Source: an optimization exercise on an open RTL-to-GDS flow (aim: a short achievable clock period and few clock cycles per item). Production flows keep margins and buffers that such runs may drop.
RTL that was checked went through simulation tests only; none was proved equivalent to the original.
The series may have gaps, and a smaller design here may also do less where the tests do not look.
For runs 2 and 3, only the layout was checked, not whether the RTL still works.

==> flow/config.mk <==
export PLATFORM = sky130hd
export DESIGN_NAME = core
export DESIGN_NICKNAME = core
export VERILOG_FILES = /design/flow/design.v
export SDC_FILE = /design/flow/constraint.sdc
export NUM_CORES = 4
export LEC_CHECK = 0
export CAP_MARGIN = 20
export CORE_MARGIN = 2
export CORE_UTILIZATION = 40
export PLACE_DENSITY = 0.6
export SLEW_MARGIN = 20
==> flow/constraint.sdc <==
create_clock -name core_clock -period 10.0 [get_ports {clk}]
set_input_delay 2.0000 -clock core_clock [delete_from_list [all_inputs] [get_ports {clk}]]
set_output_delay 2.0000 -clock core_clock [all_outputs]
set_load 0.01 [all_outputs]
==> flow/design.v <==
typedef enum logic[6:0]
{
    LUI = 7'b0110111,
    AUIPC = 7'b0010111,
    JAL = 7'b1101111,
    JALR = 7'b1100111,
    BRANCH = 7'b1100011 
} opcode_t;
typedef struct packed 
{
    logic [24:0]    body;
    opcode_t        opcode;
} any_type_instr_t;
typedef struct packed 
{
    logic [19:0]    imm;
    logic [4:0]     rd;
    opcode_t        opcode;
} u_type_instr_t;
typedef struct packed 
{
    logic [11:0]    imm;
    logic [4:0]     rs1;
    logic [2:0]     funct3;
    logic [4:0]     rd;
    opcode_t        opcode;
} i_type_instr_t;
typedef struct packed
{   
    logic [6:0]     imm_pt2;
    logic [4:0]     rs2;
    logic [4:0]     rs1;
    logic [2:0]     funct3;
    logic [4:0]     imm_pt1;
    opcode_t        opcode;
} b_type_instr_t;
typedef union packed
{
    logic [31:0]        word;
    any_type_instr_t    any;
    u_type_instr_t      utype;
    i_type_instr_t      itype;
    b_type_instr_t      btype;
} instr_t;
typedef struct packed
{
    logic       pc_in_sel;
    logic [1:0] rd_in_sel;
    logic [2:0] alu_sel;
    logic       rs1_sel;
    logic       rs2_sel;
    logic       regfile_we;
} decoder_ctl_signals_t;
typedef enum logic [2:0]
{
    ADD = 0,
    SUB = 1,
    XOR = 2,
    OR  = 3,
    AND = 4,
    LSR = 5,
    LSL = 6
} alu_op_t;
typedef struct packed 
{
    logic zero;
    logic sign;
    logic overflow;
} alu_flags_t;
typedef enum logic [2:0]
{
    BEQ = 3'b000,
    BNE = 3'b001,
    BLT = 3'b100,
    BGE = 3'b101,
    BLTU = 3'b110,
    BGEU = 3'b111
} branch_t;
typedef struct packed
{
    logic alu_ce;
    logic gp_regfile_we;
    logic fetch_en;
    logic memory_ce;
    logic gp_regfile_ce;
    logic instrdec_ce;
    logic pc_inc;
    logic branch_taken;
} main_ctl_signals;
module main_ctl 
(
    input clk,
    input ce,
    input reset,
    input instr_t instr,
    input alu_flags_t alu_flags,
    output main_ctl_signals ctl_signals
);
    typedef enum reg[2:0] {RESET, FETCH, DECODE, EXECUTE, WRITEBACK} state_t;
    state_t state, next_state;
    always @ (posedge clk)
    begin
        if (reset)
        begin
            state <= RESET;
        end 
        else if (ce)
        begin
            state <= next_state;
        end 
    end
    logic branch_taken;
    assign branch_taken = (instr.any.opcode == BRANCH) && ( 
       ( (instr.btype.funct3 == BEQ) && alu_flags.zero )    ||
       ( (instr.btype.funct3 == BNE) && !alu_flags.zero )   ||
       ( (instr.btype.funct3 == BLT) && alu_flags.sign )    ||
       ( (instr.btype.funct3 == BGE) && !alu_flags.sign) 
    );
    assign ctl_signals.branch_taken = branch_taken;     
    always @ (state, instr)
    begin
        case (state)
            RESET: next_state = FETCH;
            FETCH: next_state = DECODE; 
            DECODE: next_state = EXECUTE;
            EXECUTE: next_state = (instr.any.opcode == LUI) ? FETCH : WRITEBACK;
            WRITEBACK: next_state = FETCH;
            default: next_state = RESET;
        endcase
    end
    assign ctl_signals.memory_ce     = (state == WRITEBACK || state == FETCH) ? 1 : 0;
    assign ctl_signals.gp_regfile_ce = (state == DECODE || state == EXECUTE  || state == WRITEBACK) ? 1 : 0;
    assign ctl_signals.instrdec_ce   = (state == DECODE) ? 1 : 0;
    assign ctl_signals.pc_inc        = (state == EXECUTE && 
                                        instr.any.opcode != JAL &&
                                        instr.any.opcode != JALR &&
                                        instr.any.opcode != BRANCH ) ||
                                        (state == WRITEBACK && (
                                        instr.any.opcode == JAL || 
                                        instr.any.opcode == JALR ||
                                        instr.any.opcode == BRANCH)
                                        ) ? 1 : 0;
    assign ctl_signals.fetch_en      = (state == FETCH) ? 1 : 0;
    assign ctl_signals.gp_regfile_we = (state == WRITEBACK && instr.any.opcode == AUIPC) ||
                                       (state == EXECUTE && (
                                            instr.any.opcode == JAL ||
                                            instr.any.opcode == JALR 
                                        )) ? 1 : 0;
    assign ctl_signals.alu_ce        = (state == EXECUTE && instr.any.opcode != LUI ) ? 1 : 0;
endmodule
module instr_decoder
(
    input clk,
    input ce,
    input instr_t instr,
    output decoder_ctl_signals_t ctl_signals,
    output [4:0] rd_idx,
    output [4:0] rs1_idx,
    output [4:0] rs2_idx,
    output [31:0] rd_in
);
    assign ctl_signals.regfile_we = (instr.any.opcode == LUI) ? 1 : 0;
    assign rs1_idx = (instr.any.opcode == JALR ||
                      instr.any.opcode == BRANCH) ? instr.itype.rs1 : 5'b0;
    assign rs2_idx = (instr.any.opcode == BRANCH) ? instr.btype.rs2 : 5'b0;
    assign rd_idx = (
            instr.any.opcode == LUI
        ||  instr.any.opcode == AUIPC
        ||  instr.any.opcode == JAL
        ||  instr.any.opcode == JALR
    ) ? instr.utype.rd : 5'b0; 
    wire signed [31:0] jimm;
    assign jimm[20] = instr.utype.imm[19];
    assign jimm[10:1] = instr.utype.imm[18:9];
    assign jimm[0] = 0;
    assign jimm[11] = instr.utype.imm[8];
    assign jimm[19:12] = instr.utype.imm[7:0];
    assign jimm[31:21] = (instr.utype.imm[19]) ? 11'h7FF : 11'b0;
    wire signed [31:0] iimm;
    assign iimm[11:0] = instr.itype.imm;
    assign iimm[31:12] = (instr.itype.imm[11]) ? 20'hFFFFF : 20'b0;
    wire signed [31:0] bimm;
    assign bimm[31:12] = (instr.btype.imm_pt2[6]) ? 20'hFFFFF : 20'b0;
    assign bimm[10:5] = instr.btype.imm_pt2[5:0];
    assign bimm[4:1] = instr.btype.imm_pt1[4:1];
    assign bimm[0] = 0;
    assign bimm[11] = instr.btype.imm_pt1[0];
    assign rd_in = 
        (instr.any.opcode == LUI || instr.any.opcode == AUIPC) ? { instr.utype.imm, 12'b0 } :
        (instr.any.opcode == JAL) ? jimm :
        (instr.any.opcode == JALR) ? iimm : 
        (instr.any.opcode == BRANCH) ? bimm :
        32'b0;    
    assign ctl_signals.rs1_sel = (instr.any.opcode == AUIPC || instr.any.opcode == JAL) ? 0 : 1;
    assign ctl_signals.rs2_sel = (instr.any.opcode == AUIPC || instr.any.opcode == JAL || instr.any.opcode == JALR) ? 0 : 1;
    assign ctl_signals.rd_in_sel  = (instr.any.opcode == AUIPC) ? 2'b10 : 
                                    (instr.any.opcode == JAL || instr.any.opcode == JALR) ? 2'b00 : 2'b01;
    assign ctl_signals.alu_sel = (instr.any.opcode == AUIPC) ? ADD :
                                 (instr.any.opcode == BRANCH ) ? SUB : 0;
    assign ctl_signals.pc_in_sel = (instr.any.opcode == JAL || instr.any.opcode == JALR) ? 0 : 1; 
endmodule
module alu
(
    input clk,
    input ce,
    input alu_op_t op_sel,
    input [31:0] operand1,
    input [31:0] operand2,
    output reg [31:0] result,
    output alu_flags_t flags
);
    reg overflow;
    always @ (posedge clk)
    begin
            if (ce)
            begin
                overflow <= 0;
                case (op_sel)
                    ADD: {overflow, result} <= operand1 + operand2;
                    SUB: {overflow, result} <= operand1 - operand2;
                    XOR: result <= operand1 ^ operand2;
                    OR: result <= operand1 | operand2;
                    AND: result <= operand1 & operand2;
                    LSR: result <= operand1 >> operand2;
                    LSL: result <= operand1 << operand2;
                    default: result <= 32'b0;
                endcase
            end 
    end
    assign flags.zero = result == 32'b0;
    assign flags.sign = result[31];
    assign flags.overflow = overflow;
endmodule 
module register_file #(
    parameter REGISTER_WIDTH = 32,
    NREGS = 32
)
(
    input clk,
    input ce,
    input [4:0] rd_idx,
    input [REGISTER_WIDTH-1:0] data_in,
    input write_en,
    input [4:0] rs1_idx,
    input [4:0] rs2_idx,
    output reg [REGISTER_WIDTH-1:0] rs1,
    output reg [REGISTER_WIDTH-1:0] rs2
);
    reg [REGISTER_WIDTH-1:0] regs[NREGS-1:1];
    always @ (posedge clk)
    begin
        if (ce)
        begin
            if (write_en && rd_idx != 5'b0)
            begin
                regs[rd_idx] <= data_in;
            end
            rs1 <= (rs1_idx == 5'b0) ? {REGISTER_WIDTH{1'b0}} : regs[rs1_idx];
            rs2 <= (rs2_idx == 5'b0) ? {REGISTER_WIDTH{1'b0}} : regs[rs2_idx];
        end 
    end
endmodule
module core
(
    input clk,
    input ce,
    input reset,
    input [31:0] memout,
    output [31:0] memaddr,
    output memrd
);
    reg [31:0] pc;  
    reg [31:0] ir;  
    main_ctl_signals mctl_signals;
    decoder_ctl_signals_t dctl_signals;
    wire [4:0] rd_idx;
    wire [4:0] rs1_idx;
    wire [4:0] rs2_idx;
    wire [31:0] rs1;
    wire [31:0] rs2;
    wire [31:0] rd_in;
    wire [31:0] imm;
    wire [31:0] alu_lhs;
    wire [31:0] alu_rhs;
    wire [31:0] alu_result;
    alu_flags_t alu_flags; 
    assign memaddr = pc;
    assign memrd = mctl_signals.fetch_en;
    always @ (posedge clk)
    begin
        if (ce)
        begin
            if (mctl_signals.pc_inc)
            begin
                if (dctl_signals.pc_in_sel)
                begin
                    if (mctl_signals.branch_taken)
                    begin
                        pc <= pc + imm;
                    end
                    else
                    begin
                        pc <= pc + 4;
                    end
                end 
                else
                    pc <= {alu_result[31:1], 1'b0};
            end
            if (mctl_signals.fetch_en)
            begin
                ir <= memout;
            end
        end
        if (reset)
        begin   
                pc <= 32'b0;
                ir <= 32'b0;
        end
    end  
    main_ctl mctl(
        .clk(clk),
        .ce(ce),
        .reset(reset),
        .instr(ir),
        .ctl_signals(mctl_signals),
        .alu_flags(alu_flags)
    );
    instr_decoder id(
        .clk(clk),
        .ce(mctl_signals.instrdec_ce),
        .instr(ir),
        .ctl_signals(dctl_signals),
        .rd_idx(rd_idx),
        .rs1_idx(rs1_idx),
        .rs2_idx(rs2_idx),
        .rd_in(imm)
    ); 
    register_file gp_regfile(
        .clk(clk),
        .ce(ce & mctl_signals.gp_regfile_ce),
        .rd_idx(rd_idx),
        .data_in(rd_in),
        .write_en(dctl_signals.regfile_we | mctl_signals.gp_regfile_we),
        .rs1_idx(rs1_idx),
        .rs2_idx(rs2_idx),
        .rs1(rs1),
        .rs2(rs2)
    );
    alu main_alu(
        .clk(clk),
        .ce(ce & mctl_signals.alu_ce),
        .op_sel(dctl_signals.alu_sel),
        .operand1(alu_lhs),
        .operand2(alu_rhs),
        .result(alu_result),
        .flags(alu_flags)
    );
    assign alu_lhs = dctl_signals.rs1_sel ? rs1 : pc;
    assign alu_rhs = dctl_signals.rs2_sel ? rs2 : imm;
    assign rd_in =  dctl_signals.rd_in_sel == 2'b01  ? imm : 
                    dctl_signals.rd_in_sel == 2'b10  ? alu_result :
                                                       pc + 4; 
endmodule
==> flow/run.sh <==
#!/bin/bash
# synth_recipe.tcl (not shown) runs the flow's synth.tcl, then flattens the netlist and writes it again
# the make line also repeats each setting of config.mk as NAME=value (left out here)
make -C /OpenROAD-flow-scripts/flow DESIGN_CONFIG=/design/flow/config.mk WORK_HOME=/design/flow/orfs CLKGATE_MAP_FILE= SYNTH_SCRIPT=/design/flow/synth_recipe.tcl finish
**Run 1: the worst timing path**

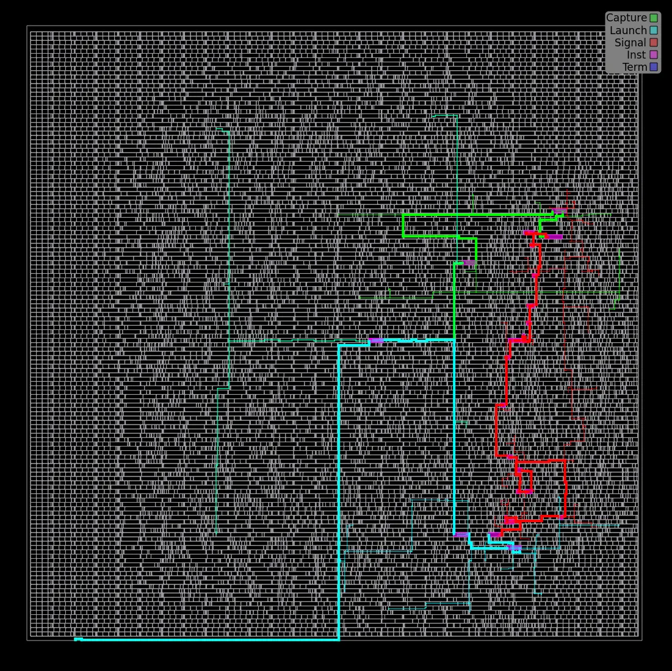
final core utilization: 0.455
min Tclk post-route: 6.39 ns
setup total negative slack: 0 ns
setup slack after layout: 3.61 ns

**Run 1: flops by top-level scope**

Bar = 100 um. Other sequential cells in the stronger grey, the rest of the logic in the fainter grey.
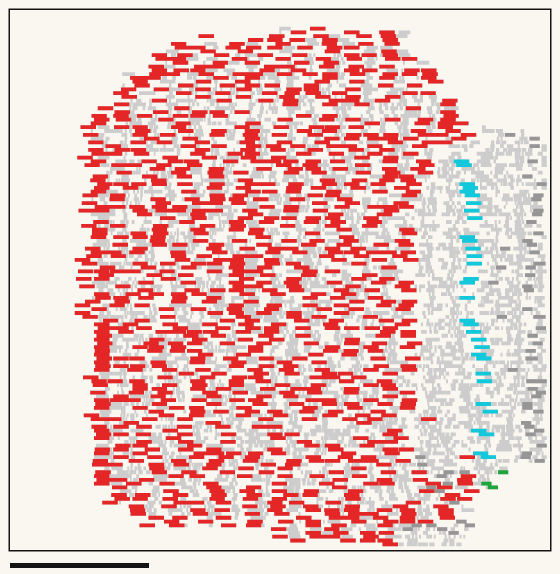
[cyan] main_alu | flops: 32
[green] mctl | flops: 3
[red] gp_regfile | flops: 1056
not coloured: 64
Layout Cells excl Fill: 7035
die area: 150000 um^2

==> impl_metrics.json, run 1 <==
{
  "outcome": "timing/DRC/antenna clean",
  "yosysMostFrequentCell": "edfxtp_1",
  "syn_inst": 5086,
  "hold_depth": 2,
  "synth_common_cells": "edfxtp_1, nand2_1, nor2_1",
  "worstPathRequired_ns": 10.49,
  "cts_tree": "yes",
  "yosysTopAreaCellShare": 0.556,
  "hold_buffers": 0,
  "antenna_left": 0,
  "grt_pass1_vias": 43800,
  "cap_violations": 0,
  "antenna_found_initial": 6,
  "drc": 0,
  "hold_viol": 0,
  "nNetsFinal": 5111,
  "yosys-top-cells-area": "edfxtp_1, nand2_1, mux4_2",
  "skew_ns": 0.0279,
  "dp_hpwl_um": 123000,
  "syn_area_um2": 58800,
  "area.growth.synth_to_final_pct": 12.8,
  "yosysWarnings": 4,
  "clk_latency_ns": 0.75,
  "post_cts_resized": 0,
  "drive_gt1_frac": 0.118,
  "crit_fanout": 54,
  "yosysUniqueCellTypes": 79,
  "gr-total-overflow": 0,
  "fin_crit_sh": 0.639,
  "io_buffers": 67,
  "critical_path_class": "reg -> reg",
  "drt_iter0_markers": 6247,
  "slew_headroom": 0.156,
  "place_congestion": 0.913,
  "cts.sinks": 1155,
  "route.detailed.wl_per_inst_um": 29.4,
  "die_h_um": 387,
  "wl_um": 207000,
  "clockBufferDepth": 3,
  "std_cell_rows": 140,
  "drt_pre_antenna_iters": 8,
  "avgSynthCellArea_um2": 11.6,
  "synth_edf_count": 1088,
  "end_kind": "flop",
  "dpl_worst_slack_ns": 3.70,
  "arrival_ns": 6.88,
  "root_buffer": "clkbuf_16",
  "rsz0062_at_grt": "false",
  "vias": 45900,
  "synth_top_cell_by_area": "edfxtp_1",
  "grt_max_degree": 146,
  "synth_flop_cell": "edfxtp_1",
  "hp-class": "reg -> reg",
  "core_region_area_um2": 146000,
  "grt_pass1_wl_um": 299000,
  "h-tree-depth": 3,
  "yosysSeqAreaShare": 0.579,
  "crit_path_start_kind": "flop",
  "cts-buffers-inserted": 121,
  "finalSetupViolations": 0,
  "r2r_cells": 20,
  "clk_pin_slew_worst_paths_ns": 0.06,
  "dieWidth_um": 387,
  "cts_setup_buffers": 0,
  "synthArstFlopShare": 0,
  "fmax_mhz": 156,
  "tightest_slew_ns": 1.25,
  "hold_ws_ns": 0.509,
  "ios": 68,
  "start_util": 0.403,
  "ys_seq_elements": 1155,
  "vias_per_cell": 6.52,
  "drv_slew": 0,
  "grt_usage": 0.268
}
Testbench counts for the RTL of run 1, summed over its fixed seeds: cycles 122,637, fetches 32,768.
**Run 1: register map, names as in the netlist**

Bar = 100 um. Other sequential cells in the stronger grey, the rest of the logic in the fainter grey.
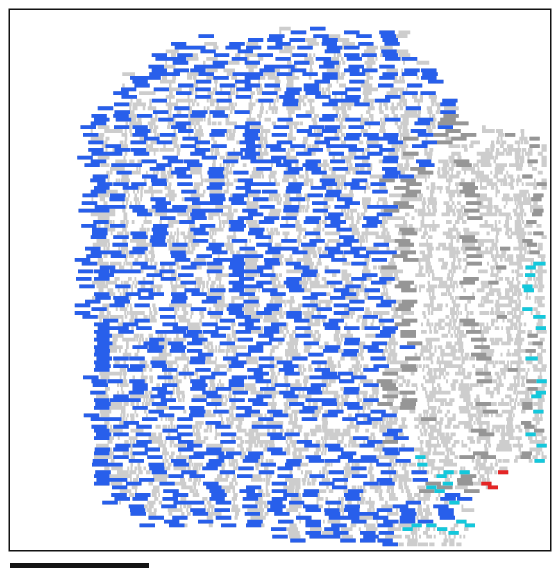
[cyan] ir | flops: 32 | where: bottom right
[blue] gp_regfile.regs | flops: 992
[red] mctl.state | flops: 3
not coloured: 128

run 1: per-stage QoR:
step / cells / utilization / instance area (um^2)
after detailed placement: 6804 / 0.426 / 62100
after global placement: 6803 / 0.426 / 62100
after CTS: 7032 / 0.455 / 66300
final: 7035 / 0.455 / 66300
after floorplan: 5086 / - / 58800
after global routing: 7032 / 0.455 / 66300
run 1: cell usage in the layout (no fill, tap or decap), drive strengths merged, types with 72 or more instances in the layout:
| master | instances |
|---|---|
| a31oi | 85 |
| nand2 | 792 |
| mux2i | 173 |
| nor2 | 335 |
| a221oi | 72 |
| o21ai | 187 |
| a21oi | 311 |
| nor3 | 74 |
| nor2b | 99 |
| buf | 137 |
| mux4 | 128 |
| clkbuf | 151 |
| o22ai | 163 |
| a211oi | 187 |
| o221ai | 143 |
| nand3 | 169 |
| edfxtp | 1088 |
run 1: critical path, cell delays in order, from the launching register on:
cell	delay, ns
dfxtp_1	0.69
inv_1	0.26
nor3_4	0.49
buf_4	0.78
a22oi_1	0.25
ha_1	0.28
o311a_1	0.15
o2111ai_1	0.21
a21o_1	0.23
o31ai_1	0.12
xor2_1	0.20
ha_1	0.38
o21ai_0	0.19
o21bai_1	0.10
a21o_1	0.19
a21o_1	0.18
o21ai_0	0.25
nor4b_1	0.52
o21ai_0	0.20
o41ai_1	0.33
xnor2_1	0.12
run 1: cells by family (layout without fill, tap and decap cells):
family,Yosys count,in the layout,share of synthesized area
simple gates,1613,1613,0.120
compound gates,1354,1354,0.154
flops,1155,1155,0.579
buf+inv,445,474,0.0298
mux,343,343,0.0865
xor+xnor,110,110,0.0164
fa+ha+maj,66,66,0.0143
other cells,0,3,0
run 1: metal layers:
layer  global-route usage  vias to the layer above  wire [um]
li1                     -                    19600          -
met1                0.368                    22800      82300
met2                0.417                     2950      92900
met3               0.0594                      503      24100
met4               0.0966                        8       7630
met5                    0                        -         54
run 1: worst paths after layout:
| check | start | endpoint | slack [ns] |
|---|---|---|---|
| setup reg to reg | ir[2]$_SDFFE_PP0P_ | main_alu.result[28]$_DFFE_PP_ | 3.61 |
| hold reg to reg | ir[0]$_SDFFE_PP0P_ | ir[0]$_SDFFE_PP0P_ | 0.51 |
| hold / removal | ir[0]$_SDFFE_PP0P_ | ir[0]$_SDFFE_PP0P_ | 0.51 |
| setup / recovery | ir[2]$_SDFFE_PP0P_ | main_alu.result[28]$_DFFE_PP_ | 3.61 |
run 1: final cells by class:
class | count | area [um^2]
Timing Repair Buffer | 203 | 1790
Clock buffer | 151 | 3230
Tap cell | 1917 | 2400
Sequential cell | 1155 | 34000
Multi-Input combinational cell | 3486 | 23800
Clock inverter | 77 | 945
Inverter | 43 | 163
Antenna cell | 3 | 7.51
Fill cell | 13200 | 79400
run 1: registers in the layout (all words and copies together), names as in the netlist:
signal and flops:
ir 32, main_alu.result 32, mctl.state 3, gp_regfile.rs1 32
gp_regfile.regs 992, gp_regfile.rs2 32, pc 32
**Run 1: wiring heat map**

The die is cut into 39 by 39 equal tiles; white is low, dark blue is high, scaled to the fullest tile. Values are wire area over tile area, all layers added.
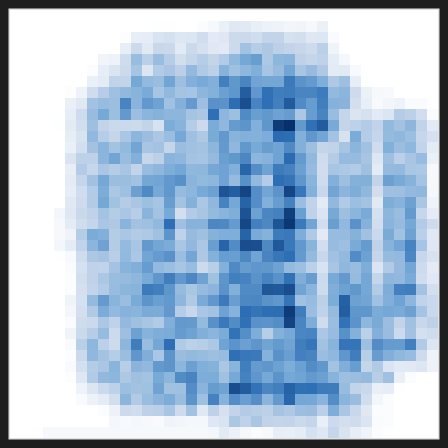

## Run 2: what changed since run 1
==> flow/design.v (replaced) <==
typedef enum logic[6:0]
{
    LUI = 7'b0110111,
    AUIPC = 7'b0010111,
    JAL = 7'b1101111,
    JALR = 7'b1100111,
    BRANCH = 7'b1100011 
} opcode_t;
typedef struct packed 
{
    logic [24:0]    body;
    opcode_t        opcode;
} any_type_instr_t;
typedef struct packed 
{
    logic [19:0]    imm;
    logic [4:0]     rd;
    opcode_t        opcode;
} u_type_instr_t;
typedef struct packed 
{
    logic [11:0]    imm;
    logic [4:0]     rs1;
    logic [2:0]     funct3;
    logic [4:0]     rd;
    opcode_t        opcode;
} i_type_instr_t;
typedef struct packed
{   
    logic [6:0]     imm_pt2;
    logic [4:0]     rs2;
    logic [4:0]     rs1;
    logic [2:0]     funct3;
    logic [4:0]     imm_pt1;
    opcode_t        opcode;
} b_type_instr_t;
typedef union packed
{
    logic [31:0]        word;
    any_type_instr_t    any;
    u_type_instr_t      utype;
    i_type_instr_t      itype;
    b_type_instr_t      btype;
} instr_t;
typedef struct packed
{
    logic       pc_in_sel;
    logic [1:0] rd_in_sel;
    logic [2:0] alu_sel;
    logic       rs1_sel;
    logic       rs2_sel;
    logic       regfile_we;
} decoder_ctl_signals_t;
typedef enum logic [2:0]
{
    ADD = 0,
    SUB = 1,
    XOR = 2,
    OR  = 3,
    AND = 4,
    LSR = 5,
    LSL = 6
} alu_op_t;
typedef struct packed 
{
    logic zero;
    logic sign;
    logic overflow;
} alu_flags_t;
typedef enum logic [2:0]
{
    BEQ = 3'b000,
    BNE = 3'b001,
    BLT = 3'b100,
    BGE = 3'b101,
    BLTU = 3'b110,
    BGEU = 3'b111
} branch_t;
module core
(
    input clk,
    input ce,
    input reset,
    input [31:0] memout,
    output [31:0] memaddr,
    output memrd
);
    reg [31:0] pc;
    reg run;
    reg [31:0] regs [1:31];
    wire [6:0] op  = memout[6:0];
    wire [4:0] rd  = memout[11:7];
    wire [2:0] f3  = memout[14:12];
    wire [4:0] rs1 = memout[19:15];
    wire [4:0] rs2 = memout[24:20];
    wire is_lui   = op == 7'b0110111;
    wire is_auipc = op == 7'b0010111;
    wire is_jal   = op == 7'b1101111;
    wire is_jalr  = op == 7'b1100111;
    wire is_br    = op == 7'b1100011;
    wire [31:0] uimm = {memout[31:12], 12'b0};
    wire [31:0] iimm = {{20{memout[31]}}, memout[31:20]};
    wire [31:0] jimm = {{12{memout[31]}}, memout[19:12], memout[20], memout[30:21], 1'b0};
    wire [31:0] bimm = {{20{memout[31]}}, memout[7], memout[30:25], memout[11:8], 1'b0};
    wire [31:0] a = (rs1 == 5'd0) ? 32'd0 : regs[rs1];
    wire [31:0] b = (rs2 == 5'd0) ? 32'd0 : regs[rs2];
    wire [31:0] pc4   = pc + 32'd4;
    wire [31:0] jal_t = pc + jimm;
    wire [31:0] br_t  = pc + bimm;
    wire [31:0] jalr_t = a + iimm;
    wire [31:0] diff = a - b;
    wire eq = a == b;
    reg taken;
    always @*
    begin
        case (f3)
            3'b000: taken = eq;
            3'b001: taken = !eq;
            3'b100: taken = diff[31];
            3'b101: taken = !diff[31];
            default: taken = 1'b0;
        endcase
    end
    wire [31:0] npc = is_jalr ? {jalr_t[31:1], 1'b0} :
                      is_jal  ? {jal_t[31:1], 1'b0} :
                      (is_br && taken) ? br_t : pc4;
    wire we = is_lui | is_auipc | is_jal | is_jalr;
    wire [31:0] wdata = is_lui   ? uimm :
                        is_auipc ? pc + uimm : pc4;
    assign memaddr = pc;
    assign memrd = run;
    always @ (posedge clk)
    begin
        if (reset)
        begin
            pc <= 32'd0;
            run <= 1'b1;
        end
        else if (ce)
        begin
            pc <= npc;
            if (we && rd != 5'd0)
                regs[rd] <= wdata;
        end
    end
endmodule
**Run 2: wiring heat map**

The die is cut into 37 by 37 equal tiles; white is low, dark blue is high, scaled to the fullest tile. Values are wire area over tile area, all layers added.
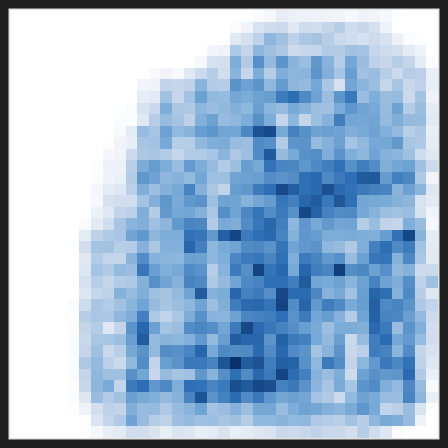
emptiest ninth of the die: top left
tiles over half the peak: 31%
fullest tile: 0.68
nearly empty tiles: 25%

**Run 2: the worst timing path**

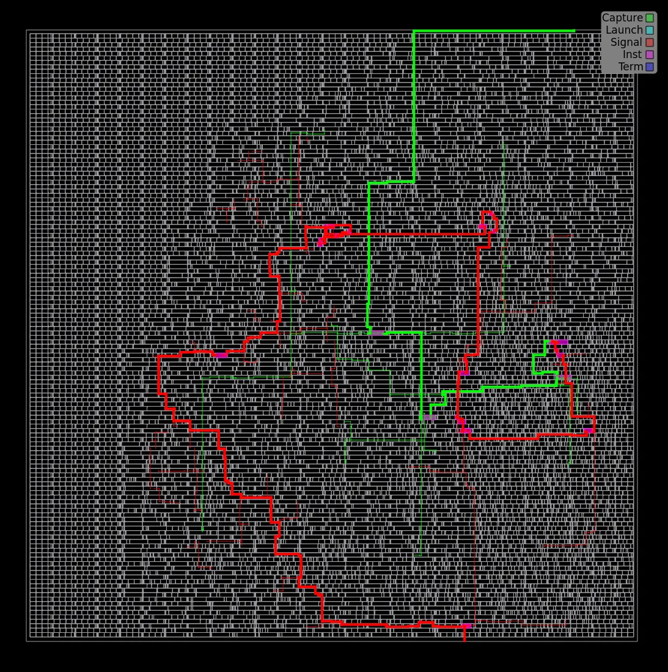
Layout Cells excl Fill: 5815
setup slack after layout: 2.10 ns
final core utilization: 0.454
min Tclk post-route: 7.90 ns

==> run 2 against run 1 <==
Effect of this change: still clean; worst hold slack improved by 0.098 ns; die area is 6.3% lower; core utilization shrank 0.13 points; synthesized area is 6.4% lower; flip-flop and latch count shrank 132; fmax fell by 19%; count of clock-buffer cells in the layout down 32; first-iteration DRC count down 16%; critical path type is now in -> reg.
==> impl_metrics.json, run 2 <==
{
  "std_cell_rows": 136,
  "avgSynthCellArea_um2": 14.3,
  "synth_edf_count": 992,
  "crit_path_start_kind": "primary input",
  "wl_um": 192000,
  "arrival_ns": 8.52,
  "synth_flop_cell": "edfxtp_1",
  "cts.sinks": 1023,
  "clockBufferDepth": 3,
  "dieArea_um2": 141000,
  "drt_pre_antenna_iters": 6,
  "largest-register": "regs",
  "synth_common_cells": "edfxtp_1, mux2i_1, mux4_2",
  "ys_seq_elements": 1023,
  "drive_gt1_frac": 0.199,
  "hold_viol": 0,
  "drt_iter0_markers": 5229,
  "layout_commonest_cell": "edfxtp_1",
  "largest_reg_flops": 992,
  "slowest_delay_ns": 0.92,
  "grt_pass1_wl_um": 271000,
  "layout_common_cells": "edfxtp_1, mux2i_1, mux4_2",
  "grt_pass1_vias": 36800,
  "yosysMostFrequentCell": "edfxtp_1",
  "yosys-top-cells-area": "edfxtp_1, mux4_2, mux2i_1",
  "h-tree-depth": 3,
  "r2r_setup_slack_ns": 4.21,
  "vias": 38300,
  "worstPathRequired_ns": 10.61,
  "drc": 0,
  "post_cts_resized": 0,
  "tightest_slew_ns": 1.33,
  "synth_top_cell_by_area": "edfxtp_1",
  "hold_buffers": 0,
  "skew_ns": 0.0414,
  "core_region_area_um2": 137000,
  "yosys.area_share.simple": 0.0562,
  "rsz0062_at_grt": "false",
  "hp-class": "reg -> reg",
  "gr-total-overflow": 0,
  "synth_xor_area_frac": 0.0202,
  "synthMuxAreaShare": 0.214,
  "cts_tree": "yes",
  "antenna_found_initial": 6,
  "grt_usage": 0.268,
  "nNetsFinal": 4076,
  "area.growth.synth_to_final_pct": 12.9,
  "dp_hpwl_um": 117000,
  "syn_area_um2": 55000,
  "fillers": 11900,
  "root_buffer": "clkbuf_16",
  "grt_max_degree": 110,
  "cp_cell_sequence": "buf_8, buf_12, mux2_2, a21oi_1, o21ai_0, o22ai_1, nor3b_1, o21ai_0, ha_1, nand4_1, nor3_1, nand2_1, nor4b_2, nand4_1, o211ai_2, xor2_1, a21oi_2, mux2i_2, mux2_1, o21ai_1, o31ai_1",
  "fmax_mhz": 127,
  "drv_slew": 0,
  "yosysTopAreaCellShare": 0.541,
  "reg_top3": "regs: 992 flops, pc: 31 flops",
  "cts_setup_buffers": 0,
  "outcome": "timing/DRC/antenna clean",
  "clk_latency_ns": 0.74,
  "hold_ws_ns": 0.608,
  "yosysWarnings": 1,
  "tns_ns": 0,
  "antenna_left": 0,
  "end_kind": "flop",
  "syn_inst": 3855,
  "cts-buffers-inserted": 105,
  "route.detailed.wl_per_inst_um": 33.0,
  "critical_path_class": "in -> reg",
  "yosysUniqueCellTypes": 95,
  "slew_headroom": 0.112,
  "synthArstFlopShare": 0,
  "cp_slowest_cell": "mux2i_2",
  "synth_top_family_by_area": "multiplexers",
  "start_util": 0.402,
  "fin_crit_sh": 0.790,
  "place_congestion": 0.919,
  "yosysSeqAreaShare": 0.553,
  "vias_per_cell": 6.58,
  "dieWidth_um": 375,
  "synth-adder-area-share": 0.0268,
  "die_h_um": 375,
  "cap_violations": 0,
  "crit_fanout": 52,
  "clk_pin_slew_worst_paths_ns": 0.07,
  "finalSetupViolations": 0,
  "synth_compound_area_frac": 0.106
}
**Run 2: nets reached from selected ports**

Bar = 100 um.
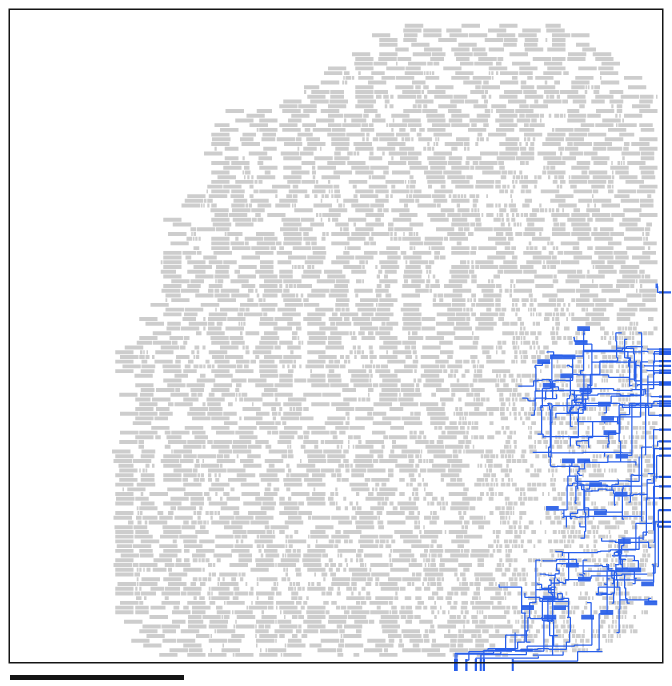
[blue] memaddr | direction: output | end cells: 32 | buffers: 31 | wire: 4070 um
I/O pin cnt: 68
Port Buffer Count: 65

run 2: changes by cell type after synthesis, moves of 109 or more:
cell,previous run,this run
a211oi_1,187,78
clkbuf_1,297,175
mux2i_1,173,356
mux4_2,128,341
nand2_1,791,152
nand3_1,168,41
run 2: worst paths after layout:
check,from,endpoint,cells past startpoint
max,memout[20],pc[28]$_SDFFE_PP0P_,21
min,pc[10]$_SDFFE_PP0P_,pc[10]$_SDFFE_PP0P_,2
max reg2reg,regs[18][25]$_DFFE_PP_,pc[28]$_SDFFE_PP0P_,19
min reg2reg,pc[10]$_SDFFE_PP0P_,pc[10]$_SDFFE_PP0P_,2
run 2: final cells by class:
cell class	instances	area (um^2)	area share
tap	1794	2240	0.0361
sequential	1023	30400	0.489
inverter	38	145	0.00233
clock buffer	119	2680	0.0431
antenna	1	2.50	0.0000403
multi-input combinational	2550	23800	0.383
clock inverter	74	925	0.0149
timing repair buffer	216	1950	0.0314
run 2: worst max-delay path, delay by kind of cell:
kind,cells,cell delay (ns)
AOI/OAI and AO/OA,8,1.82
xor gates and xnor gates,1,0.09
adders and majority gates,1,0.28
buffers and inverters,2,0.90
muxes,3,1.70
and+or+nand+nor,6,1.49
run 2: logic make-up (layout without fill, tap and decap cells):
group,after synthesis,after routing
compound gates,887,887
xor+xnor,127,127
fa+ha+maj,118,118
buf+inv,313,447
flops,1023,1023
mux,742,742
other cells,2,34
simple gates,643,643
run 2: metrics by stage:
stage           util  instances  instance area [um^2]  worst slack [ns]
3_5_place_dp   0.427       5621                 58600              1.52
6_report       0.454       5815                 62200              2.10
5_1_grt        0.454       5814                 62200              1.99
3_3_place_gp   0.427       5621                 58500              1.56
2_1_floorplan      -       3886                 55200              1.93
4_1_cts        0.454       5814                 62200              2.31
run 2: metal layers:
layer	vias to the layer above	global-route usage	routed length, um
met4	0	0.125	9480
met5	-	0	0
met2	2336	0.420	87600
met3	466	0.0468	19400
li1	15800	-	-
met1	19700	0.365	75100
## Run 3: what changed since run 2
--- a/flow/config.mk
+++ b/flow/config.mk
@@ -5,8 +5,11 @@
 export SDC_FILE = /design/flow/constraint.sdc
 export NUM_CORES = 4
 export LEC_CHECK = 0
+export ABC_CLOCK_PERIOD_IN_PS = 4000
 export CAP_MARGIN = 20
 export CORE_MARGIN = 2
 export CORE_UTILIZATION = 40
 export PLACE_DENSITY = 0.6
+export SETUP_SLACK_MARGIN = 5
 export SLEW_MARGIN = 20
+export TNS_END_PERCENT = 100
**Run 3: register map, names as in the netlist**

Bar = 100 um. Other cells in grey.
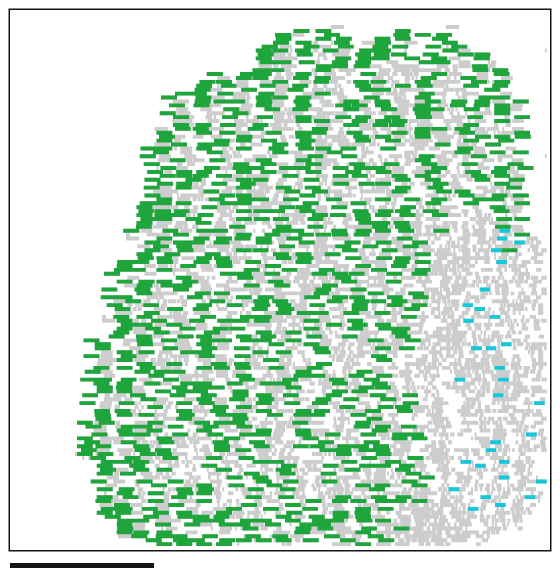
[green] regs | flops: 992
[cyan] pc | flops: 31

**Run 3: clock distribution**

Bar = 100 um.
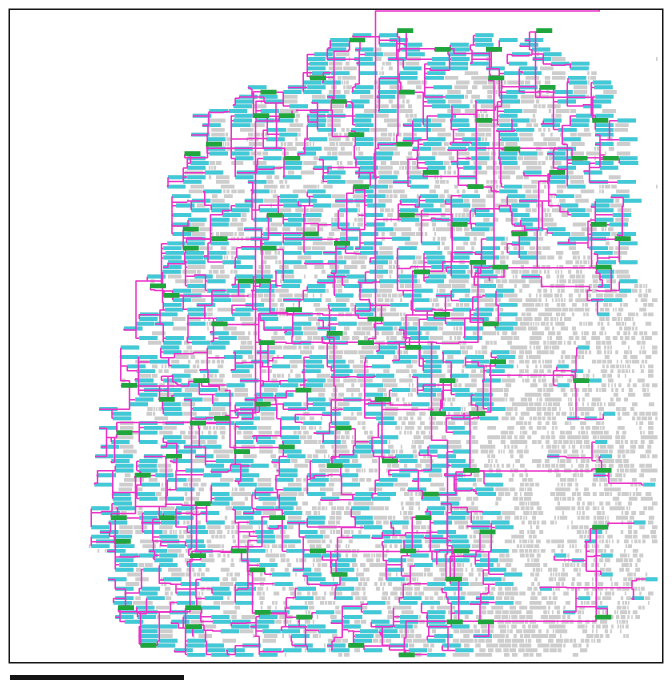
[cyan] flip-flops | count: 1023
[magenta] clock wires | length: 12900 um
[green] clock drivers | count: 107
routed clock nets: 108

==> run 3 against run 2 <==
Effect of this change: global-route usage rose by 2.2 points; now fails the layout checks on max-capacitance violations, max-slew violations; fmax rose by 26%; critical path depth shrank 2; setup slack improved by 1.6 ns; final cell count up 3.4%.
==> impl_metrics.json, run 3 <==
{
  "worstPathRequired_ns": 10.65,
  "fin_crit_sh": 0.630,
  "tns_ns": 0,
  "dieWidth_um": 375,
  "layout_setup_ws_ns": 3.70,
  "cts.sinks": 1023,
  "cap_violations": 1,
  "syn_inst": 3855,
  "finalSetupViolations": 0,
  "skew_ns": 0.0606,
  "final_util": 0.487,
  "synth_top_cell_by_area": "edfxtp_1",
  "antenna_left": 0,
  "syn_area_um2": 55000,
  "r2r_end": "pc[16]$_SDFFE_PP0P_",
  "core_region_area_um2": 137000,
  "timing.rr.start": "regs[11][25]$_DFFE_PP_",
  "grt_use_met3": 0.0579,
  "layout_commonest_cell": "edfxtp_1",
  "grt_pass1_wl_um": 290000,
  "drive_gt1_frac": 0.273,
  "hold_depth": 2,
  "nNetsFinal": 4265,
  "hold_ws_ns": 0.589,
  "crit_fanout": 19,
  "synth_common_cells": "edfxtp_1, mux2i_1, mux4_2",
  "critical_path_class": "in -> reg",
  "yosysUniqueCellTypes": 95,
  "crit_path_start_kind": "primary input",
  "grtUsageMet2": 0.455,
  "synth_edf_count": 992,
  "layout_common_cells": "edfxtp_1, mux2i_1, mux4_2",
  "ys_seq_elements": 1023,
  "gr-total-overflow": 0,
  "r2r_cells": 20,
  "synth_flop_cell": "edfxtp_1",
  "final.min_clock_period_ns": 6.30,
  "yosysWarnings": 1,
  "largest-register": "regs",
  "vias_per_cell": 6.65,
  "avgSynthCellArea_um2": 14.3,
  "antenna_found_initial": 3,
  "so.violations": "max-capacitance violations, max-slew violations",
  "largest_reg_flops": 992,
  "h-tree-depth": 3,
  "cts-buffers-inserted": 107,
  "yosysTopAreaCellShare": 0.541,
  "arrival_ns": 6.94,
  "dpl_worst_slack_ns": 1.44,
  "yosysMostFrequentCell": "edfxtp_1",
  "tightest_slew_ns": 1.54,
  "grt_max_degree": 55,
  "std_cell_rows": 136,
  "drc": 0,
  "yosys-top-cells-area": "edfxtp_1, mux4_2, mux2i_1",
  "yosysSeqAreaShare": 0.553,
  "slew_headroom": -0.0312,
  "grt.busiest_layer": "met2",
  "rsz0062_at_grt": "true",
  "reg_top3": "regs: 992 flops, pc: 31 flops",
  "ios": 68,
  "fmax_mhz": 159,
  "drt_pre_antenna_iters": 6,
  "root_buffer": "clkbuf_16",
  "grt_pass1_vias": 38300,
  "io_buffers": 65,
  "met1_usage": 0.384,
  "cts_tree": "yes",
  "end_kind": "flop",
  "hold_viol": 0,
  "r2r_setup_slack_ns": 4.96,
  "outcome": "failed layout checks",
  "die_h_um": 375,
  "start_util": 0.402,
  "synthArstFlopShare": 0,
  "hold_buffers": 0,
  "hp-class": "reg -> reg",
  "area.growth.synth_to_final_pct": 21.2,
  "drv_slew": 4,
  "min_to": "pc[20]$_SDFFE_PP0P_",
  "drt_iter0_markers": 5887,
  "dieArea_um2": 141000,
  "clk_pin_slew_worst_paths_ns": 0.06,
  "holdCritStartpoint": "pc[20]$_SDFFE_PP0P_",
  "dp_hpwl_um": 116000,
  "clk_latency_ns": 0.76,
  "place_congestion": 0.906,
  "clockBufferDepth": 3
}
**Run 3: wiring heat map**

The die is cut into 37 by 37 equal tiles; white is low, dark blue is high, scaled to the fullest tile. Values are wire area over tile area, all layers added.
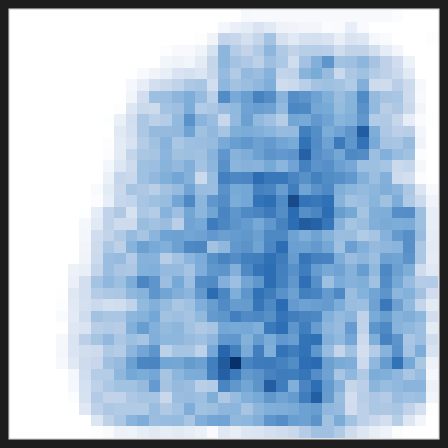
emptiest ninth of the die: top left
tiles over half the peak: 24%
nearly empty tiles: 25%
mean over tiles: 0.26
fullest tile: 0.83
densest ninth of the die: middle
routed vias: 40000
final wirelength: 211000 um
WL/cell: 35.0 um
Total Routing Usage GR: 0.291

==> run 3: cell types whose count changed in the layout (fill, tap and decap cells not counted), moves of 21 or more <==
cell     delta
a21oi_1    -27
buf_12     +48
buf_16     +32
buf_4      +21
buf_6      +52
o21ai_0    -29
==> run 3: stage by stage <==
stage          instances  instance area, um^2
6_report            6011                66700
4_1_cts             5956                65500
5_1_grt             6010                66700
3_3_place_gp        5619                58600
3_5_place_dp        5622                58700
2_1_floorplan       3886                55800
==> run 3: kinds of logic after synthesis <==
family                     count (synthesis)  share of synthesized area
and+or+nand+nor                          643                     0.0562
other                                      2                   0.000136
AOI/OAI and AO/OA                        887                      0.106
adders and majority gates                118                     0.0268
buffers and inverters                    313                     0.0250
xor gates and xnor gates                 127                     0.0202
DFF                                     1023                      0.553
muxes                                    742                      0.214
==> run 3: final cells by class <==
| cell class | count | area, um^2 |
|---|---|---|
| flip-flops and latches | 1023 | 30400 |
| clock inverters | 76 | 749 |
| diodes | 3 | 7.51 |
| well taps | 1794 | 2240 |
| clock buffers | 124 | 2760 |
| inverters | 38 | 161 |
| fillers | 11500 | 70300 |
| repair buffers | 395 | 5330 |
| multi-input cells | 2558 | 25000 |
==> run 3: routing by layer <==
layer,vias to the layer above,routed length (um)
li1,16200,-
met1,20500,78700
met2,2667,95700
met3,578,23900
met4,2,12200
met5,-,13
==> run 3: what timing repair did <==
| action | CTS | global route |
|---|---|---|
| pin swaps | 68 | 59 |
| cloned | 39 | 7 |
| endpoints found under the setup margin | 1362 | 1052 |
| setup buffers | 95 | 45 |
| resized for setup | 313 | 128 |
==> run 3: worst max-delay path by stage <==
stage               start  slack (ns)                   to  depth (start not counted)
2_1_floorplan  memout[15]        2.99   pc[8]$_SDFFE_PP0P_                         27
3_3_place_gp   memout[16]        1.43   pc[7]$_SDFFE_PP0P_                         20
3_5_place_dp   memout[16]        1.44   pc[7]$_SDFFE_PP0P_                         20
4_1_cts        memout[15]        3.82   pc[8]$_SDFFE_PP0P_                         23
5_1_grt        memout[22]        3.58  pc[23]$_SDFFE_PP0P_                         24
6_report       memout[22]        3.70  pc[16]$_SDFFE_PP0P_                         19
==> run 3: critical path, stage by stage <==
cell and delay, ns:
buf_4 0.22, inv_4 0.24, buf_6 0.39, buf_4 0.46, a211oi_1 0.15, o21ai_0 0.26
ha_1 0.30, a21o_1 0.26, maj3_1 0.41, a221oi_4 0.39, o211ai_2 0.16, xor2_2 0.18
a21oi_4 0.28, mux2i_4 0.35, buf_4 0.17, buf_12 0.13, mux2i_2 0.21, a211oi_1 0.07
a221o_1 0.26
==> run 4: a larger rewrite; changed files in full <==
==> flow/design.v <==
typedef enum logic[6:0]
{
    LUI = 7'b0110111,
    AUIPC = 7'b0010111,
    JAL = 7'b1101111,
    JALR = 7'b1100111,
    BRANCH = 7'b1100011 
} opcode_t;
typedef struct packed 
{
    logic [24:0]    body;
    opcode_t        opcode;
} any_type_instr_t;
typedef struct packed 
{
    logic [19:0]    imm;
    logic [4:0]     rd;
    opcode_t        opcode;
} u_type_instr_t;
typedef struct packed 
{
    logic [11:0]    imm;
    logic [4:0]     rs1;
    logic [2:0]     funct3;
    logic [4:0]     rd;
    opcode_t        opcode;
} i_type_instr_t;
typedef struct packed
{   
    logic [6:0]     imm_pt2;
    logic [4:0]     rs2;
    logic [4:0]     rs1;
    logic [2:0]     funct3;
    logic [4:0]     imm_pt1;
    opcode_t        opcode;
} b_type_instr_t;
typedef union packed
{
    logic [31:0]        word;
    any_type_instr_t    any;
    u_type_instr_t      utype;
    i_type_instr_t      itype;
    b_type_instr_t      btype;
} instr_t;
typedef struct packed
{
    logic       pc_in_sel;
    logic [1:0] rd_in_sel;
    logic [2:0] alu_sel;
    logic       rs1_sel;
    logic       rs2_sel;
    logic       regfile_we;
} decoder_ctl_signals_t;
typedef enum logic [2:0]
{
    ADD = 0,
    SUB = 1,
    XOR = 2,
    OR  = 3,
    AND = 4,
    LSR = 5,
    LSL = 6
} alu_op_t;
typedef struct packed 
{
    logic zero;
    logic sign;
    logic overflow;
} alu_flags_t;
typedef enum logic [2:0]
{
    BEQ = 3'b000,
    BNE = 3'b001,
    BLT = 3'b100,
    BGE = 3'b101,
    BLTU = 3'b110,
    BGEU = 3'b111
} branch_t;
module pg_node_p
(
    input g_hi, p_hi, g_lo, p_lo,
    output ng, np
);
    assign ng = ~(g_hi | (p_hi & g_lo));
    assign np = ~(p_hi & p_lo);
endmodule
module pg_node_n
(
    input ng_hi, np_hi, ng_lo, np_lo,
    output g, p
);
    assign g = ~(ng_hi & (np_hi | ng_lo));
    assign p = ~(np_hi | np_lo);
endmodule
module pg_inv
(
    input g_in, p_in,
    output g, p
);
    assign g = ~g_in;
    assign p = ~p_in;
endmodule
module add_gp
(
    input a, b,
    output g, p
);
    assign g = a & b;
    assign p = a | b;
endmodule
module bit_xor
(
    input a, b,
    output x
);
    assign x = a ^ b;
endmodule
module add32
(
    input [31:0] a,
    input [31:0] b,
    output [31:0] s
);
    wire [31:0] x;
    wire [31:0] g0, p0, g1, p1, g2, p2, g3, p3, g4, p4, g5, p5;
    genvar i;
    generate
        for (i = 0; i < 32; i = i + 1)
        begin : lv0
            add_gp l (.a(a[i]), .b(b[i]), .g(g0[i]), .p(p0[i]));
            bit_xor xl (.a(a[i]), .b(b[i]), .x(x[i]));
        end
        for (i = 0; i < 32; i = i + 1)
        begin : lv1
            if (i >= 1)
                pg_node_p n (.g_hi(g0[i]), .p_hi(p0[i]), .g_lo(g0[i-1]), .p_lo(p0[i-1]), .ng(g1[i]), .np(p1[i]));
            else
                pg_inv n (.g_in(g0[i]), .p_in(p0[i]), .g(g1[i]), .p(p1[i]));
        end
        for (i = 0; i < 32; i = i + 1)
        begin : lv2
            if (i >= 2)
                pg_node_n n (.ng_hi(g1[i]), .np_hi(p1[i]), .ng_lo(g1[i-2]), .np_lo(p1[i-2]), .g(g2[i]), .p(p2[i]));
            else
                pg_inv n (.g_in(g1[i]), .p_in(p1[i]), .g(g2[i]), .p(p2[i]));
        end
        for (i = 0; i < 32; i = i + 1)
        begin : lv3
            if (i >= 4)
                pg_node_p n (.g_hi(g2[i]), .p_hi(p2[i]), .g_lo(g2[i-4]), .p_lo(p2[i-4]), .ng(g3[i]), .np(p3[i]));
            else
                pg_inv n (.g_in(g2[i]), .p_in(p2[i]), .g(g3[i]), .p(p3[i]));
        end
        for (i = 0; i < 32; i = i + 1)
        begin : lv4
            if (i >= 8)
                pg_node_n n (.ng_hi(g3[i]), .np_hi(p3[i]), .ng_lo(g3[i-8]), .np_lo(p3[i-8]), .g(g4[i]), .p(p4[i]));
            else
                pg_inv n (.g_in(g3[i]), .p_in(p3[i]), .g(g4[i]), .p(p4[i]));
        end
        for (i = 0; i < 32; i = i + 1)
        begin : lv5
            if (i >= 16)
                pg_node_p n (.g_hi(g4[i]), .p_hi(p4[i]), .g_lo(g4[i-16]), .p_lo(p4[i-16]), .ng(g5[i]), .np(p5[i]));
            else
                pg_inv n (.g_in(g4[i]), .p_in(p4[i]), .g(g5[i]), .p(p5[i]));
        end
    endgenerate
    assign s = {x[31:1] ^ ~g5[30:0], x[0]};
endmodule
module cmp_leaf
(
    input [1:0] a,
    input [1:0] b,
    input [1:0] e,
    output lt,
    output eq
);
    wire lt1 = ~a[1] & b[1];
    wire lt0 = ~a[0] & b[0];
    assign lt = lt1 | (e[1] & lt0);
    assign eq = e[1] & e[0];
endmodule
module cmp31
(
    input [30:0] a,
    input [30:0] b,
    output lt_low,
    output eq_low
);
    wire [31:0] ta = {1'b0, a};
    wire [31:0] tb = {1'b0, b};
    wire [31:0] te;
    assign te[31] = 1'b1;
    wire [15:0] lt1, eq1;
    wire [7:0]  nlt2, neq2;
    wire [3:0]  lt3, eq3;
    wire [1:0]  nlt4, neq4;
    genvar gi;
    generate
        for (gi = 0; gi < 31; gi = gi + 1)
        begin : g0
            bit_xor xb (.a(a[gi]), .b(~b[gi]), .x(te[gi]));
        end
        for (gi = 0; gi < 16; gi = gi + 1)
        begin : g1
            cmp_leaf n (.a(ta[2*gi +: 2]), .b(tb[2*gi +: 2]), .e(te[2*gi +: 2]), .lt(lt1[gi]), .eq(eq1[gi]));
        end
        for (gi = 0; gi < 8; gi = gi + 1)
        begin : g2
            pg_node_p n (.g_hi(lt1[2*gi+1]), .p_hi(eq1[2*gi+1]), .g_lo(lt1[2*gi]), .p_lo(eq1[2*gi]),
                         .ng(nlt2[gi]), .np(neq2[gi]));
        end
        for (gi = 0; gi < 4; gi = gi + 1)
        begin : g3
            pg_node_n n (.ng_hi(nlt2[2*gi+1]), .np_hi(neq2[2*gi+1]), .ng_lo(nlt2[2*gi]), .np_lo(neq2[2*gi]),
                         .g(lt3[gi]), .p(eq3[gi]));
        end
        for (gi = 0; gi < 2; gi = gi + 1)
        begin : g4
            pg_node_p n (.g_hi(lt3[2*gi+1]), .p_hi(eq3[2*gi+1]), .g_lo(lt3[2*gi]), .p_lo(eq3[2*gi]),
                         .ng(nlt4[gi]), .np(neq4[gi]));
        end
    endgenerate
    pg_node_n g5 (.ng_hi(nlt4[1]), .np_hi(neq4[1]), .ng_lo(nlt4[0]), .np_lo(neq4[0]),
                  .g(lt_low), .p(eq_low));
endmodule
module late_sel
(
    input eq_low, lt_low,
    input v_eq, v_lt, v_ge,
    output q
);
    assign q = eq_low ? v_eq : (lt_low ? v_lt : v_ge);
endmodule
module rf_dec
(
    input [4:0] idx,
    output [31:0] sel
);
    genvar gi;
    generate
        for (gi = 0; gi < 32; gi = gi + 1)
        begin : d
            assign sel[gi] = (gi != 0) && (idx == gi);
        end
    endgenerate
endmodule
module g_aoi22
(
    input s0, d0, s1, d1,
    output y
);
    assign y = ~((s0 & d0) | (s1 & d1));
endmodule
module g_nand4
(
    input a, b, c, d,
    output y
);
    assign y = ~(a & b & c & d);
endmodule
module g_nor2
(
    input a, b,
    output y
);
    assign y = ~(a | b);
endmodule
module g_nand2
(
    input a, b,
    output y
);
    assign y = ~(a & b);
endmodule
module rf_bit
(
    input [31:0] sel,
    input [31:0] d,
    output q
);
    wire [15:0] t;
    wire [3:0] u;
    wire [1:0] v;
    genvar gi;
    generate
        for (gi = 0; gi < 16; gi = gi + 1)
        begin : a
            g_aoi22 g (.s0(sel[2*gi]), .d0(d[2*gi]), .s1(sel[2*gi+1]), .d1(d[2*gi+1]), .y(t[gi]));
        end
        for (gi = 0; gi < 4; gi = gi + 1)
        begin : b
            g_nand4 g (.a(t[4*gi]), .b(t[4*gi+1]), .c(t[4*gi+2]), .d(t[4*gi+3]), .y(u[gi]));
        end
        for (gi = 0; gi < 2; gi = gi + 1)
        begin : c
            g_nor2 g (.a(u[2*gi]), .b(u[2*gi+1]), .y(v[gi]));
        end
    endgenerate
    g_nand2 g (.a(v[0]), .b(v[1]), .y(q));
endmodule
module rf_read
(
    input [31*32-1:0] regs,
    input [4:0] idx,
    output [31:0] q
);
    wire [31:0] sel;
    rf_dec dec (.idx(idx), .sel(sel));
    genvar gb, gi;
    generate
        for (gb = 0; gb < 32; gb = gb + 1)
        begin : bit_
            wire [31:0] d;
            assign d[0] = 1'b0;
            for (gi = 1; gi < 32; gi = gi + 1)
            begin : r
                assign d[gi] = regs[(gi-1)*32 + gb];
            end
            rf_bit rb (.sel(sel), .d(d), .q(q[gb]));
        end
    endgenerate
endmodule
module core
(
    input clk,
    input ce,
    input reset,
    input [31:0] memout,
    output [31:0] memaddr,
    output memrd
);
    reg [31:0] seq_r;     
    reg [31:0] tgt_r;     
    reg [31:0] jalr_r;    
    reg use_tgt, use_jalr;
    reg run;
    reg [31:0] regs [1:31];
    wire [31*32-1:0] regs_flat;
    genvar gi;
    generate
        for (gi = 1; gi < 32; gi = gi + 1)
        begin : flat
            assign regs_flat[(gi-1)*32 +: 32] = regs[gi];
        end
    endgenerate
    wire [31:0] pc = use_jalr ? jalr_r : use_tgt ? tgt_r : seq_r;
    wire [6:0] op  = memout[6:0];
    wire [4:0] rd  = memout[11:7];
    wire [2:0] f3  = memout[14:12];
    wire [4:0] rs1 = memout[19:15];
    wire [4:0] rs2 = memout[24:20];
    wire is_lui   = op == 7'b0110111;
    wire is_auipc = op == 7'b0010111;
    wire is_jal   = op == 7'b1101111;
    wire is_jalr  = op == 7'b1100111;
    wire is_br    = op == 7'b1100011;
    wire [31:0] uimm = {memout[31:12], 12'b0};
    wire [31:0] iimm = {{20{memout[31]}}, memout[31:20]};
    wire [31:0] jimm = {{12{memout[31]}}, memout[19:12], memout[20], memout[30:21], 1'b0};
    wire [31:0] bimm = {{20{memout[31]}}, memout[7], memout[30:25], memout[11:8], 1'b0};
    wire [31:0] a, b;
    rf_read rd_a (.regs(regs_flat), .idx(rs1), .q(a));
    rf_read rd_b (.regs(regs_flat), .idx(rs2), .q(b));
    wire lt_low, eq_low;
    cmp31 cmp (.a(a[30:0]), .b(b[30:0]), .lt_low(lt_low), .eq_low(eq_low));
    wire sdiff = a[31] ^ b[31];
    reg t_eq, t_lt, t_ge;
    always @*
    begin
        case (f3)
            3'b000: begin t_eq = !sdiff; t_lt = 1'b0;    t_ge = 1'b0;    end
            3'b001: begin t_eq = sdiff;  t_lt = 1'b1;    t_ge = 1'b1;    end
            3'b100: begin t_eq = sdiff;  t_lt = !sdiff;  t_ge = sdiff;   end
            3'b101: begin t_eq = !sdiff; t_lt = sdiff;   t_ge = !sdiff;  end
            default: begin t_eq = 1'b0;  t_lt = 1'b0;    t_ge = 1'b0;    end
        endcase
    end
    wire go = ce & !reset;
    wire use_tgt_d;
    late_sel ls (.eq_low(eq_low), .lt_low(lt_low),
                 .v_eq(go & (is_jal | (is_br & t_eq))),
                 .v_lt(go & (is_jal | (is_br & t_lt))),
                 .v_ge(go & (is_jal | (is_br & t_ge))),
                 .q(use_tgt_d));
    wire [31:0] pc4, tgt, jalr_t, pc_u;
    add32 add_seq  (.a(pc), .b(32'd4), .s(pc4));
    add32 add_tgt  (.a(pc), .b(is_jal ? jimm : bimm), .s(tgt));
    add32 add_jalr (.a(a), .b(iimm), .s(jalr_t));
    add32 add_u    (.a(pc), .b(uimm), .s(pc_u));
    wire we = is_lui | is_auipc | is_jal | is_jalr;
    wire [31:0] wdata = is_lui   ? uimm :
                        is_auipc ? pc_u : pc4;
    assign memaddr = pc;
    assign memrd = run;
    always @ (posedge clk)
    begin
        tgt_r <= tgt;
        jalr_r <= {jalr_t[31:1], 1'b0};
        use_tgt <= use_tgt_d;
        use_jalr <= go & is_jalr;
        if (reset)
        begin
            seq_r <= 32'd0;
            run <= 1'b1;
        end
        else if (ce)
        begin
            seq_r <= pc4;
            if (we && rd != 5'd0)
                regs[rd] <= wdata;
        end
        else
            seq_r <= pc;
    end
endmodule
==> flow/config.mk <==
export PLATFORM = sky130hd
export DESIGN_NAME = core
export DESIGN_NICKNAME = core
export VERILOG_FILES = /design/flow/design.v
export SDC_FILE = /design/flow/constraint.sdc
export NUM_CORES = 4
export LEC_CHECK = 0
export CAP_MARGIN = 20
export CORE_MARGIN = 2
export CORE_UTILIZATION = 40
export PLACE_DENSITY = 0.6
export SETUP_SLACK_MARGIN = 5
export SLEW_MARGIN = 20
export SYNTH_HIERARCHICAL = 1
export SYNTH_MINIMUM_KEEP_SIZE = 0
export TNS_END_PERCENT = 100
**Run 4: the worst timing path**

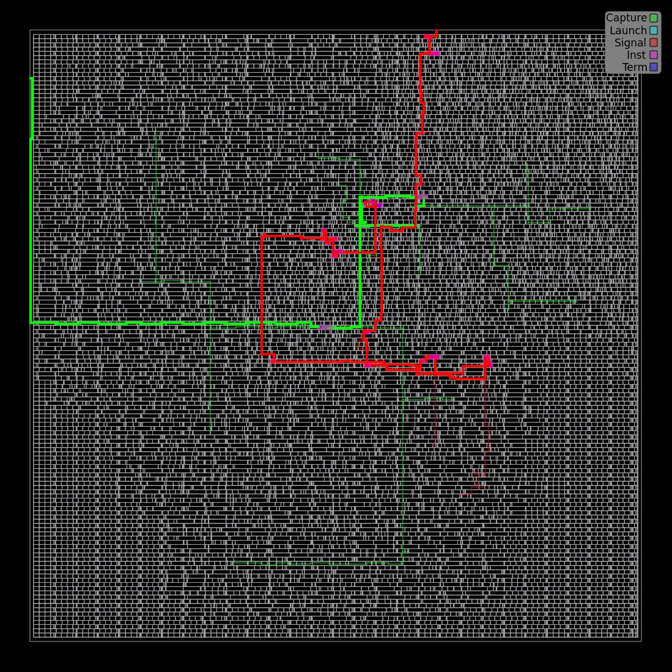
final core utilization: 0.478
setup slack after layout: 4.98 ns

**Run 4: register map, names as in the netlist**

Bar = 100 um. Other sequential cells in the stronger grey, the rest of the logic in the fainter grey.
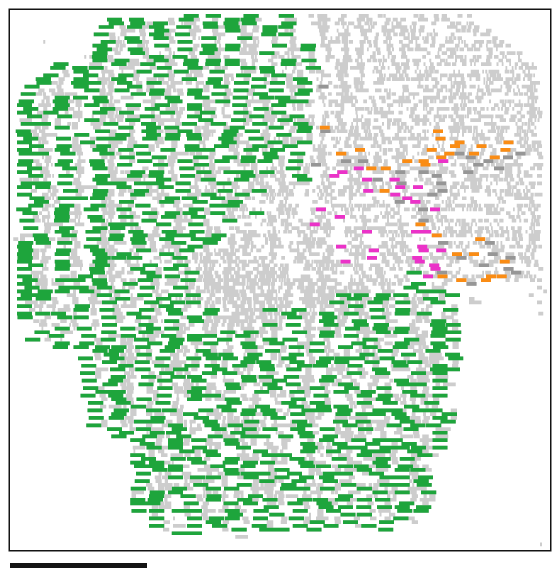
[orange] seq_r | flops: 32
[magenta] jalr_r | flops: 31 | where: right middle
[green] regs | flops: 992
not coloured: 34

**Run 4: clock distribution**

Bar = 100 um.
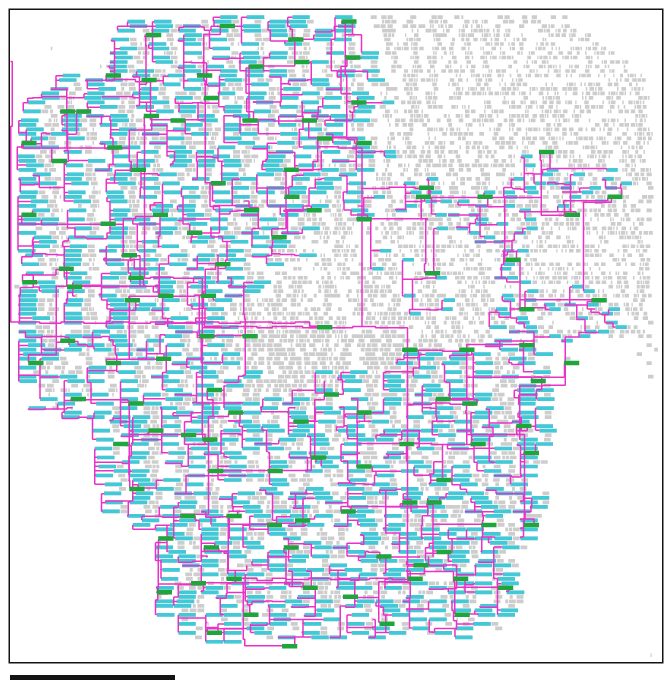
[cyan] flip-flops | count: 1089
[magenta] clock wires | length: 13900 um
[green] clock drivers | count: 117
routed clock nets: 118

==> run 4 against run 3 <==
Effect of this change: now clean on timing, DRC and antenna; worst hold slack better by 0.084 ns; register-to-register slack better by 0.74 ns; count of clock-buffer cells in the layout is 31 higher; routed wire length increased by 13%.
==> impl_metrics.json, run 4 <==
{
  "drive_gt1_frac": 0.459,
  "grt_pass1_wl_um": 324000,
  "gr-total-overflow": 0,
  "antenna_found_initial": 10,
  "fmax_mhz": 199,
  "clk_latency_ns": 0.80,
  "fin_cells": 7396,
  "avgSynthCellArea_um2": 13.1,
  "slew_headroom": 0.187,
  "fin_crit_sh": 0.502,
  "seq_area_um2": 31700,
  "r2r_cells": 12,
  "worstPathRequired_ns": 10.64,
  "arrival_ns": 5.66,
  "yosysWarnings": 7,
  "slowest_delay_ns": 0.45,
  "h-tree-depth": 3,
  "vias_per_cell": 6.14,
  "dp_hpwl_um": 150000,
  "hold_depth": 3,
  "post-place-cells": 7047,
  "multi_input_area_um2": 30600,
  "wl_um": 238000,
  "hp-class": "reg -> reg",
  "outcome": "timing/DRC/antenna clean",
  "std_cell_rows": 143,
  "tns_ns": 0,
  "layout_common_cells": "a22oi_2, edfxtp_1, nand2_1",
  "layout_commonest_cell": "a22oi_2",
  "io_buffers": 66,
  "cp_slowest_cell": "clkdlybuf4s50_1",
  "clk_pin_slew_worst_paths_ns": 0.06,
  "die_h_um": 395,
  "cts-buffers-inserted": 117,
  "dieArea_um2": 156000,
  "grt_max_degree": 68,
  "cts_tree": "yes",
  "ios": 68,
  "end_kind": "flop",
  "tightest_slew_ns": 1.22,
  "dieWidth_um": 395,
  "area.growth.synth_to_final_pct": 18.9,
  "antenna_left": 0,
  "syn_area_um2": 61000,
  "grt_pass1_vias": 43400,
  "largest_reg_flops": 992,
  "vias": 45400,
  "syn_inst": 4673,
  "drv_slew": 0,
  "reg_top3": "regs: 992 flops, seq_r: 32 flops, tgt_r: 32 flops",
  "cts.sinks": 1089,
  "drc": 0,
  "clockBufferDepth": 3,
  "rsz0062_at_grt": "false",
  "root_buffer": "clkbuf_16",
  "start_util": 0.402,
  "fillers": 13600,
  "critical_path_class": "in -> reg",
  "crit_fanout": 16,
  "largest-register": "regs",
  "cap_violations": 0,
  "final.min_clock_period_ns": 5.02,
  "drt_iter0_markers": 5159,
  "place_congestion": 0.979,
  "route.detailed.wl_per_inst_um": 32.1,
  "cp_cell_sequence": "clkdlybuf4s50_1, buf_12, or3b_4, nor2_4, buf_4, buf_12, buf_4, a22oi_2, nand4_1, nor2_2, nand2_1, inv_1, xor2_1, and2_1, nand2_1, o21ai_2, a21oi_2, o21ai_4, mux2i_1, o21ai_1",
  "skew_ns": 0.0525,
  "hold_viol": 0,
  "finalSetupViolations": 0,
  "dpl_worst_slack_ns": 2.78,
  "core_region_area_um2": 152000,
  "crit_path_start_kind": "primary input",
  "nNetsFinal": 5311,
  "drt_pre_antenna_iters": 6,
  "grt_usage": 0.292
}
Testbench counts for the RTL of run 4, summed over its fixed seeds: cycles 32,896, fetches 32,768.
[run 4: layout make-up]
class | instances | share of cell area
Inverter | 173 | 0.00895
Clock buffer | 155 | 0.0427
Antenna cell | 7 | 0.000241
Timing Repair Buffer | 337 | 0.0481
Multi-Input combinational cell | 3558 | 0.421
Clock inverter | 47 | 0.00643
Tap cell | 2030 | 0.0350
Sequential cell | 1089 | 0.437
[run 4: metal layers]
metal,GRT usage,wire length (um),part of all wire,up-vias
li1,-,-,-,19400
met2,0.444,104000,0.44,2356
met3,0.0576,22300,0.094,489
met5,0.00154,46,0.00019,-
met4,0.149,14100,0.059,4
met1,0.395,96800,0.41,23100
[run 4: through the flow]
step	utilization	instance area, um^2	hold WS (ns)
4_1_cts	0.470	71300	0.682
3_5_place_dp	0.437	66400	0.658
3_3_place_gp	0.437	66400	0.659
6_report	0.478	72600	0.673
2_1_floorplan	-	62000	0.623
5_1_grt	0.478	72600	0.734
[run 4: final timing paths]
check / start / endpoint / slack, ns
setup / recovery: memout[22] / use_tgt$_DFF_P_ / 4.98
hold / removal: use_jalr$_DFF_P_ / seq_r[0]$_SDFF_PP0_ / 0.67
setup reg to reg: use_tgt$_DFF_P_ / regs[23][23]$_DFFE_PP_ / 5.70
hold reg to reg: use_jalr$_DFF_P_ / seq_r[0]$_SDFF_PP0_ / 0.67
[run 4: worst max-delay path, delay by kind of cell]
kind            cells  cell delay (ns)
buf+inv             6             1.14
compound gates      5             0.61
mux                 1             0.21
simple gates        7             1.48
xor+xnor            1             0.17
[run 4: timing repair]
| item | in CTS | in global routing |
|---|---|---|
| hold buffers | 0 | 0 |
| cloned | 4 | 8 |
| resized for setup | 209 | 173 |
| endpoints found under the setup margin | 36 | 28 |
| buffers inserted | 82 | 44 |
| pin swaps | 59 | 64 |
| hold endpoints to repair | 0 | 0 |
## Run 5: what changed since run 4
==> flow/flow/run.sh (new file) <==
#!/bin/bash
set -euo pipefail
bash standard.sh SETUP_SLACK_MARGIN=6.2 MATCH_CELL_FOOTPRINT=0 finish > flow_make.log 2>&1
==> flow/standard.sh (new file) <==
#!/bin/bash
# synth_recipe.tcl (not shown) runs the flow's synth.tcl, then flattens the netlist and writes it again
# the make line also repeats each setting of config.mk as NAME=value (left out here)
make -C /OpenROAD-flow-scripts/flow DESIGN_CONFIG=/design/flow/config.mk WORK_HOME=/design/flow/orfs CLKGATE_MAP_FILE= SYNTH_SCRIPT=/design/flow/synth_recipe.tcl "${@:-finish}"
--- a/flow/config.mk
+++ b/flow/config.mk
@@ -9,7 +9,6 @@
 export CORE_MARGIN = 2
 export CORE_UTILIZATION = 40
 export PLACE_DENSITY = 0.6
-export SETUP_SLACK_MARGIN = 5
 export SLEW_MARGIN = 20
 export SYNTH_HIERARCHICAL = 1
 export SYNTH_MINIMUM_KEEP_SIZE = 0
removed: flow/run.sh
==> run 5 against run 4 <==
Effect of this change: sequential share of layout area down 3.2 points; register-to-register slack better by 0.22 ns; clock skew is 0.0046 ns higher; die area unchanged; critical path type unchanged; worst hold slack improved by 0.10 ns.
==> impl_metrics.json, run 5 <==
{
  "hold_buffers": 0,
  "largest-register": "regs",
  "die_h_um": 395,
  "outcome": "timing/DRC/antenna clean",
  "drc": 0,
  "core_region_area_um2": 152000,
  "dieWidth_um": 395,
  "grt_pass1_vias": 45700,
  "syn_inst": 4673,
  "vias": 47800,
  "start_util": 0.402,
  "cp_slowest_cell": "nand4_1",
  "rsz0062_at_grt": "true",
  "place_congestion": 0.947,
  "grt_max_degree": 64,
  "cap_violations": 0,
  "largest_reg_flops": 992,
  "cp_cell_sequence": "clkbuf_4, nand3b_1, buf_4, nor2_4, buf_6, a22oi_2, nand4_1, nor2_4, nand2_2, inv_1, xor2_1, and2_1, a21oi_2, o21ai_2, a21oi_2, o21ai_2, mux2i_1, o21ai_1",
  "finalSetupViolations": 0,
  "ios": 68,
  "critical_path_class": "in -> reg",
  "drive_gt1_frac": 0.533,
  "std_cell_rows": 143,
  "slowest_delay_ns": 0.50,
  "layout_commonest_cell": "a22oi_2",
  "nNetsFinal": 5561,
  "crit_path_start_kind": "primary input",
  "reg_top3": "regs: 992 flops, seq_r: 32 flops, tgt_r: 32 flops",
  "drt_pre_antenna_iters": 6,
  "io_buffers": 66,
  "cts-buffers-inserted": 116,
  "cts_tree": "yes",
  "crit_buf_inv": 4,
  "fin_crit_sh": 0.470,
  "hold_ws_ns": 0.776,
  "worstPathRequired_ns": 10.68,
  "antenna_found_initial": 13,
  "drv_slew": 0,
  "h-tree-depth": 3,
  "yosysWarnings": 7,
  "root_buffer": "clkbuf_16",
  "hold_viol": 0,
  "final_util": 0.516,
  "syn_area_um2": 61000,
  "fmax_mhz": 213,
  "grt_usage": 0.319,
  "gr-total-overflow": 0,
  "dieArea_um2": 156000,
  "clockBufferDepth": 3,
  "vias_per_cell": 6.24,
  "clk_pin_slew_worst_paths_ns": 0.06,
  "slew_headroom": 0.374,
  "arrival_ns": 5.37,
  "dp_hpwl_um": 154000,
  "cts.sinks": 1089,
  "grt_pass1_wl_um": 351000,
  "wl_um": 258000,
  "hp-class": "reg -> reg",
  "final.min_clock_period_ns": 4.70,
  "tns_ns": 0,
  "crit_fanout": 32,
  "crit_family": "simple AND/OR/NAND/NOR gates",
  "layout_common_cells": "a22oi_2, edfxtp_1, buf_4",
  "antenna_left": 0,
  "drt_iter0_markers": 5714,
  "route.detailed.wl_per_inst_um": 33.7,
  "end_kind": "flop",
  "area.growth.synth_to_final_pct": 28.3,
  "avgSynthCellArea_um2": 13.1,
  "tightest_slew_ns": 0.940
}
[run 5: worst min-delay path: stages, from the launching register on]
cell and delay (ns):
dfxtp_1 0.36, mux2i_4 0.09, nor3_1 0.14, a21oi_1 0.06, nor2_1 0.09
[run 5: metal layers]
layer,global-route usage,part of all wire
met2,0.474,0.43
met5,0,0
met3,0.0856,0.11
met1,0.415,0.38
met4,0.189,0.070
[run 5: area by class of cell]
class	instances	area, um^2
Tap cell	2030	2540
Fill cell	13000	73500
Clock inverter	79	728
Sequential cell	1089	31700
Antenna cell	9	22.5
Clock buffer	137	3010
Multi-Input combinational cell	3567	32800
Inverter	173	667
Timing Repair Buffer	579	6750
[run 5: through the flow]
step	cell area [um^2]	instances	setup WS [ns]
floorplan	63300	4866	5.34
finish	78300	7663	5.30
CTS	76700	7589	5.55
global route	78300	7658	5.33
global placement	67200	7049	3.03
detailed placement	67200	7049	2.95
[run 5: what timing repair did]
item / in CTS / in global routing
gates cloned: 33 / 6
pin swaps: 276 / 91
buffers inserted: 291 / 59
setup endpoints to repair: 2016 / 860
resized for setup: 812 / 179
[run 5: worst paths after layout]
check / start / endpoint / slack [ns] / cells after the start
setup / recovery: memout[22] / use_tgt$_DFF_P_ / 5.30 / 18
hold / removal: seq_r[0]$_SDFF_PP0_ / seq_r[0]$_SDFF_PP0_ / 0.78 / 4
setup reg to reg: use_tgt$_DFF_P_ / regs[17][31]$_DFFE_PP_ / 5.92 / 21
hold reg to reg: seq_r[0]$_SDFF_PP0_ / seq_r[0]$_SDFF_PP0_ / 0.78 / 4
**Run 5: clock distribution**

Bar = 100 um.
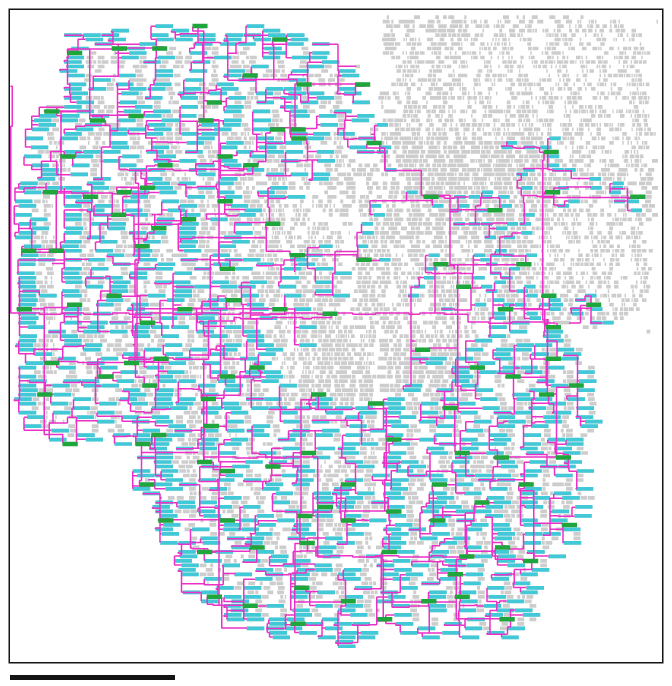
[magenta] clock wires | length: 13800 um
[green] clock drivers | count: 116
[cyan] flip-flops | count: 1089
routed clock nets: 117
clock skew: 0.0571 ns
clock latency on the worst-skew pair: 0.79 ns

**Run 5: register map, names as in the netlist**

Bar = 100 um. Other sequential cells in the stronger grey, the rest of the logic in the fainter grey.
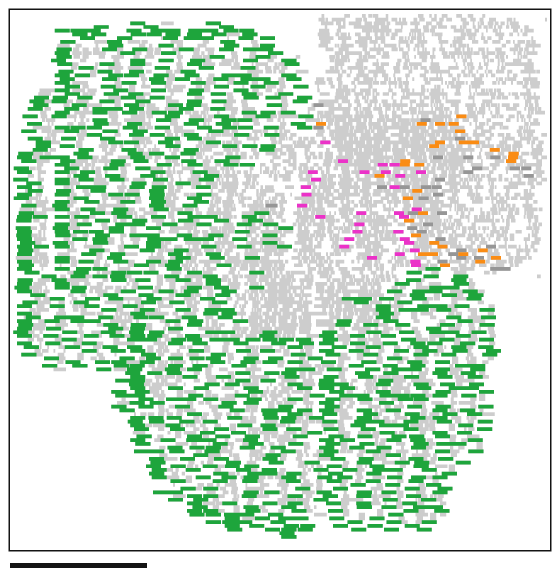
[magenta] jalr_r | flops: 31
[orange] seq_r | flops: 32
[green] regs | flops: 992 | where: widely spread
not coloured: 34

**Run 5: wiring heat map**

The die is cut into 39 by 39 equal tiles; white is low, dark blue is high, scaled to the fullest tile. Values are wire area over tile area, all layers added.
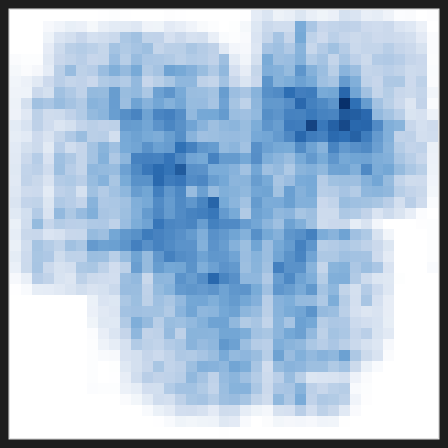
tiles over half the peak: 19%
nearly empty tiles: 19%
fullest tile: 0.98

==> run 6: a larger rewrite; changed files in full <==
==> flow/design.v <==
typedef enum logic[6:0]
{
    LUI = 7'b0110111,
    AUIPC = 7'b0010111,
    JAL = 7'b1101111,
    JALR = 7'b1100111,
    BRANCH = 7'b1100011 
} opcode_t;
typedef struct packed 
{
    logic [24:0]    body;
    opcode_t        opcode;
} any_type_instr_t;
typedef struct packed 
{
    logic [19:0]    imm;
    logic [4:0]     rd;
    opcode_t        opcode;
} u_type_instr_t;
typedef struct packed 
{
    logic [11:0]    imm;
    logic [4:0]     rs1;
    logic [2:0]     funct3;
    logic [4:0]     rd;
    opcode_t        opcode;
} i_type_instr_t;
typedef struct packed
{   
    logic [6:0]     imm_pt2;
    logic [4:0]     rs2;
    logic [4:0]     rs1;
    logic [2:0]     funct3;
    logic [4:0]     imm_pt1;
    opcode_t        opcode;
} b_type_instr_t;
typedef union packed
{
    logic [31:0]        word;
    any_type_instr_t    any;
    u_type_instr_t      utype;
    i_type_instr_t      itype;
    b_type_instr_t      btype;
} instr_t;
typedef struct packed
{
    logic       pc_in_sel;
    logic [1:0] rd_in_sel;
    logic [2:0] alu_sel;
    logic       rs1_sel;
    logic       rs2_sel;
    logic       regfile_we;
} decoder_ctl_signals_t;
typedef enum logic [2:0]
{
    ADD = 0,
    SUB = 1,
    XOR = 2,
    OR  = 3,
    AND = 4,
    LSR = 5,
    LSL = 6
} alu_op_t;
typedef struct packed 
{
    logic zero;
    logic sign;
    logic overflow;
} alu_flags_t;
typedef enum logic [2:0]
{
    BEQ = 3'b000,
    BNE = 3'b001,
    BLT = 3'b100,
    BGE = 3'b101,
    BLTU = 3'b110,
    BGEU = 3'b111
} branch_t;
module pg_node_p
(
    input g_hi, p_hi, g_lo, p_lo,
    output ng, np
);
    assign ng = ~(g_hi | (p_hi & g_lo));
    assign np = ~(p_hi & p_lo);
endmodule
module pg_node_n
(
    input ng_hi, np_hi, ng_lo, np_lo,
    output g, p
);
    assign g = ~(ng_hi & (np_hi | ng_lo));
    assign p = ~(np_hi | np_lo);
endmodule
module pg_inv
(
    input g_in, p_in,
    output g, p
);
    assign g = ~g_in;
    assign p = ~p_in;
endmodule
module add_gp
(
    input a, b,
    output g, p
);
    assign g = a & b;
    assign p = a | b;
endmodule
module bit_xor
(
    input a, b,
    output x
);
    assign x = a ^ b;
endmodule
module add32
(
    input [31:0] a,
    input [31:0] b,
    output [31:0] s
);
    wire [31:0] x;
    wire [31:0] g0, p0, g1, p1, g2, p2, g3, p3, g4, p4, g5, p5;
    genvar i;
    generate
        for (i = 0; i < 32; i = i + 1)
        begin : lv0
            add_gp l (.a(a[i]), .b(b[i]), .g(g0[i]), .p(p0[i]));
            bit_xor xl (.a(a[i]), .b(b[i]), .x(x[i]));
        end
        for (i = 0; i < 32; i = i + 1)
        begin : lv1
            if (i >= 1)
                pg_node_p n (.g_hi(g0[i]), .p_hi(p0[i]), .g_lo(g0[i-1]), .p_lo(p0[i-1]), .ng(g1[i]), .np(p1[i]));
            else
                pg_inv n (.g_in(g0[i]), .p_in(p0[i]), .g(g1[i]), .p(p1[i]));
        end
        for (i = 0; i < 32; i = i + 1)
        begin : lv2
            if (i >= 2)
                pg_node_n n (.ng_hi(g1[i]), .np_hi(p1[i]), .ng_lo(g1[i-2]), .np_lo(p1[i-2]), .g(g2[i]), .p(p2[i]));
            else
                pg_inv n (.g_in(g1[i]), .p_in(p1[i]), .g(g2[i]), .p(p2[i]));
        end
        for (i = 0; i < 32; i = i + 1)
        begin : lv3
            if (i >= 4)
                pg_node_p n (.g_hi(g2[i]), .p_hi(p2[i]), .g_lo(g2[i-4]), .p_lo(p2[i-4]), .ng(g3[i]), .np(p3[i]));
            else
                pg_inv n (.g_in(g2[i]), .p_in(p2[i]), .g(g3[i]), .p(p3[i]));
        end
        for (i = 0; i < 32; i = i + 1)
        begin : lv4
            if (i >= 8)
                pg_node_n n (.ng_hi(g3[i]), .np_hi(p3[i]), .ng_lo(g3[i-8]), .np_lo(p3[i-8]), .g(g4[i]), .p(p4[i]));
            else
                pg_inv n (.g_in(g3[i]), .p_in(p3[i]), .g(g4[i]), .p(p4[i]));
        end
        for (i = 0; i < 32; i = i + 1)
        begin : lv5
            if (i >= 16)
                pg_node_p n (.g_hi(g4[i]), .p_hi(p4[i]), .g_lo(g4[i-16]), .p_lo(p4[i-16]), .ng(g5[i]), .np(p5[i]));
            else
                pg_inv n (.g_in(g4[i]), .p_in(p4[i]), .g(g5[i]), .p(p5[i]));
        end
    endgenerate
    assign s = {x[31:1] ^ ~g5[30:0], x[0]};
endmodule
module lt_leaf
(
    input a, b,
    output lt, le
);
    assign lt = ~a & b;
    assign le = ~a | b;
endmodule
module lt_node_p
(
    input lt_hi, le_hi, lt_lo, le_lo,
    output nlt, nle
);
    assign nlt = ~(lt_hi | (le_hi & lt_lo));
    assign nle = ~(lt_hi | (le_hi & le_lo));
endmodule
module lt_node_n
(
    input nlt_hi, nle_hi, nlt_lo, nle_lo,
    output lt, le
);
    assign lt = ~(nlt_hi & (nle_hi | nlt_lo));
    assign le = ~(nlt_hi & (nle_hi | nle_lo));
endmodule
module bit_xnor
(
    input a, b,
    output e
);
    assign e = ~(a ^ b);
endmodule
module g_mux2i
(
    input s, a1, a0,
    output y
);
    assign y = ~(s ? a1 : a0);
endmodule
module g_a21oi
(
    input a1, a2, b1,
    output y
);
    assign y = ~((a1 & a2) | b1);
endmodule
module late_sel
(
    input lt_hi, le_hi, lt_lo,
    input eq_low,
    input v_eq, v_lt, v_ge,
    output q
);
    wire nlt, nw;
    g_a21oi l (.a1(le_hi), .a2(lt_lo), .b1(lt_hi), .y(nlt));
    g_mux2i m1 (.s(nlt), .a1(v_ge), .a0(v_lt), .y(nw));
    g_mux2i m2 (.s(eq_low), .a1(~v_eq), .a0(nw), .y(q));
endmodule
module cmp31
(
    input [30:0] a,
    input [30:0] b,
    output lt_hi, le_hi, lt_lo, le_lo,
    output eq_low
);
    wire [31:0] lt0, le0;
    assign lt0[31] = 1'b0;
    assign le0[31] = 1'b1;
    wire [15:0] nlt1, nle1;
    wire [7:0]  lt2, le2;
    wire [3:0]  nlt3, nle3;
    wire [1:0]  lt4, le4;
    wire [30:0] e;
    wire [7:0] ne1;
    wire [3:0] eq2;
    wire [1:0] neq3;
    genvar gi;
    generate
        for (gi = 0; gi < 31; gi = gi + 1)
        begin : g0
            lt_leaf l (.a(a[gi]), .b(b[gi]), .lt(lt0[gi]), .le(le0[gi]));
            bit_xnor x (.a(a[gi]), .b(b[gi]), .e(e[gi]));
        end
        for (gi = 0; gi < 16; gi = gi + 1)
        begin : g1
            lt_node_p n (.lt_hi(lt0[2*gi+1]), .le_hi(le0[2*gi+1]), .lt_lo(lt0[2*gi]), .le_lo(le0[2*gi]),
                         .nlt(nlt1[gi]), .nle(nle1[gi]));
        end
        for (gi = 0; gi < 8; gi = gi + 1)
        begin : g2
            lt_node_n n (.nlt_hi(nlt1[2*gi+1]), .nle_hi(nle1[2*gi+1]), .nlt_lo(nlt1[2*gi]), .nle_lo(nle1[2*gi]),
                         .lt(lt2[gi]), .le(le2[gi]));
        end
        for (gi = 0; gi < 4; gi = gi + 1)
        begin : g3
            lt_node_p n (.lt_hi(lt2[2*gi+1]), .le_hi(le2[2*gi+1]), .lt_lo(lt2[2*gi]), .le_lo(le2[2*gi]),
                         .nlt(nlt3[gi]), .nle(nle3[gi]));
        end
        for (gi = 0; gi < 2; gi = gi + 1)
        begin : g4
            lt_node_n n (.nlt_hi(nlt3[2*gi+1]), .nle_hi(nle3[2*gi+1]), .nlt_lo(nlt3[2*gi]), .nle_lo(nle3[2*gi]),
                         .lt(lt4[gi]), .le(le4[gi]));
        end
        for (gi = 0; gi < 8; gi = gi + 1)
        begin : e1
            if (gi < 7)
                g_nand4 n (.a(e[4*gi]), .b(e[4*gi+1]), .c(e[4*gi+2]), .d(e[4*gi+3]), .y(ne1[gi]));
            else
                g_nand4 n (.a(e[28]), .b(e[29]), .c(e[30]), .d(1'b1), .y(ne1[gi]));
        end
        for (gi = 0; gi < 4; gi = gi + 1)
        begin : e2
            g_nor2 n (.a(ne1[2*gi]), .b(ne1[2*gi+1]), .y(eq2[gi]));
        end
        for (gi = 0; gi < 2; gi = gi + 1)
        begin : e3
            g_nand2 n (.a(eq2[2*gi]), .b(eq2[2*gi+1]), .y(neq3[gi]));
        end
    endgenerate
    g_nor2 e4 (.a(neq3[0]), .b(neq3[1]), .y(eq_low));
    assign lt_hi = lt4[1];
    assign le_hi = le4[1];
    assign lt_lo = lt4[0];
    assign le_lo = le4[0];
endmodule
module jalr_hi_bit
(
    input h, inc, dec, s, is_jalr, tgt,
    output y1, y0
);
    assign y1 = is_jalr ? (s ? h : inc) : tgt;
    assign y0 = is_jalr ? (s ? dec : h) : tgt;
endmodule
module bit_xnor2
(
    input a, b,
    output y
);
    assign y = ~(a ^ b);
endmodule
module jalr_hi
(
    input [19:0] h,
    input s,
    input is_jalr,
    input [19:0] tgt,
    output [19:0] y1,     
    output [19:0] y0
);
    wire [19:0] o1, o2, o3, o4, o5, z1, z2, z3, z4, z5;
    wire [19:0] inc, dec;
    genvar i;
    generate
        for (i = 0; i < 20; i = i + 1)
        begin : t
            if (i >= 1) begin : l1
                g_nand2 a (.a(h[i]), .b(h[i-1]), .y(o1[i]));
                g_nor2  b (.a(h[i]), .b(h[i-1]), .y(z1[i]));
            end else begin : l1p
                assign o1[i] = ~h[i];
                assign z1[i] = ~h[i];
            end
            if (i >= 2) begin : l2
                g_nor2  a (.a(o1[i]), .b(o1[i-2]), .y(o2[i]));
                g_nand2 b (.a(z1[i]), .b(z1[i-2]), .y(z2[i]));
            end else begin : l2p
                assign o2[i] = ~o1[i];
                assign z2[i] = ~z1[i];
            end
            if (i >= 4) begin : l3
                g_nand2 a (.a(o2[i]), .b(o2[i-4]), .y(o3[i]));
                g_nor2  b (.a(z2[i]), .b(z2[i-4]), .y(z3[i]));
            end else begin : l3p
                assign o3[i] = ~o2[i];
                assign z3[i] = ~z2[i];
            end
            if (i >= 8) begin : l4
                g_nor2  a (.a(o3[i]), .b(o3[i-8]), .y(o4[i]));
                g_nand2 b (.a(z3[i]), .b(z3[i-8]), .y(z4[i]));
            end else begin : l4p
                assign o4[i] = ~o3[i];
                assign z4[i] = ~z3[i];
            end
            if (i >= 16) begin : l5
                g_nand2 a (.a(o4[i]), .b(o4[i-16]), .y(o5[i]));
                g_nor2  b (.a(z4[i]), .b(z4[i-16]), .y(z5[i]));
            end else begin : l5p
                assign o5[i] = ~o4[i];
                assign z5[i] = ~z4[i];
            end
            if (i == 0) begin : b0
                assign inc[i] = ~h[i];
                assign dec[i] = ~h[i];
            end else begin : bn
                bit_xnor2 xi (.a(h[i]), .b(o5[i-1]), .y(inc[i]));
                bit_xor   xd (.a(h[i]), .b(z5[i-1]), .x(dec[i]));
            end
            jalr_hi_bit hb (.h(h[i]), .inc(inc[i]), .dec(dec[i]), .s(s), .is_jalr(is_jalr), .tgt(tgt[i]),
                            .y1(y1[i]), .y0(y0[i]));
        end
    endgenerate
endmodule
module csel
(
    input c, y1, y0,
    output y
);
    assign y = c ? y1 : y0;
endmodule
module jalr_sel
(
    input [31:0] a,
    input [11:0] imm,
    input is_jalr,
    input [31:0] tgt,
    output [31:0] d
);
    wire [11:0] x, g0, p0, g1, p1, g2, p2, g3, p3, g4, p4;
    genvar i;
    generate
        for (i = 0; i < 12; i = i + 1)
        begin : lv0
            add_gp l (.a(a[i]), .b(imm[i]), .g(g0[i]), .p(p0[i]));
            bit_xor xl (.a(a[i]), .b(imm[i]), .x(x[i]));
        end
        for (i = 0; i < 12; i = i + 1)
        begin : lv1
            if (i >= 1)
                pg_node_p n (.g_hi(g0[i]), .p_hi(p0[i]), .g_lo(g0[i-1]), .p_lo(p0[i-1]), .ng(g1[i]), .np(p1[i]));
            else
                pg_inv n (.g_in(g0[i]), .p_in(p0[i]), .g(g1[i]), .p(p1[i]));
        end
        for (i = 0; i < 12; i = i + 1)
        begin : lv2
            if (i >= 2)
                pg_node_n n (.ng_hi(g1[i]), .np_hi(p1[i]), .ng_lo(g1[i-2]), .np_lo(p1[i-2]), .g(g2[i]), .p(p2[i]));
            else
                pg_inv n (.g_in(g1[i]), .p_in(p1[i]), .g(g2[i]), .p(p2[i]));
        end
        for (i = 0; i < 12; i = i + 1)
        begin : lv3
            if (i >= 4)
                pg_node_p n (.g_hi(g2[i]), .p_hi(p2[i]), .g_lo(g2[i-4]), .p_lo(p2[i-4]), .ng(g3[i]), .np(p3[i]));
            else
                pg_inv n (.g_in(g2[i]), .p_in(p2[i]), .g(g3[i]), .p(p3[i]));
        end
        for (i = 0; i < 12; i = i + 1)
        begin : lv4
            if (i >= 8)
                pg_node_n n (.ng_hi(g3[i]), .np_hi(p3[i]), .ng_lo(g3[i-8]), .np_lo(p3[i-8]), .g(g4[i]), .p(p4[i]));
            else
                pg_inv n (.g_in(g3[i]), .p_in(p3[i]), .g(g4[i]), .p(p4[i]));
        end
        for (i = 1; i < 12; i = i + 1)
        begin : lo
            csel c (.c(g4[i-1]), .y1(is_jalr ? ~x[i] : tgt[i]), .y0(is_jalr ? x[i] : tgt[i]), .y(d[i]));
        end
    endgenerate
    assign d[0] = is_jalr ? 1'b0 : tgt[0];
    wire [19:0] y1, y0;
    jalr_hi hi (.h(a[31:12]), .s(imm[11]), .is_jalr(is_jalr), .tgt(tgt[31:12]), .y1(y1), .y0(y0));
    generate
        for (i = 12; i < 32; i = i + 1)
        begin : hi_sel
            csel c (.c(g4[11]), .y1(y1[i-12]), .y0(y0[i-12]), .y(d[i]));
        end
    endgenerate
endmodule
module rf_dec
(
    input [4:0] idx,
    output [31:0] sel
);
    genvar gi;
    generate
        for (gi = 0; gi < 32; gi = gi + 1)
        begin : d
            assign sel[gi] = (gi != 0) && (idx == gi);
        end
    endgenerate
endmodule
module g_aoi22
(
    input s0, d0, s1, d1,
    output y
);
    assign y = ~((s0 & d0) | (s1 & d1));
endmodule
module g_nand4
(
    input a, b, c, d,
    output y
);
    assign y = ~(a & b & c & d);
endmodule
module g_nor2
(
    input a, b,
    output y
);
    assign y = ~(a | b);
endmodule
module g_nand2
(
    input a, b,
    output y
);
    assign y = ~(a & b);
endmodule
module rf_bit
(
    input [31:0] sel,
    input [31:0] d,
    output q
);
    wire [15:0] t;
    wire [3:0] u;
    wire [1:0] v;
    genvar gi;
    generate
        for (gi = 0; gi < 16; gi = gi + 1)
        begin : a
            g_aoi22 g (.s0(sel[2*gi]), .d0(d[2*gi]), .s1(sel[2*gi+1]), .d1(d[2*gi+1]), .y(t[gi]));
        end
        for (gi = 0; gi < 4; gi = gi + 1)
        begin : b
            g_nand4 g (.a(t[4*gi]), .b(t[4*gi+1]), .c(t[4*gi+2]), .d(t[4*gi+3]), .y(u[gi]));
        end
        for (gi = 0; gi < 2; gi = gi + 1)
        begin : c
            g_nor2 g (.a(u[2*gi]), .b(u[2*gi+1]), .y(v[gi]));
        end
    endgenerate
    g_nand2 g (.a(v[0]), .b(v[1]), .y(q));
endmodule
module rf_read
(
    input [31*32-1:0] regs,
    input [4:0] idx,
    output [31:0] q
);
    wire [31:0] sel;
    rf_dec dec (.idx(idx), .sel(sel));
    genvar gb, gi;
    generate
        for (gb = 0; gb < 32; gb = gb + 1)
        begin : bit_
            wire [31:0] d;
            assign d[0] = 1'b0;
            for (gi = 1; gi < 32; gi = gi + 1)
            begin : r
                assign d[gi] = regs[(gi-1)*32 + gb];
            end
            rf_bit rb (.sel(sel), .d(d), .q(q[gb]));
        end
    endgenerate
endmodule
module core
(
    input clk,
    input ce,
    input reset,
    input [31:0] memout,
    output [31:0] memaddr,
    output memrd
);
    reg [31:0] seq_r;     
    reg [31:0] alt_r;     
    reg use_alt;
    reg [3:0] use_alt_o;  
    reg run;
    reg [31:0] regs [1:31];
    wire [31*32-1:0] regs_flat;
    genvar gi;
    generate
        for (gi = 1; gi < 32; gi = gi + 1)
        begin : flat
            assign regs_flat[(gi-1)*32 +: 32] = regs[gi];
        end
    endgenerate
    wire [31:0] pc = use_alt ? alt_r : seq_r;
    genvar gk;
    generate
        for (gk = 0; gk < 4; gk = gk + 1)
        begin : out_sel
            assign memaddr[8*gk +: 8] = use_alt_o[gk] ? alt_r[8*gk +: 8] : seq_r[8*gk +: 8];
        end
    endgenerate
    wire [6:0] op  = memout[6:0];
    wire [4:0] rd  = memout[11:7];
    wire [2:0] f3  = memout[14:12];
    wire [4:0] rs1 = memout[19:15];
    wire [4:0] rs2 = memout[24:20];
    wire is_lui   = op == 7'b0110111;
    wire is_auipc = op == 7'b0010111;
    wire is_jal   = op == 7'b1101111;
    wire is_jalr  = op == 7'b1100111;
    wire is_br    = op == 7'b1100011;
    wire [31:0] uimm = {memout[31:12], 12'b0};
    wire [31:0] iimm = {{20{memout[31]}}, memout[31:20]};
    wire [31:0] jimm = {{12{memout[31]}}, memout[19:12], memout[20], memout[30:21], 1'b0};
    wire [31:0] bimm = {{20{memout[31]}}, memout[7], memout[30:25], memout[11:8], 1'b0};
    wire [31:0] a, b;
    rf_read rd_a (.regs(regs_flat), .idx(rs1), .q(a));
    rf_read rd_b (.regs(regs_flat), .idx(rs2), .q(b));
    wire lt_hi, le_hi, lt_lo, le_lo, eq_low;
    cmp31 cmp (.a(a[30:0]), .b(b[30:0]), .lt_hi(lt_hi), .le_hi(le_hi), .lt_lo(lt_lo), .le_lo(le_lo),
               .eq_low(eq_low));
    wire sdiff = a[31] ^ b[31];
    reg t_eq, t_lt, t_ge;
    always @*
    begin
        case (f3)
            3'b000: begin t_eq = !sdiff; t_lt = 1'b0;    t_ge = 1'b0;    end
            3'b001: begin t_eq = sdiff;  t_lt = 1'b1;    t_ge = 1'b1;    end
            3'b100: begin t_eq = sdiff;  t_lt = !sdiff;  t_ge = sdiff;   end
            3'b101: begin t_eq = !sdiff; t_lt = sdiff;   t_ge = !sdiff;  end
            default: begin t_eq = 1'b0;  t_lt = 1'b0;    t_ge = 1'b0;    end
        endcase
    end
    wire go = ce & !reset;
    wire jump = is_jal | is_jalr;
    wire v_eq = go & (jump | (is_br & t_eq));
    wire v_lt = go & (jump | (is_br & t_lt));
    wire v_ge = go & (jump | (is_br & t_ge));
    wire use_alt_d;
    wire [3:0] use_alt_o_d;
    late_sel ls (.lt_hi(lt_hi), .le_hi(le_hi), .lt_lo(lt_lo), .eq_low(eq_low),
                 .v_eq(v_eq), .v_lt(v_lt), .v_ge(v_ge), .q(use_alt_d));
    generate
        for (gk = 0; gk < 4; gk = gk + 1)
        begin : out_dec
            late_sel ls (.lt_hi(lt_hi), .le_hi(le_hi), .lt_lo(lt_lo), .eq_low(eq_low),
                         .v_eq(v_eq), .v_lt(v_lt), .v_ge(v_ge), .q(use_alt_o_d[gk]));
        end
    endgenerate
    wire [31:0] pc4, tgt, pc_u, alt_d;
    jalr_sel js (.a(a), .imm(memout[31:20]), .is_jalr(is_jalr), .tgt(tgt), .d(alt_d));
    add32 add_seq  (.a(pc), .b(32'd4), .s(pc4));
    add32 add_tgt  (.a(pc), .b(is_jal ? jimm : bimm), .s(tgt));
    add32 add_u    (.a(pc), .b(uimm), .s(pc_u));
    wire we = is_lui | is_auipc | is_jal | is_jalr;
    wire [31:0] wdata = is_lui   ? uimm :
                        is_auipc ? pc_u : pc4;
    assign memrd = run;
    always @ (posedge clk)
    begin
        alt_r <= alt_d;
        use_alt <= use_alt_d;
        use_alt_o <= use_alt_o_d;
        if (reset)
        begin
            seq_r <= 32'd0;
            run <= 1'b1;
        end
        else if (ce)
        begin
            seq_r <= pc4;
            if (we && rd != 5'd0)
                regs[rd] <= wdata;
        end
        else
            seq_r <= pc;
    end
endmodule
**Run 6: the worst timing path**

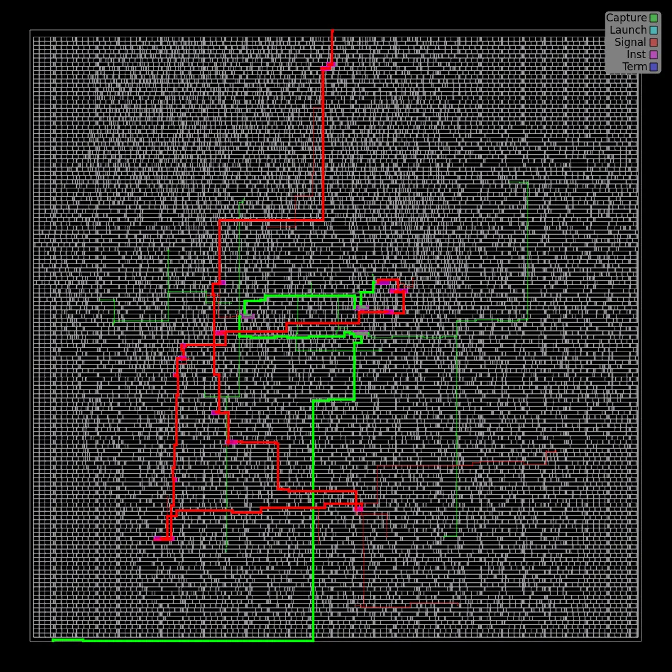
final core utilization: 0.515
Layout Cells excl Fill: 7689
setup slack after layout: 5.47 ns
min Tclk post-route: 4.53 ns

**Run 6: clock distribution**

Bar = 100 um.
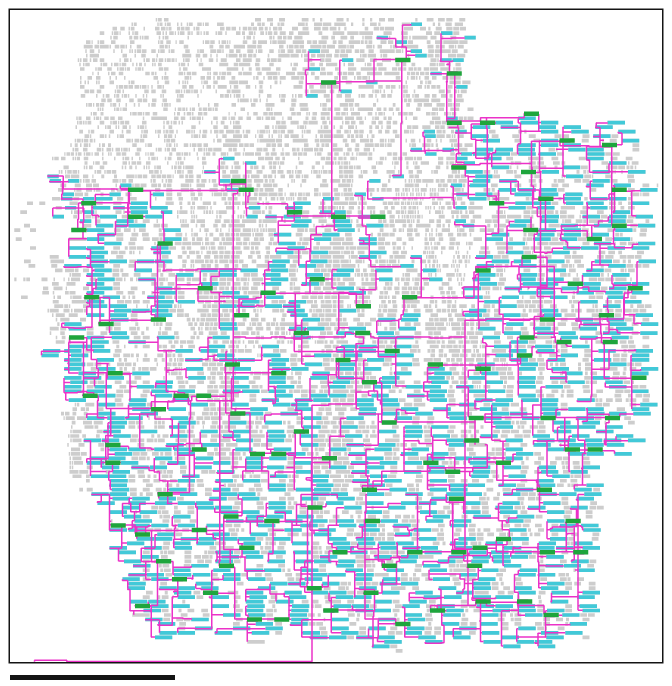
[magenta] clock wires | length: 13700 um
[green] clock drivers | count: 116
[cyan] flip-flops | count: 1061
routed clock nets: 117

==> run 6 against run 5 <==
Effect of this change: still clean on timing, DRC and antenna; routed wire length decreased by 0.29%; setup slack improved by 0.16 ns; first-iteration DRC count up 0.75%; count of clock-buffer cells in the layout up 3; final cell count increased by 0.34%; clock skew is 0.012 ns lower; core utilization is essentially flat; flip-flop and latch count shrank 28; via count increased by 1.3%; register-to-register slack better by 0.10 ns; critical path type unchanged.
==> impl_metrics.json, run 6 <==
{
  "clockBufferDepth": 3,
  "drc": 0,
  "io_buffers": 66,
  "grt_pass1_vias": 46700,
  "cts_tree": "yes",
  "dp_hpwl_um": 149000,
  "cts.sinks": 1061,
  "critical_path_class": "in -> reg",
  "layout_common_cells": "a22oi_2, edfxtp_1, nand2_1",
  "vias": 48400,
  "start_util": 0.404,
  "crit_path_start_kind": "primary input",
  "rsz0062_at_grt": "true",
  "root_buffer": "clkbuf_16",
  "reg_top3": "regs: 992 flops, alt_r: 32 flops, seq_r: 32 flops",
  "crit_fanout": 8,
  "layout_commonest_cell": "a22oi_2",
  "core_region_area_um2": 152000,
  "largest_reg_flops": 992,
  "nNetsFinal": 5593,
  "fmax_mhz": 221,
  "area.growth.synth_to_final_pct": 27.7,
  "drv_slew": 0,
  "grt_pass1_wl_um": 346000,
  "drt_iter0_markers": 5757,
  "drt_pre_antenna_iters": 6,
  "h-tree-depth": 3,
  "syn_area_um2": 61500,
  "cap_violations": 0,
  "dieArea_um2": 157000,
  "dpl_cell_area_um2": 67100,
  "fillers": 12900,
  "dpl_worst_slack_ns": 2.82,
  "wl_um": 257000,
  "outcome": "timing/DRC/antenna clean",
  "end_kind": "flop",
  "gr-total-overflow": 0,
  "post-place-cells": 7108,
  "hold_viol": 0,
  "grt_usage": 0.307,
  "largest-register": "regs",
  "yosysWarnings": 7,
  "std_cell_rows": 143,
  "fin_area_um2": 78600,
  "place_congestion": 0.936,
  "fin_crit_sh": 0.453,
  "route.detailed.wl_per_inst_um": 33.5,
  "antenna_found_initial": 12,
  "drive_gt1_frac": 0.512,
  "grt_max_degree": 67,
  "tightest_slew_ns": 1.26,
  "hp-class": "reg -> reg",
  "worstPathRequired_ns": 10.60,
  "antenna_left": 0
}
Testbench counts for the RTL of run 6, summed over its fixed seeds: cycles 32,896, fetches 32,768.
**Run 6: register map, names as in the netlist**

Bar = 100 um. Other sequential cells in the stronger grey, the rest of the logic in the fainter grey.
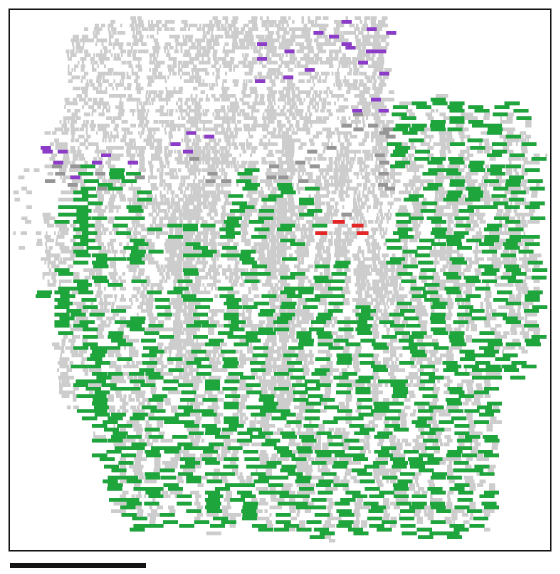
[red] use_alt_o | flops: 4
[purple] seq_r | flops: 32
[green] regs | flops: 992
not coloured: 33

## run 6: changes by cell type in the layout (fill, tap and decap cells not counted), sizes merged, moves of 34 or more
cell / delta
o21ai: -62
buf: -99
nor3: -34
inv: -36
nor2b: +44
mux2: +123
mux2i: +60
nor2: +75
a21oi: +47
nand2b: +38
## run 6: timing repair
action                     in CTS  in global routing
pin swaps                     231                131
gates resized for setup       797                288
cloned                         60                 21
setup endpoints to repair    2053                766
setup buffers                 210                 71
hold buffers                    0                  0
## run 6: worst paths after layout
check,slack [ns],start,cells after the start,end
worst max register to register,6.02,use_alt$_DFF_P_,10,regs[13][23]$_DFFE_PP_
worst max-delay path,5.47,memout[22],18,use_alt_o[1]$_DFF_P_
worst min register to register,0.79,seq_r[31]$_SDFF_PP0_,3,seq_r[31]$_SDFF_PP0_
worst min-delay path,0.79,seq_r[31]$_SDFF_PP0_,3,seq_r[31]$_SDFF_PP0_
## run 6: layout make-up
class	instances	area (um^2)	area share
diodes	6	15.0	0.000191
clock buffers	140	3000	0.0382
clock inverters	73	801	0.0102
inverters	139	531	0.00675
multi-input cells	3745	34500	0.439
flip-flops and latches	1061	31200	0.397
well taps	2030	2540	0.0323
repair buffers	495	6040	0.0768
## run 6: critical path, stage by stage
cell and delay (ns):
buf_8 0.12, buf_8 0.15, or3b_4 0.32, nor2_4 0.07, buf_12 0.15, buf_8 0.18, a22oi_2 0.20, nand4_1 0.20
nor2_2 0.23, nand2_1 0.14, nand2b_1 0.16, a21oi_1 0.17, o21ai_2 0.12, a21oi_4 0.30, o21ai_4 0.13, a21oi_2 0.17
mux2i_1 0.19, mux2i_1 0.10
## run 6: through the flow
step / utilization / hold slack, ns
final: 0.515 / 0.793
after detailed placement: 0.440 / 0.755
after global routing: 0.515 / 0.826
after floorplan: - / 0.658
after global placement: 0.440 / 0.749
after CTS: 0.503 / 0.778
## run 6: per-layer routing
metal / wire, um / up-vias / GRT usage
met3: 24600 / 595 / 0.0606
li1: - / 20300 / -
met5: 28 / - / 0
met2: 113000 / 2747 / 0.476
met1: 103000 / 24800 / 0.409
met4: 17200 / 4 / 0.158
## Run 7: what changed since run 6
--- a/flow/design.v
+++ b/flow/design.v
@@ -435,16 +435,49 @@
         end
     endgenerate
 endmodule
+module g_nand3
+(
+    input a, b, c,
+    output y
+);
+    assign y = ~(a & b & c);
+endmodule
+module g_inv
+(
+    input a,
+    output y
+);
+    assign y = ~a;
+endmodule
 module rf_dec
 (
     input [4:0] idx,
     output [31:0] sel
 );
+    wire [4:0] n;
+    wire [3:0] p2;
+    wire [7:0] p3;
     genvar gi;
     generate
+        for (gi = 0; gi < 5; gi = gi + 1)
+        begin : iv
+            g_inv v (.a(idx[gi]), .y(n[gi]));
+        end
+        for (gi = 0; gi < 4; gi = gi + 1)
+        begin : d2
+            g_nand2 g (.a(gi[0] ? idx[0] : n[0]), .b(gi[1] ? idx[1] : n[1]), .y(p2[gi]));
+        end
+        for (gi = 0; gi < 8; gi = gi + 1)
+        begin : d3
+            g_nand3 g (.a(gi[0] ? idx[2] : n[2]), .b(gi[1] ? idx[3] : n[3]), .c(gi[2] ? idx[4] : n[4]),
+                       .y(p3[gi]));
+        end
         for (gi = 0; gi < 32; gi = gi + 1)
         begin : d
-            assign sel[gi] = (gi != 0) && (idx == gi);
+            if (gi == 0)
+                assign sel[gi] = 1'b0;
+            else
+                g_nor2 g (.a(p3[gi / 4]), .b(p2[gi % 4]), .y(sel[gi]));
         end
     endgenerate
 endmodule
@@ -483,24 +516,31 @@
     output q
 );
     wire [15:0] t;
-    wire [3:0] u;
-    wire [1:0] v;
+    wire [7:0] u;
+    wire [3:0] v;
+    wire [1:0] w;
+    wire nq;
     genvar gi;
     generate
         for (gi = 0; gi < 16; gi = gi + 1)
         begin : a
             g_aoi22 g (.s0(sel[2*gi]), .d0(d[2*gi]), .s1(sel[2*gi+1]), .d1(d[2*gi+1]), .y(t[gi]));
         end
-        for (gi = 0; gi < 4; gi = gi + 1)
+        for (gi = 0; gi < 8; gi = gi + 1)
         begin : b
-            g_nand4 g (.a(t[4*gi]), .b(t[4*gi+1]), .c(t[4*gi+2]), .d(t[4*gi+3]), .y(u[gi]));
+            g_nand2 g (.a(t[2*gi]), .b(t[2*gi+1]), .y(u[gi]));
         end
-        for (gi = 0; gi < 2; gi = gi + 1)
+        for (gi = 0; gi < 4; gi = gi + 1)
         begin : c
             g_nor2 g (.a(u[2*gi]), .b(u[2*gi+1]), .y(v[gi]));
         end
+        for (gi = 0; gi < 2; gi = gi + 1)
+        begin : d_
+            g_nand2 g (.a(v[2*gi]), .b(v[2*gi+1]), .y(w[gi]));
+        end
     endgenerate
-    g_nand2 g (.a(v[0]), .b(v[1]), .y(q));
+    g_nor2 g (.a(w[0]), .b(w[1]), .y(nq));
+    g_inv gq (.a(nq), .y(q));
 endmodule
 module rf_read
 (
**Run 7: register map, names as in the netlist**

Bar = 100 um. Other sequential cells in the stronger grey, the rest of the logic in the fainter grey.
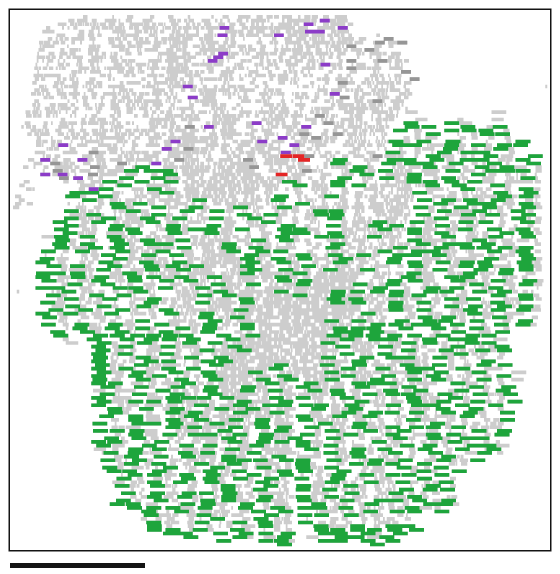
[purple] seq_r | flops: 32
[red] use_alt_o | flops: 4 | where: top middle
[green] regs | flops: 992
not coloured: 33
final core utilization: 0.518
sequential cell area share: 0.385
Register Area: 31200 um^2

**Run 7: the worst timing path**

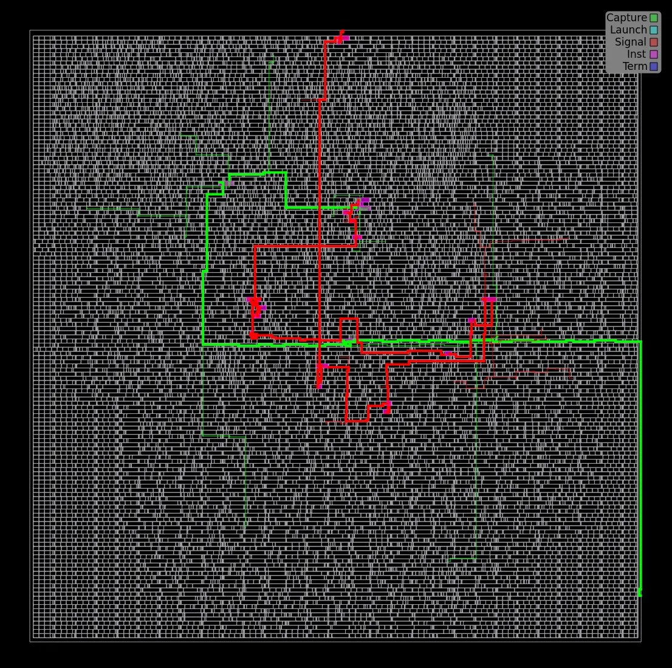
Layout Cells excl Fill: 8306
setup slack after layout: 5.30 ns

==> run 7 against run 6 <==
Effect of this change: critical path depth grew 3; still clean; highest routed layer unchanged; fmax shrank 3.6%; critical path type unchanged; final cell count grew 8.0%; first-iteration DRC count grew 27%; largest cell class unchanged; non-clock buffer count shrank 13.
==> impl_metrics.json, run 7 <==
{
  "yosysWarnings": 7,
  "final.min_clock_period_ns": 4.70,
  "tns_ns": 0,
  "syn_area_um2": 63000,
  "vias_per_cell": 6.11,
  "h-tree-depth": 3,
  "fmax_mhz": 213,
  "grt.busiest_layer": "met2",
  "grt_pass1_wl_um": 357000,
  "crit_path_start_kind": "primary input",
  "drc": 0,
  "cap_violations": 0,
  "skew_ns": 0.0540,
  "largest-register": "regs",
  "hp-class": "reg -> reg",
  "worstPathRequired_ns": 10.61,
  "clk_latency_ns": 0.77,
  "grt_pass1_vias": 47600,
  "min_to": "seq_r[31]$_SDFF_PP0_",
  "timing.rr.start": "use_alt$_DFF_P_",
  "drt_iter0_markers": 7289,
  "cts.sinks": 1061,
  "dpl_cell_area_um2": 68700,
  "io_buffers": 66,
  "grt_usage": 0.310,
  "std_cell_rows": 145,
  "gr-total-overflow": 0,
  "r2r_cells": 10,
  "cts_tree": "yes",
  "wl_um": 268000,
  "hold_depth": 3,
  "dieArea_um2": 161000,
  "critical_path_class": "in -> reg",
  "place_congestion": 0.936,
  "antenna_found_initial": 26,
  "hold_buffers": 0,
  "slew_headroom": 0.318,
  "hold_ws_ns": 0.786,
  "root_buffer": "clkbuf_16",
  "syn_inst": 5339,
  "holdCritStartpoint": "seq_r[31]$_SDFF_PP0_",
  "reg_top3": "regs: 992 flops, alt_r: 32 flops, seq_r: 32 flops",
  "ios": 68,
  "clk_pin_slew_worst_paths_ns": 0.06,
  "dieWidth_um": 401,
  "grtUsageMet2": 0.441,
  "met1_usage": 0.435,
  "die_h_um": 401,
  "r2r_setup_slack_ns": 6.15,
  "layout_commonest_cell": "a22oi_2",
  "cts-buffers-inserted": 119,
  "arrival_ns": 5.32,
  "drt_pre_antenna_iters": 6,
  "end_kind": "flop",
  "avgSynthCellArea_um2": 11.8,
  "area.growth.synth_to_final_pct": 28.5,
  "fin_crit_sh": 0.470,
  "layout_common_cells": "a22oi_2, edfxtp_1, nand2_1",
  "grt_max_degree": 85,
  "crit_fanout": 8,
  "rsz0062_at_grt": "true",
  "route.detailed.wl_per_inst_um": 32.3,
  "start_util": 0.403,
  "largest_reg_flops": 992,
  "vias": 50800,
  "fillers": 13300,
  "finalSetupViolations": 0,
  "grt_use_met3": 0.0781,
  "hold_viol": 0,
  "r2r_end": "regs[22][22]$_DFFE_PP_",
  "drive_gt1_frac": 0.493,
  "clockBufferDepth": 3,
  "core_region_area_um2": 156000,
  "drv_slew": 0,
  "tightest_slew_ns": 1.02,
  "fin_area_um2": 81000,
  "antenna_left": 0,
  "dp_hpwl_um": 155000,
  "nNetsFinal": 6170,
  "outcome": "timing/DRC/antenna clean"
}
Testbench counts for the RTL of run 7, summed over its fixed seeds: cycles 32,896, fetches 32,768.
**Run 7: nets reached from selected ports**

Bar = 100 um.
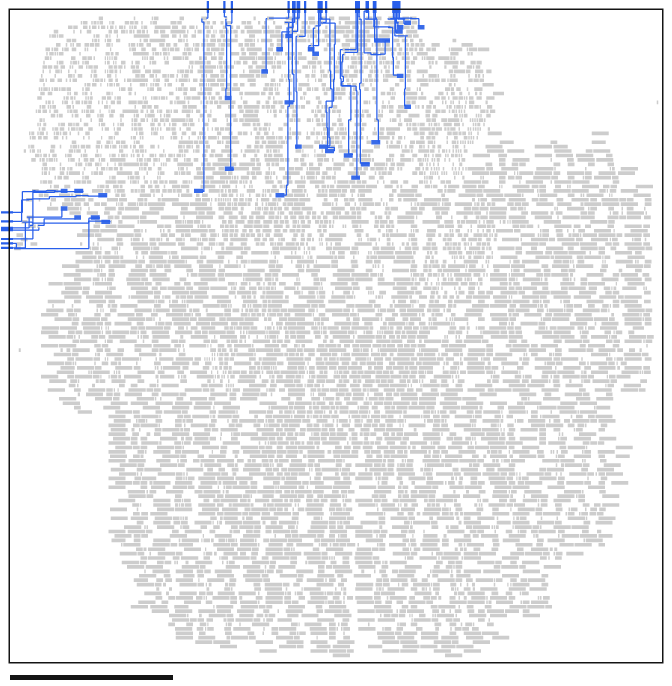
[blue] memaddr | direction: output | end cells: 32 | buffers: 32 | wire: 2050 um

-- run 7: repair_timing --
| action | CTS | global route |
|---|---|---|
| gates resized for setup | 1020 | 282 |
| buffers inserted | 213 | 50 |
| pin swaps | 211 | 104 |
| cloned | 57 | 28 |
| endpoints found under the setup margin | 1960 | 1396 |
-- run 7: worst max-delay path by stage --
stage	startpoint	to	slack, ns	depth (start not counted)
2_1_floorplan	memout[19]	alt_r[12]$_DFF_P_	5.04	15
3_3_place_gp	memout[19]	alt_r[28]$_DFF_P_	2.53	20
5_1_grt	memout[17]	alt_r[27]$_DFF_P_	5.28	25
6_report	memout[20]	use_alt_o[3]$_DFF_P_	5.30	21
4_1_cts	memout[15]	alt_r[23]$_DFF_P_	5.54	21
3_5_place_dp	memout[15]	alt_r[24]$_DFF_P_	2.71	16
-- run 7: routing by layer --
metal,share of wire,vias up
met5,0.00027,-
met4,0.064,12
met3,0.13,611
met2,0.41,3112
met1,0.40,25600
li1,-,21400
-- run 7: final cells by class --
| class | count | area [um^2] | area share |
|---|---|---|---|
| Multi-Input combinational cell | 4258 | 36500 | 0.451 |
| Sequential cell | 1061 | 31200 | 0.385 |
| Timing Repair Buffer | 482 | 5970 | 0.0737 |
| Clock buffer | 145 | 3120 | 0.0385 |
| Tap cell | 2058 | 2570 | 0.0318 |
| Inverter | 213 | 883 | 0.0109 |
| Clock inverter | 75 | 706 | 0.00871 |
| Antenna cell | 14 | 35.0 | 0.000433 |
-- run 7: through the flow --
stage                     setup WS, ns  utilization  cells
after floorplan                   5.04            -   5533
after global placement            2.53        0.439   7724
after detailed placement          2.71        0.439   7724
after CTS                         5.54        0.506   8214
after global routing              5.28        0.518   8294
final                             5.30        0.518   8306
-- run 7: worst max-delay path, stage by stage --
cell,delay (ns)
clkbuf_2,0.10
buf_12,0.15
clkinvlp_4,0.20
nand2_8,0.21
buf_4,0.15
nor2_4,0.08
clkbuf_16,0.22
a22oi_2,0.19
nand2_1,0.13
nor2_4,0.26
nand2_1,0.11
nor2_1,0.13
inv_1,0.09
nor2b_2,0.15
a21oi_1,0.19
o21ai_2,0.09
a21oi_4,0.24
o21ai_4,0.13
a21oi_2,0.17
mux2i_1,0.22
mux2i_1,0.08

==> screenshots <==
Wiring heat map.
panel A
The die is cut into 39 by 39 equal tiles; white is low, dark blue is high, scaled to the fullest tile. Values are wire area over tile area, all layers added.
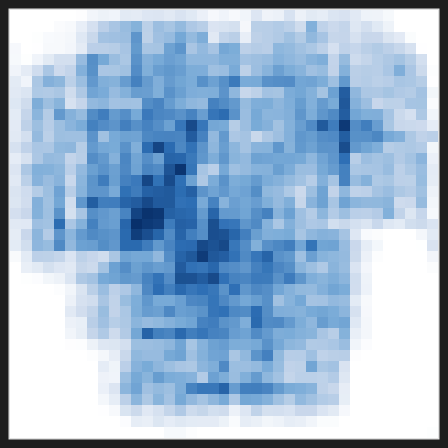
panel B
The die is cut into 20 by 20 equal tiles; white is low, dark blue is high, scaled to the fullest tile. Values are wire area over tile area, all layers added.
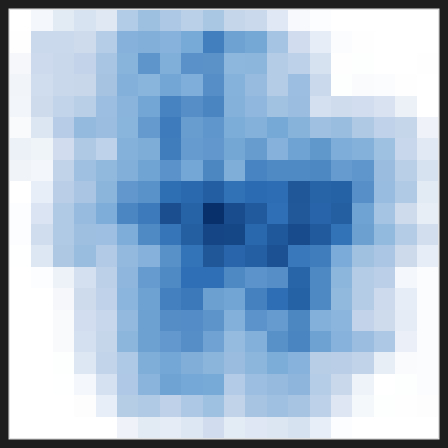
panel C
The die is cut into 40 by 40 equal tiles; white is low, dark blue is high, scaled to the fullest tile. Values are wire area over tile area, all layers added.
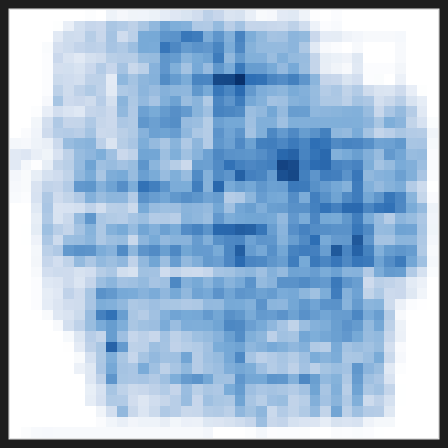
panel B -> run 7
panel C -> run 6
panel A -> run 4


==> gallery <==
Nets reached from selected ports.
Bar = 100 um.
Plate I
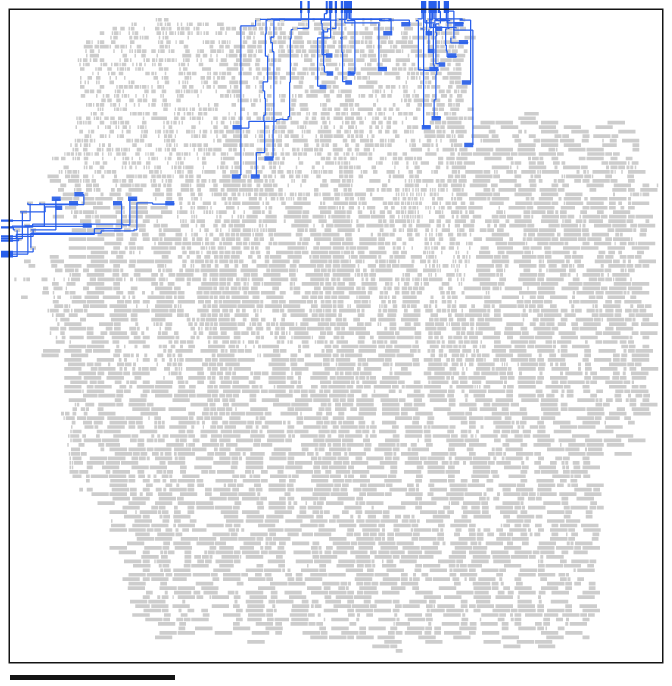
Plate II
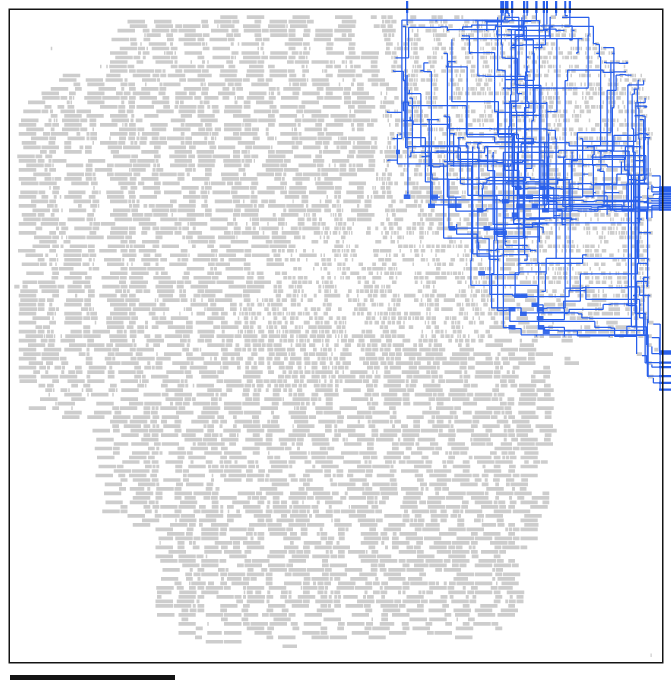
Plate III
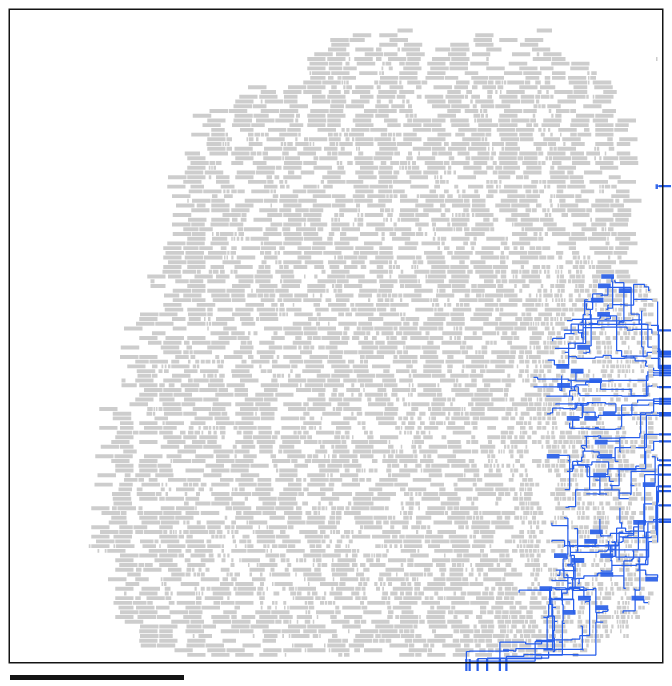
| from | picture |
|---|---|
| run 3 | Plate III |
| run 6 | Plate I |
| run 4 | Plate II |
- fewest cells: Plate III

Key to Plate II:
[blue] memaddr | direction: output | end cells: 32 | buffers: 33 | wire: 10400 um

port drivers added, routing unchanged:
How much do the figures lean on ideal ports? The routed layouts below were timed once more, with nothing changed but the port constraints. Step 1: set_driving_cell puts a clkbuf_16 on clk and a buf_2 on each other input, an assumption about the parent block. Step 2, shift: input delay + t, output delay - t, t = (earliest + latest rising clock arrival at the registers) / 2. This alone moves slack from input paths to output paths. Slacks: ideal / step 1 / step 2; pairs: ideal / step 1.
run	shift t [ns]	setup slack, ns	worst hold slack (ns)	pins driven straight from the clock port
run 1	0.812	3.605 / 3.605 / 3.605	0.509 / 0.509 / 0.509	1
run 2	0.796	2.097 / 2.119 / 1.322	0.608 / 0.608 / 0.608	1
run 3	0.803	3.704 / 3.394 / 2.591	0.589 / 0.589 / 0.589	1
run 4	0.847	4.978 / 5.027 / 4.180	0.673 / 0.673 / 0.673	1
run 5	0.837	5.304 / 5.334 / 4.497	0.776 / 0.776 / 0.776	1
run 6	0.827	5.466 / 5.463 / 4.637	0.793 / 0.793 / 0.793	1
run 7	0.830	5.295 / 5.344 / 4.514	0.786 / 0.786 / 0.786	1
For run 3, which loses most, drivers alone change the setup slack by -0.310 ns; drivers and shift together by -1.113 ns.
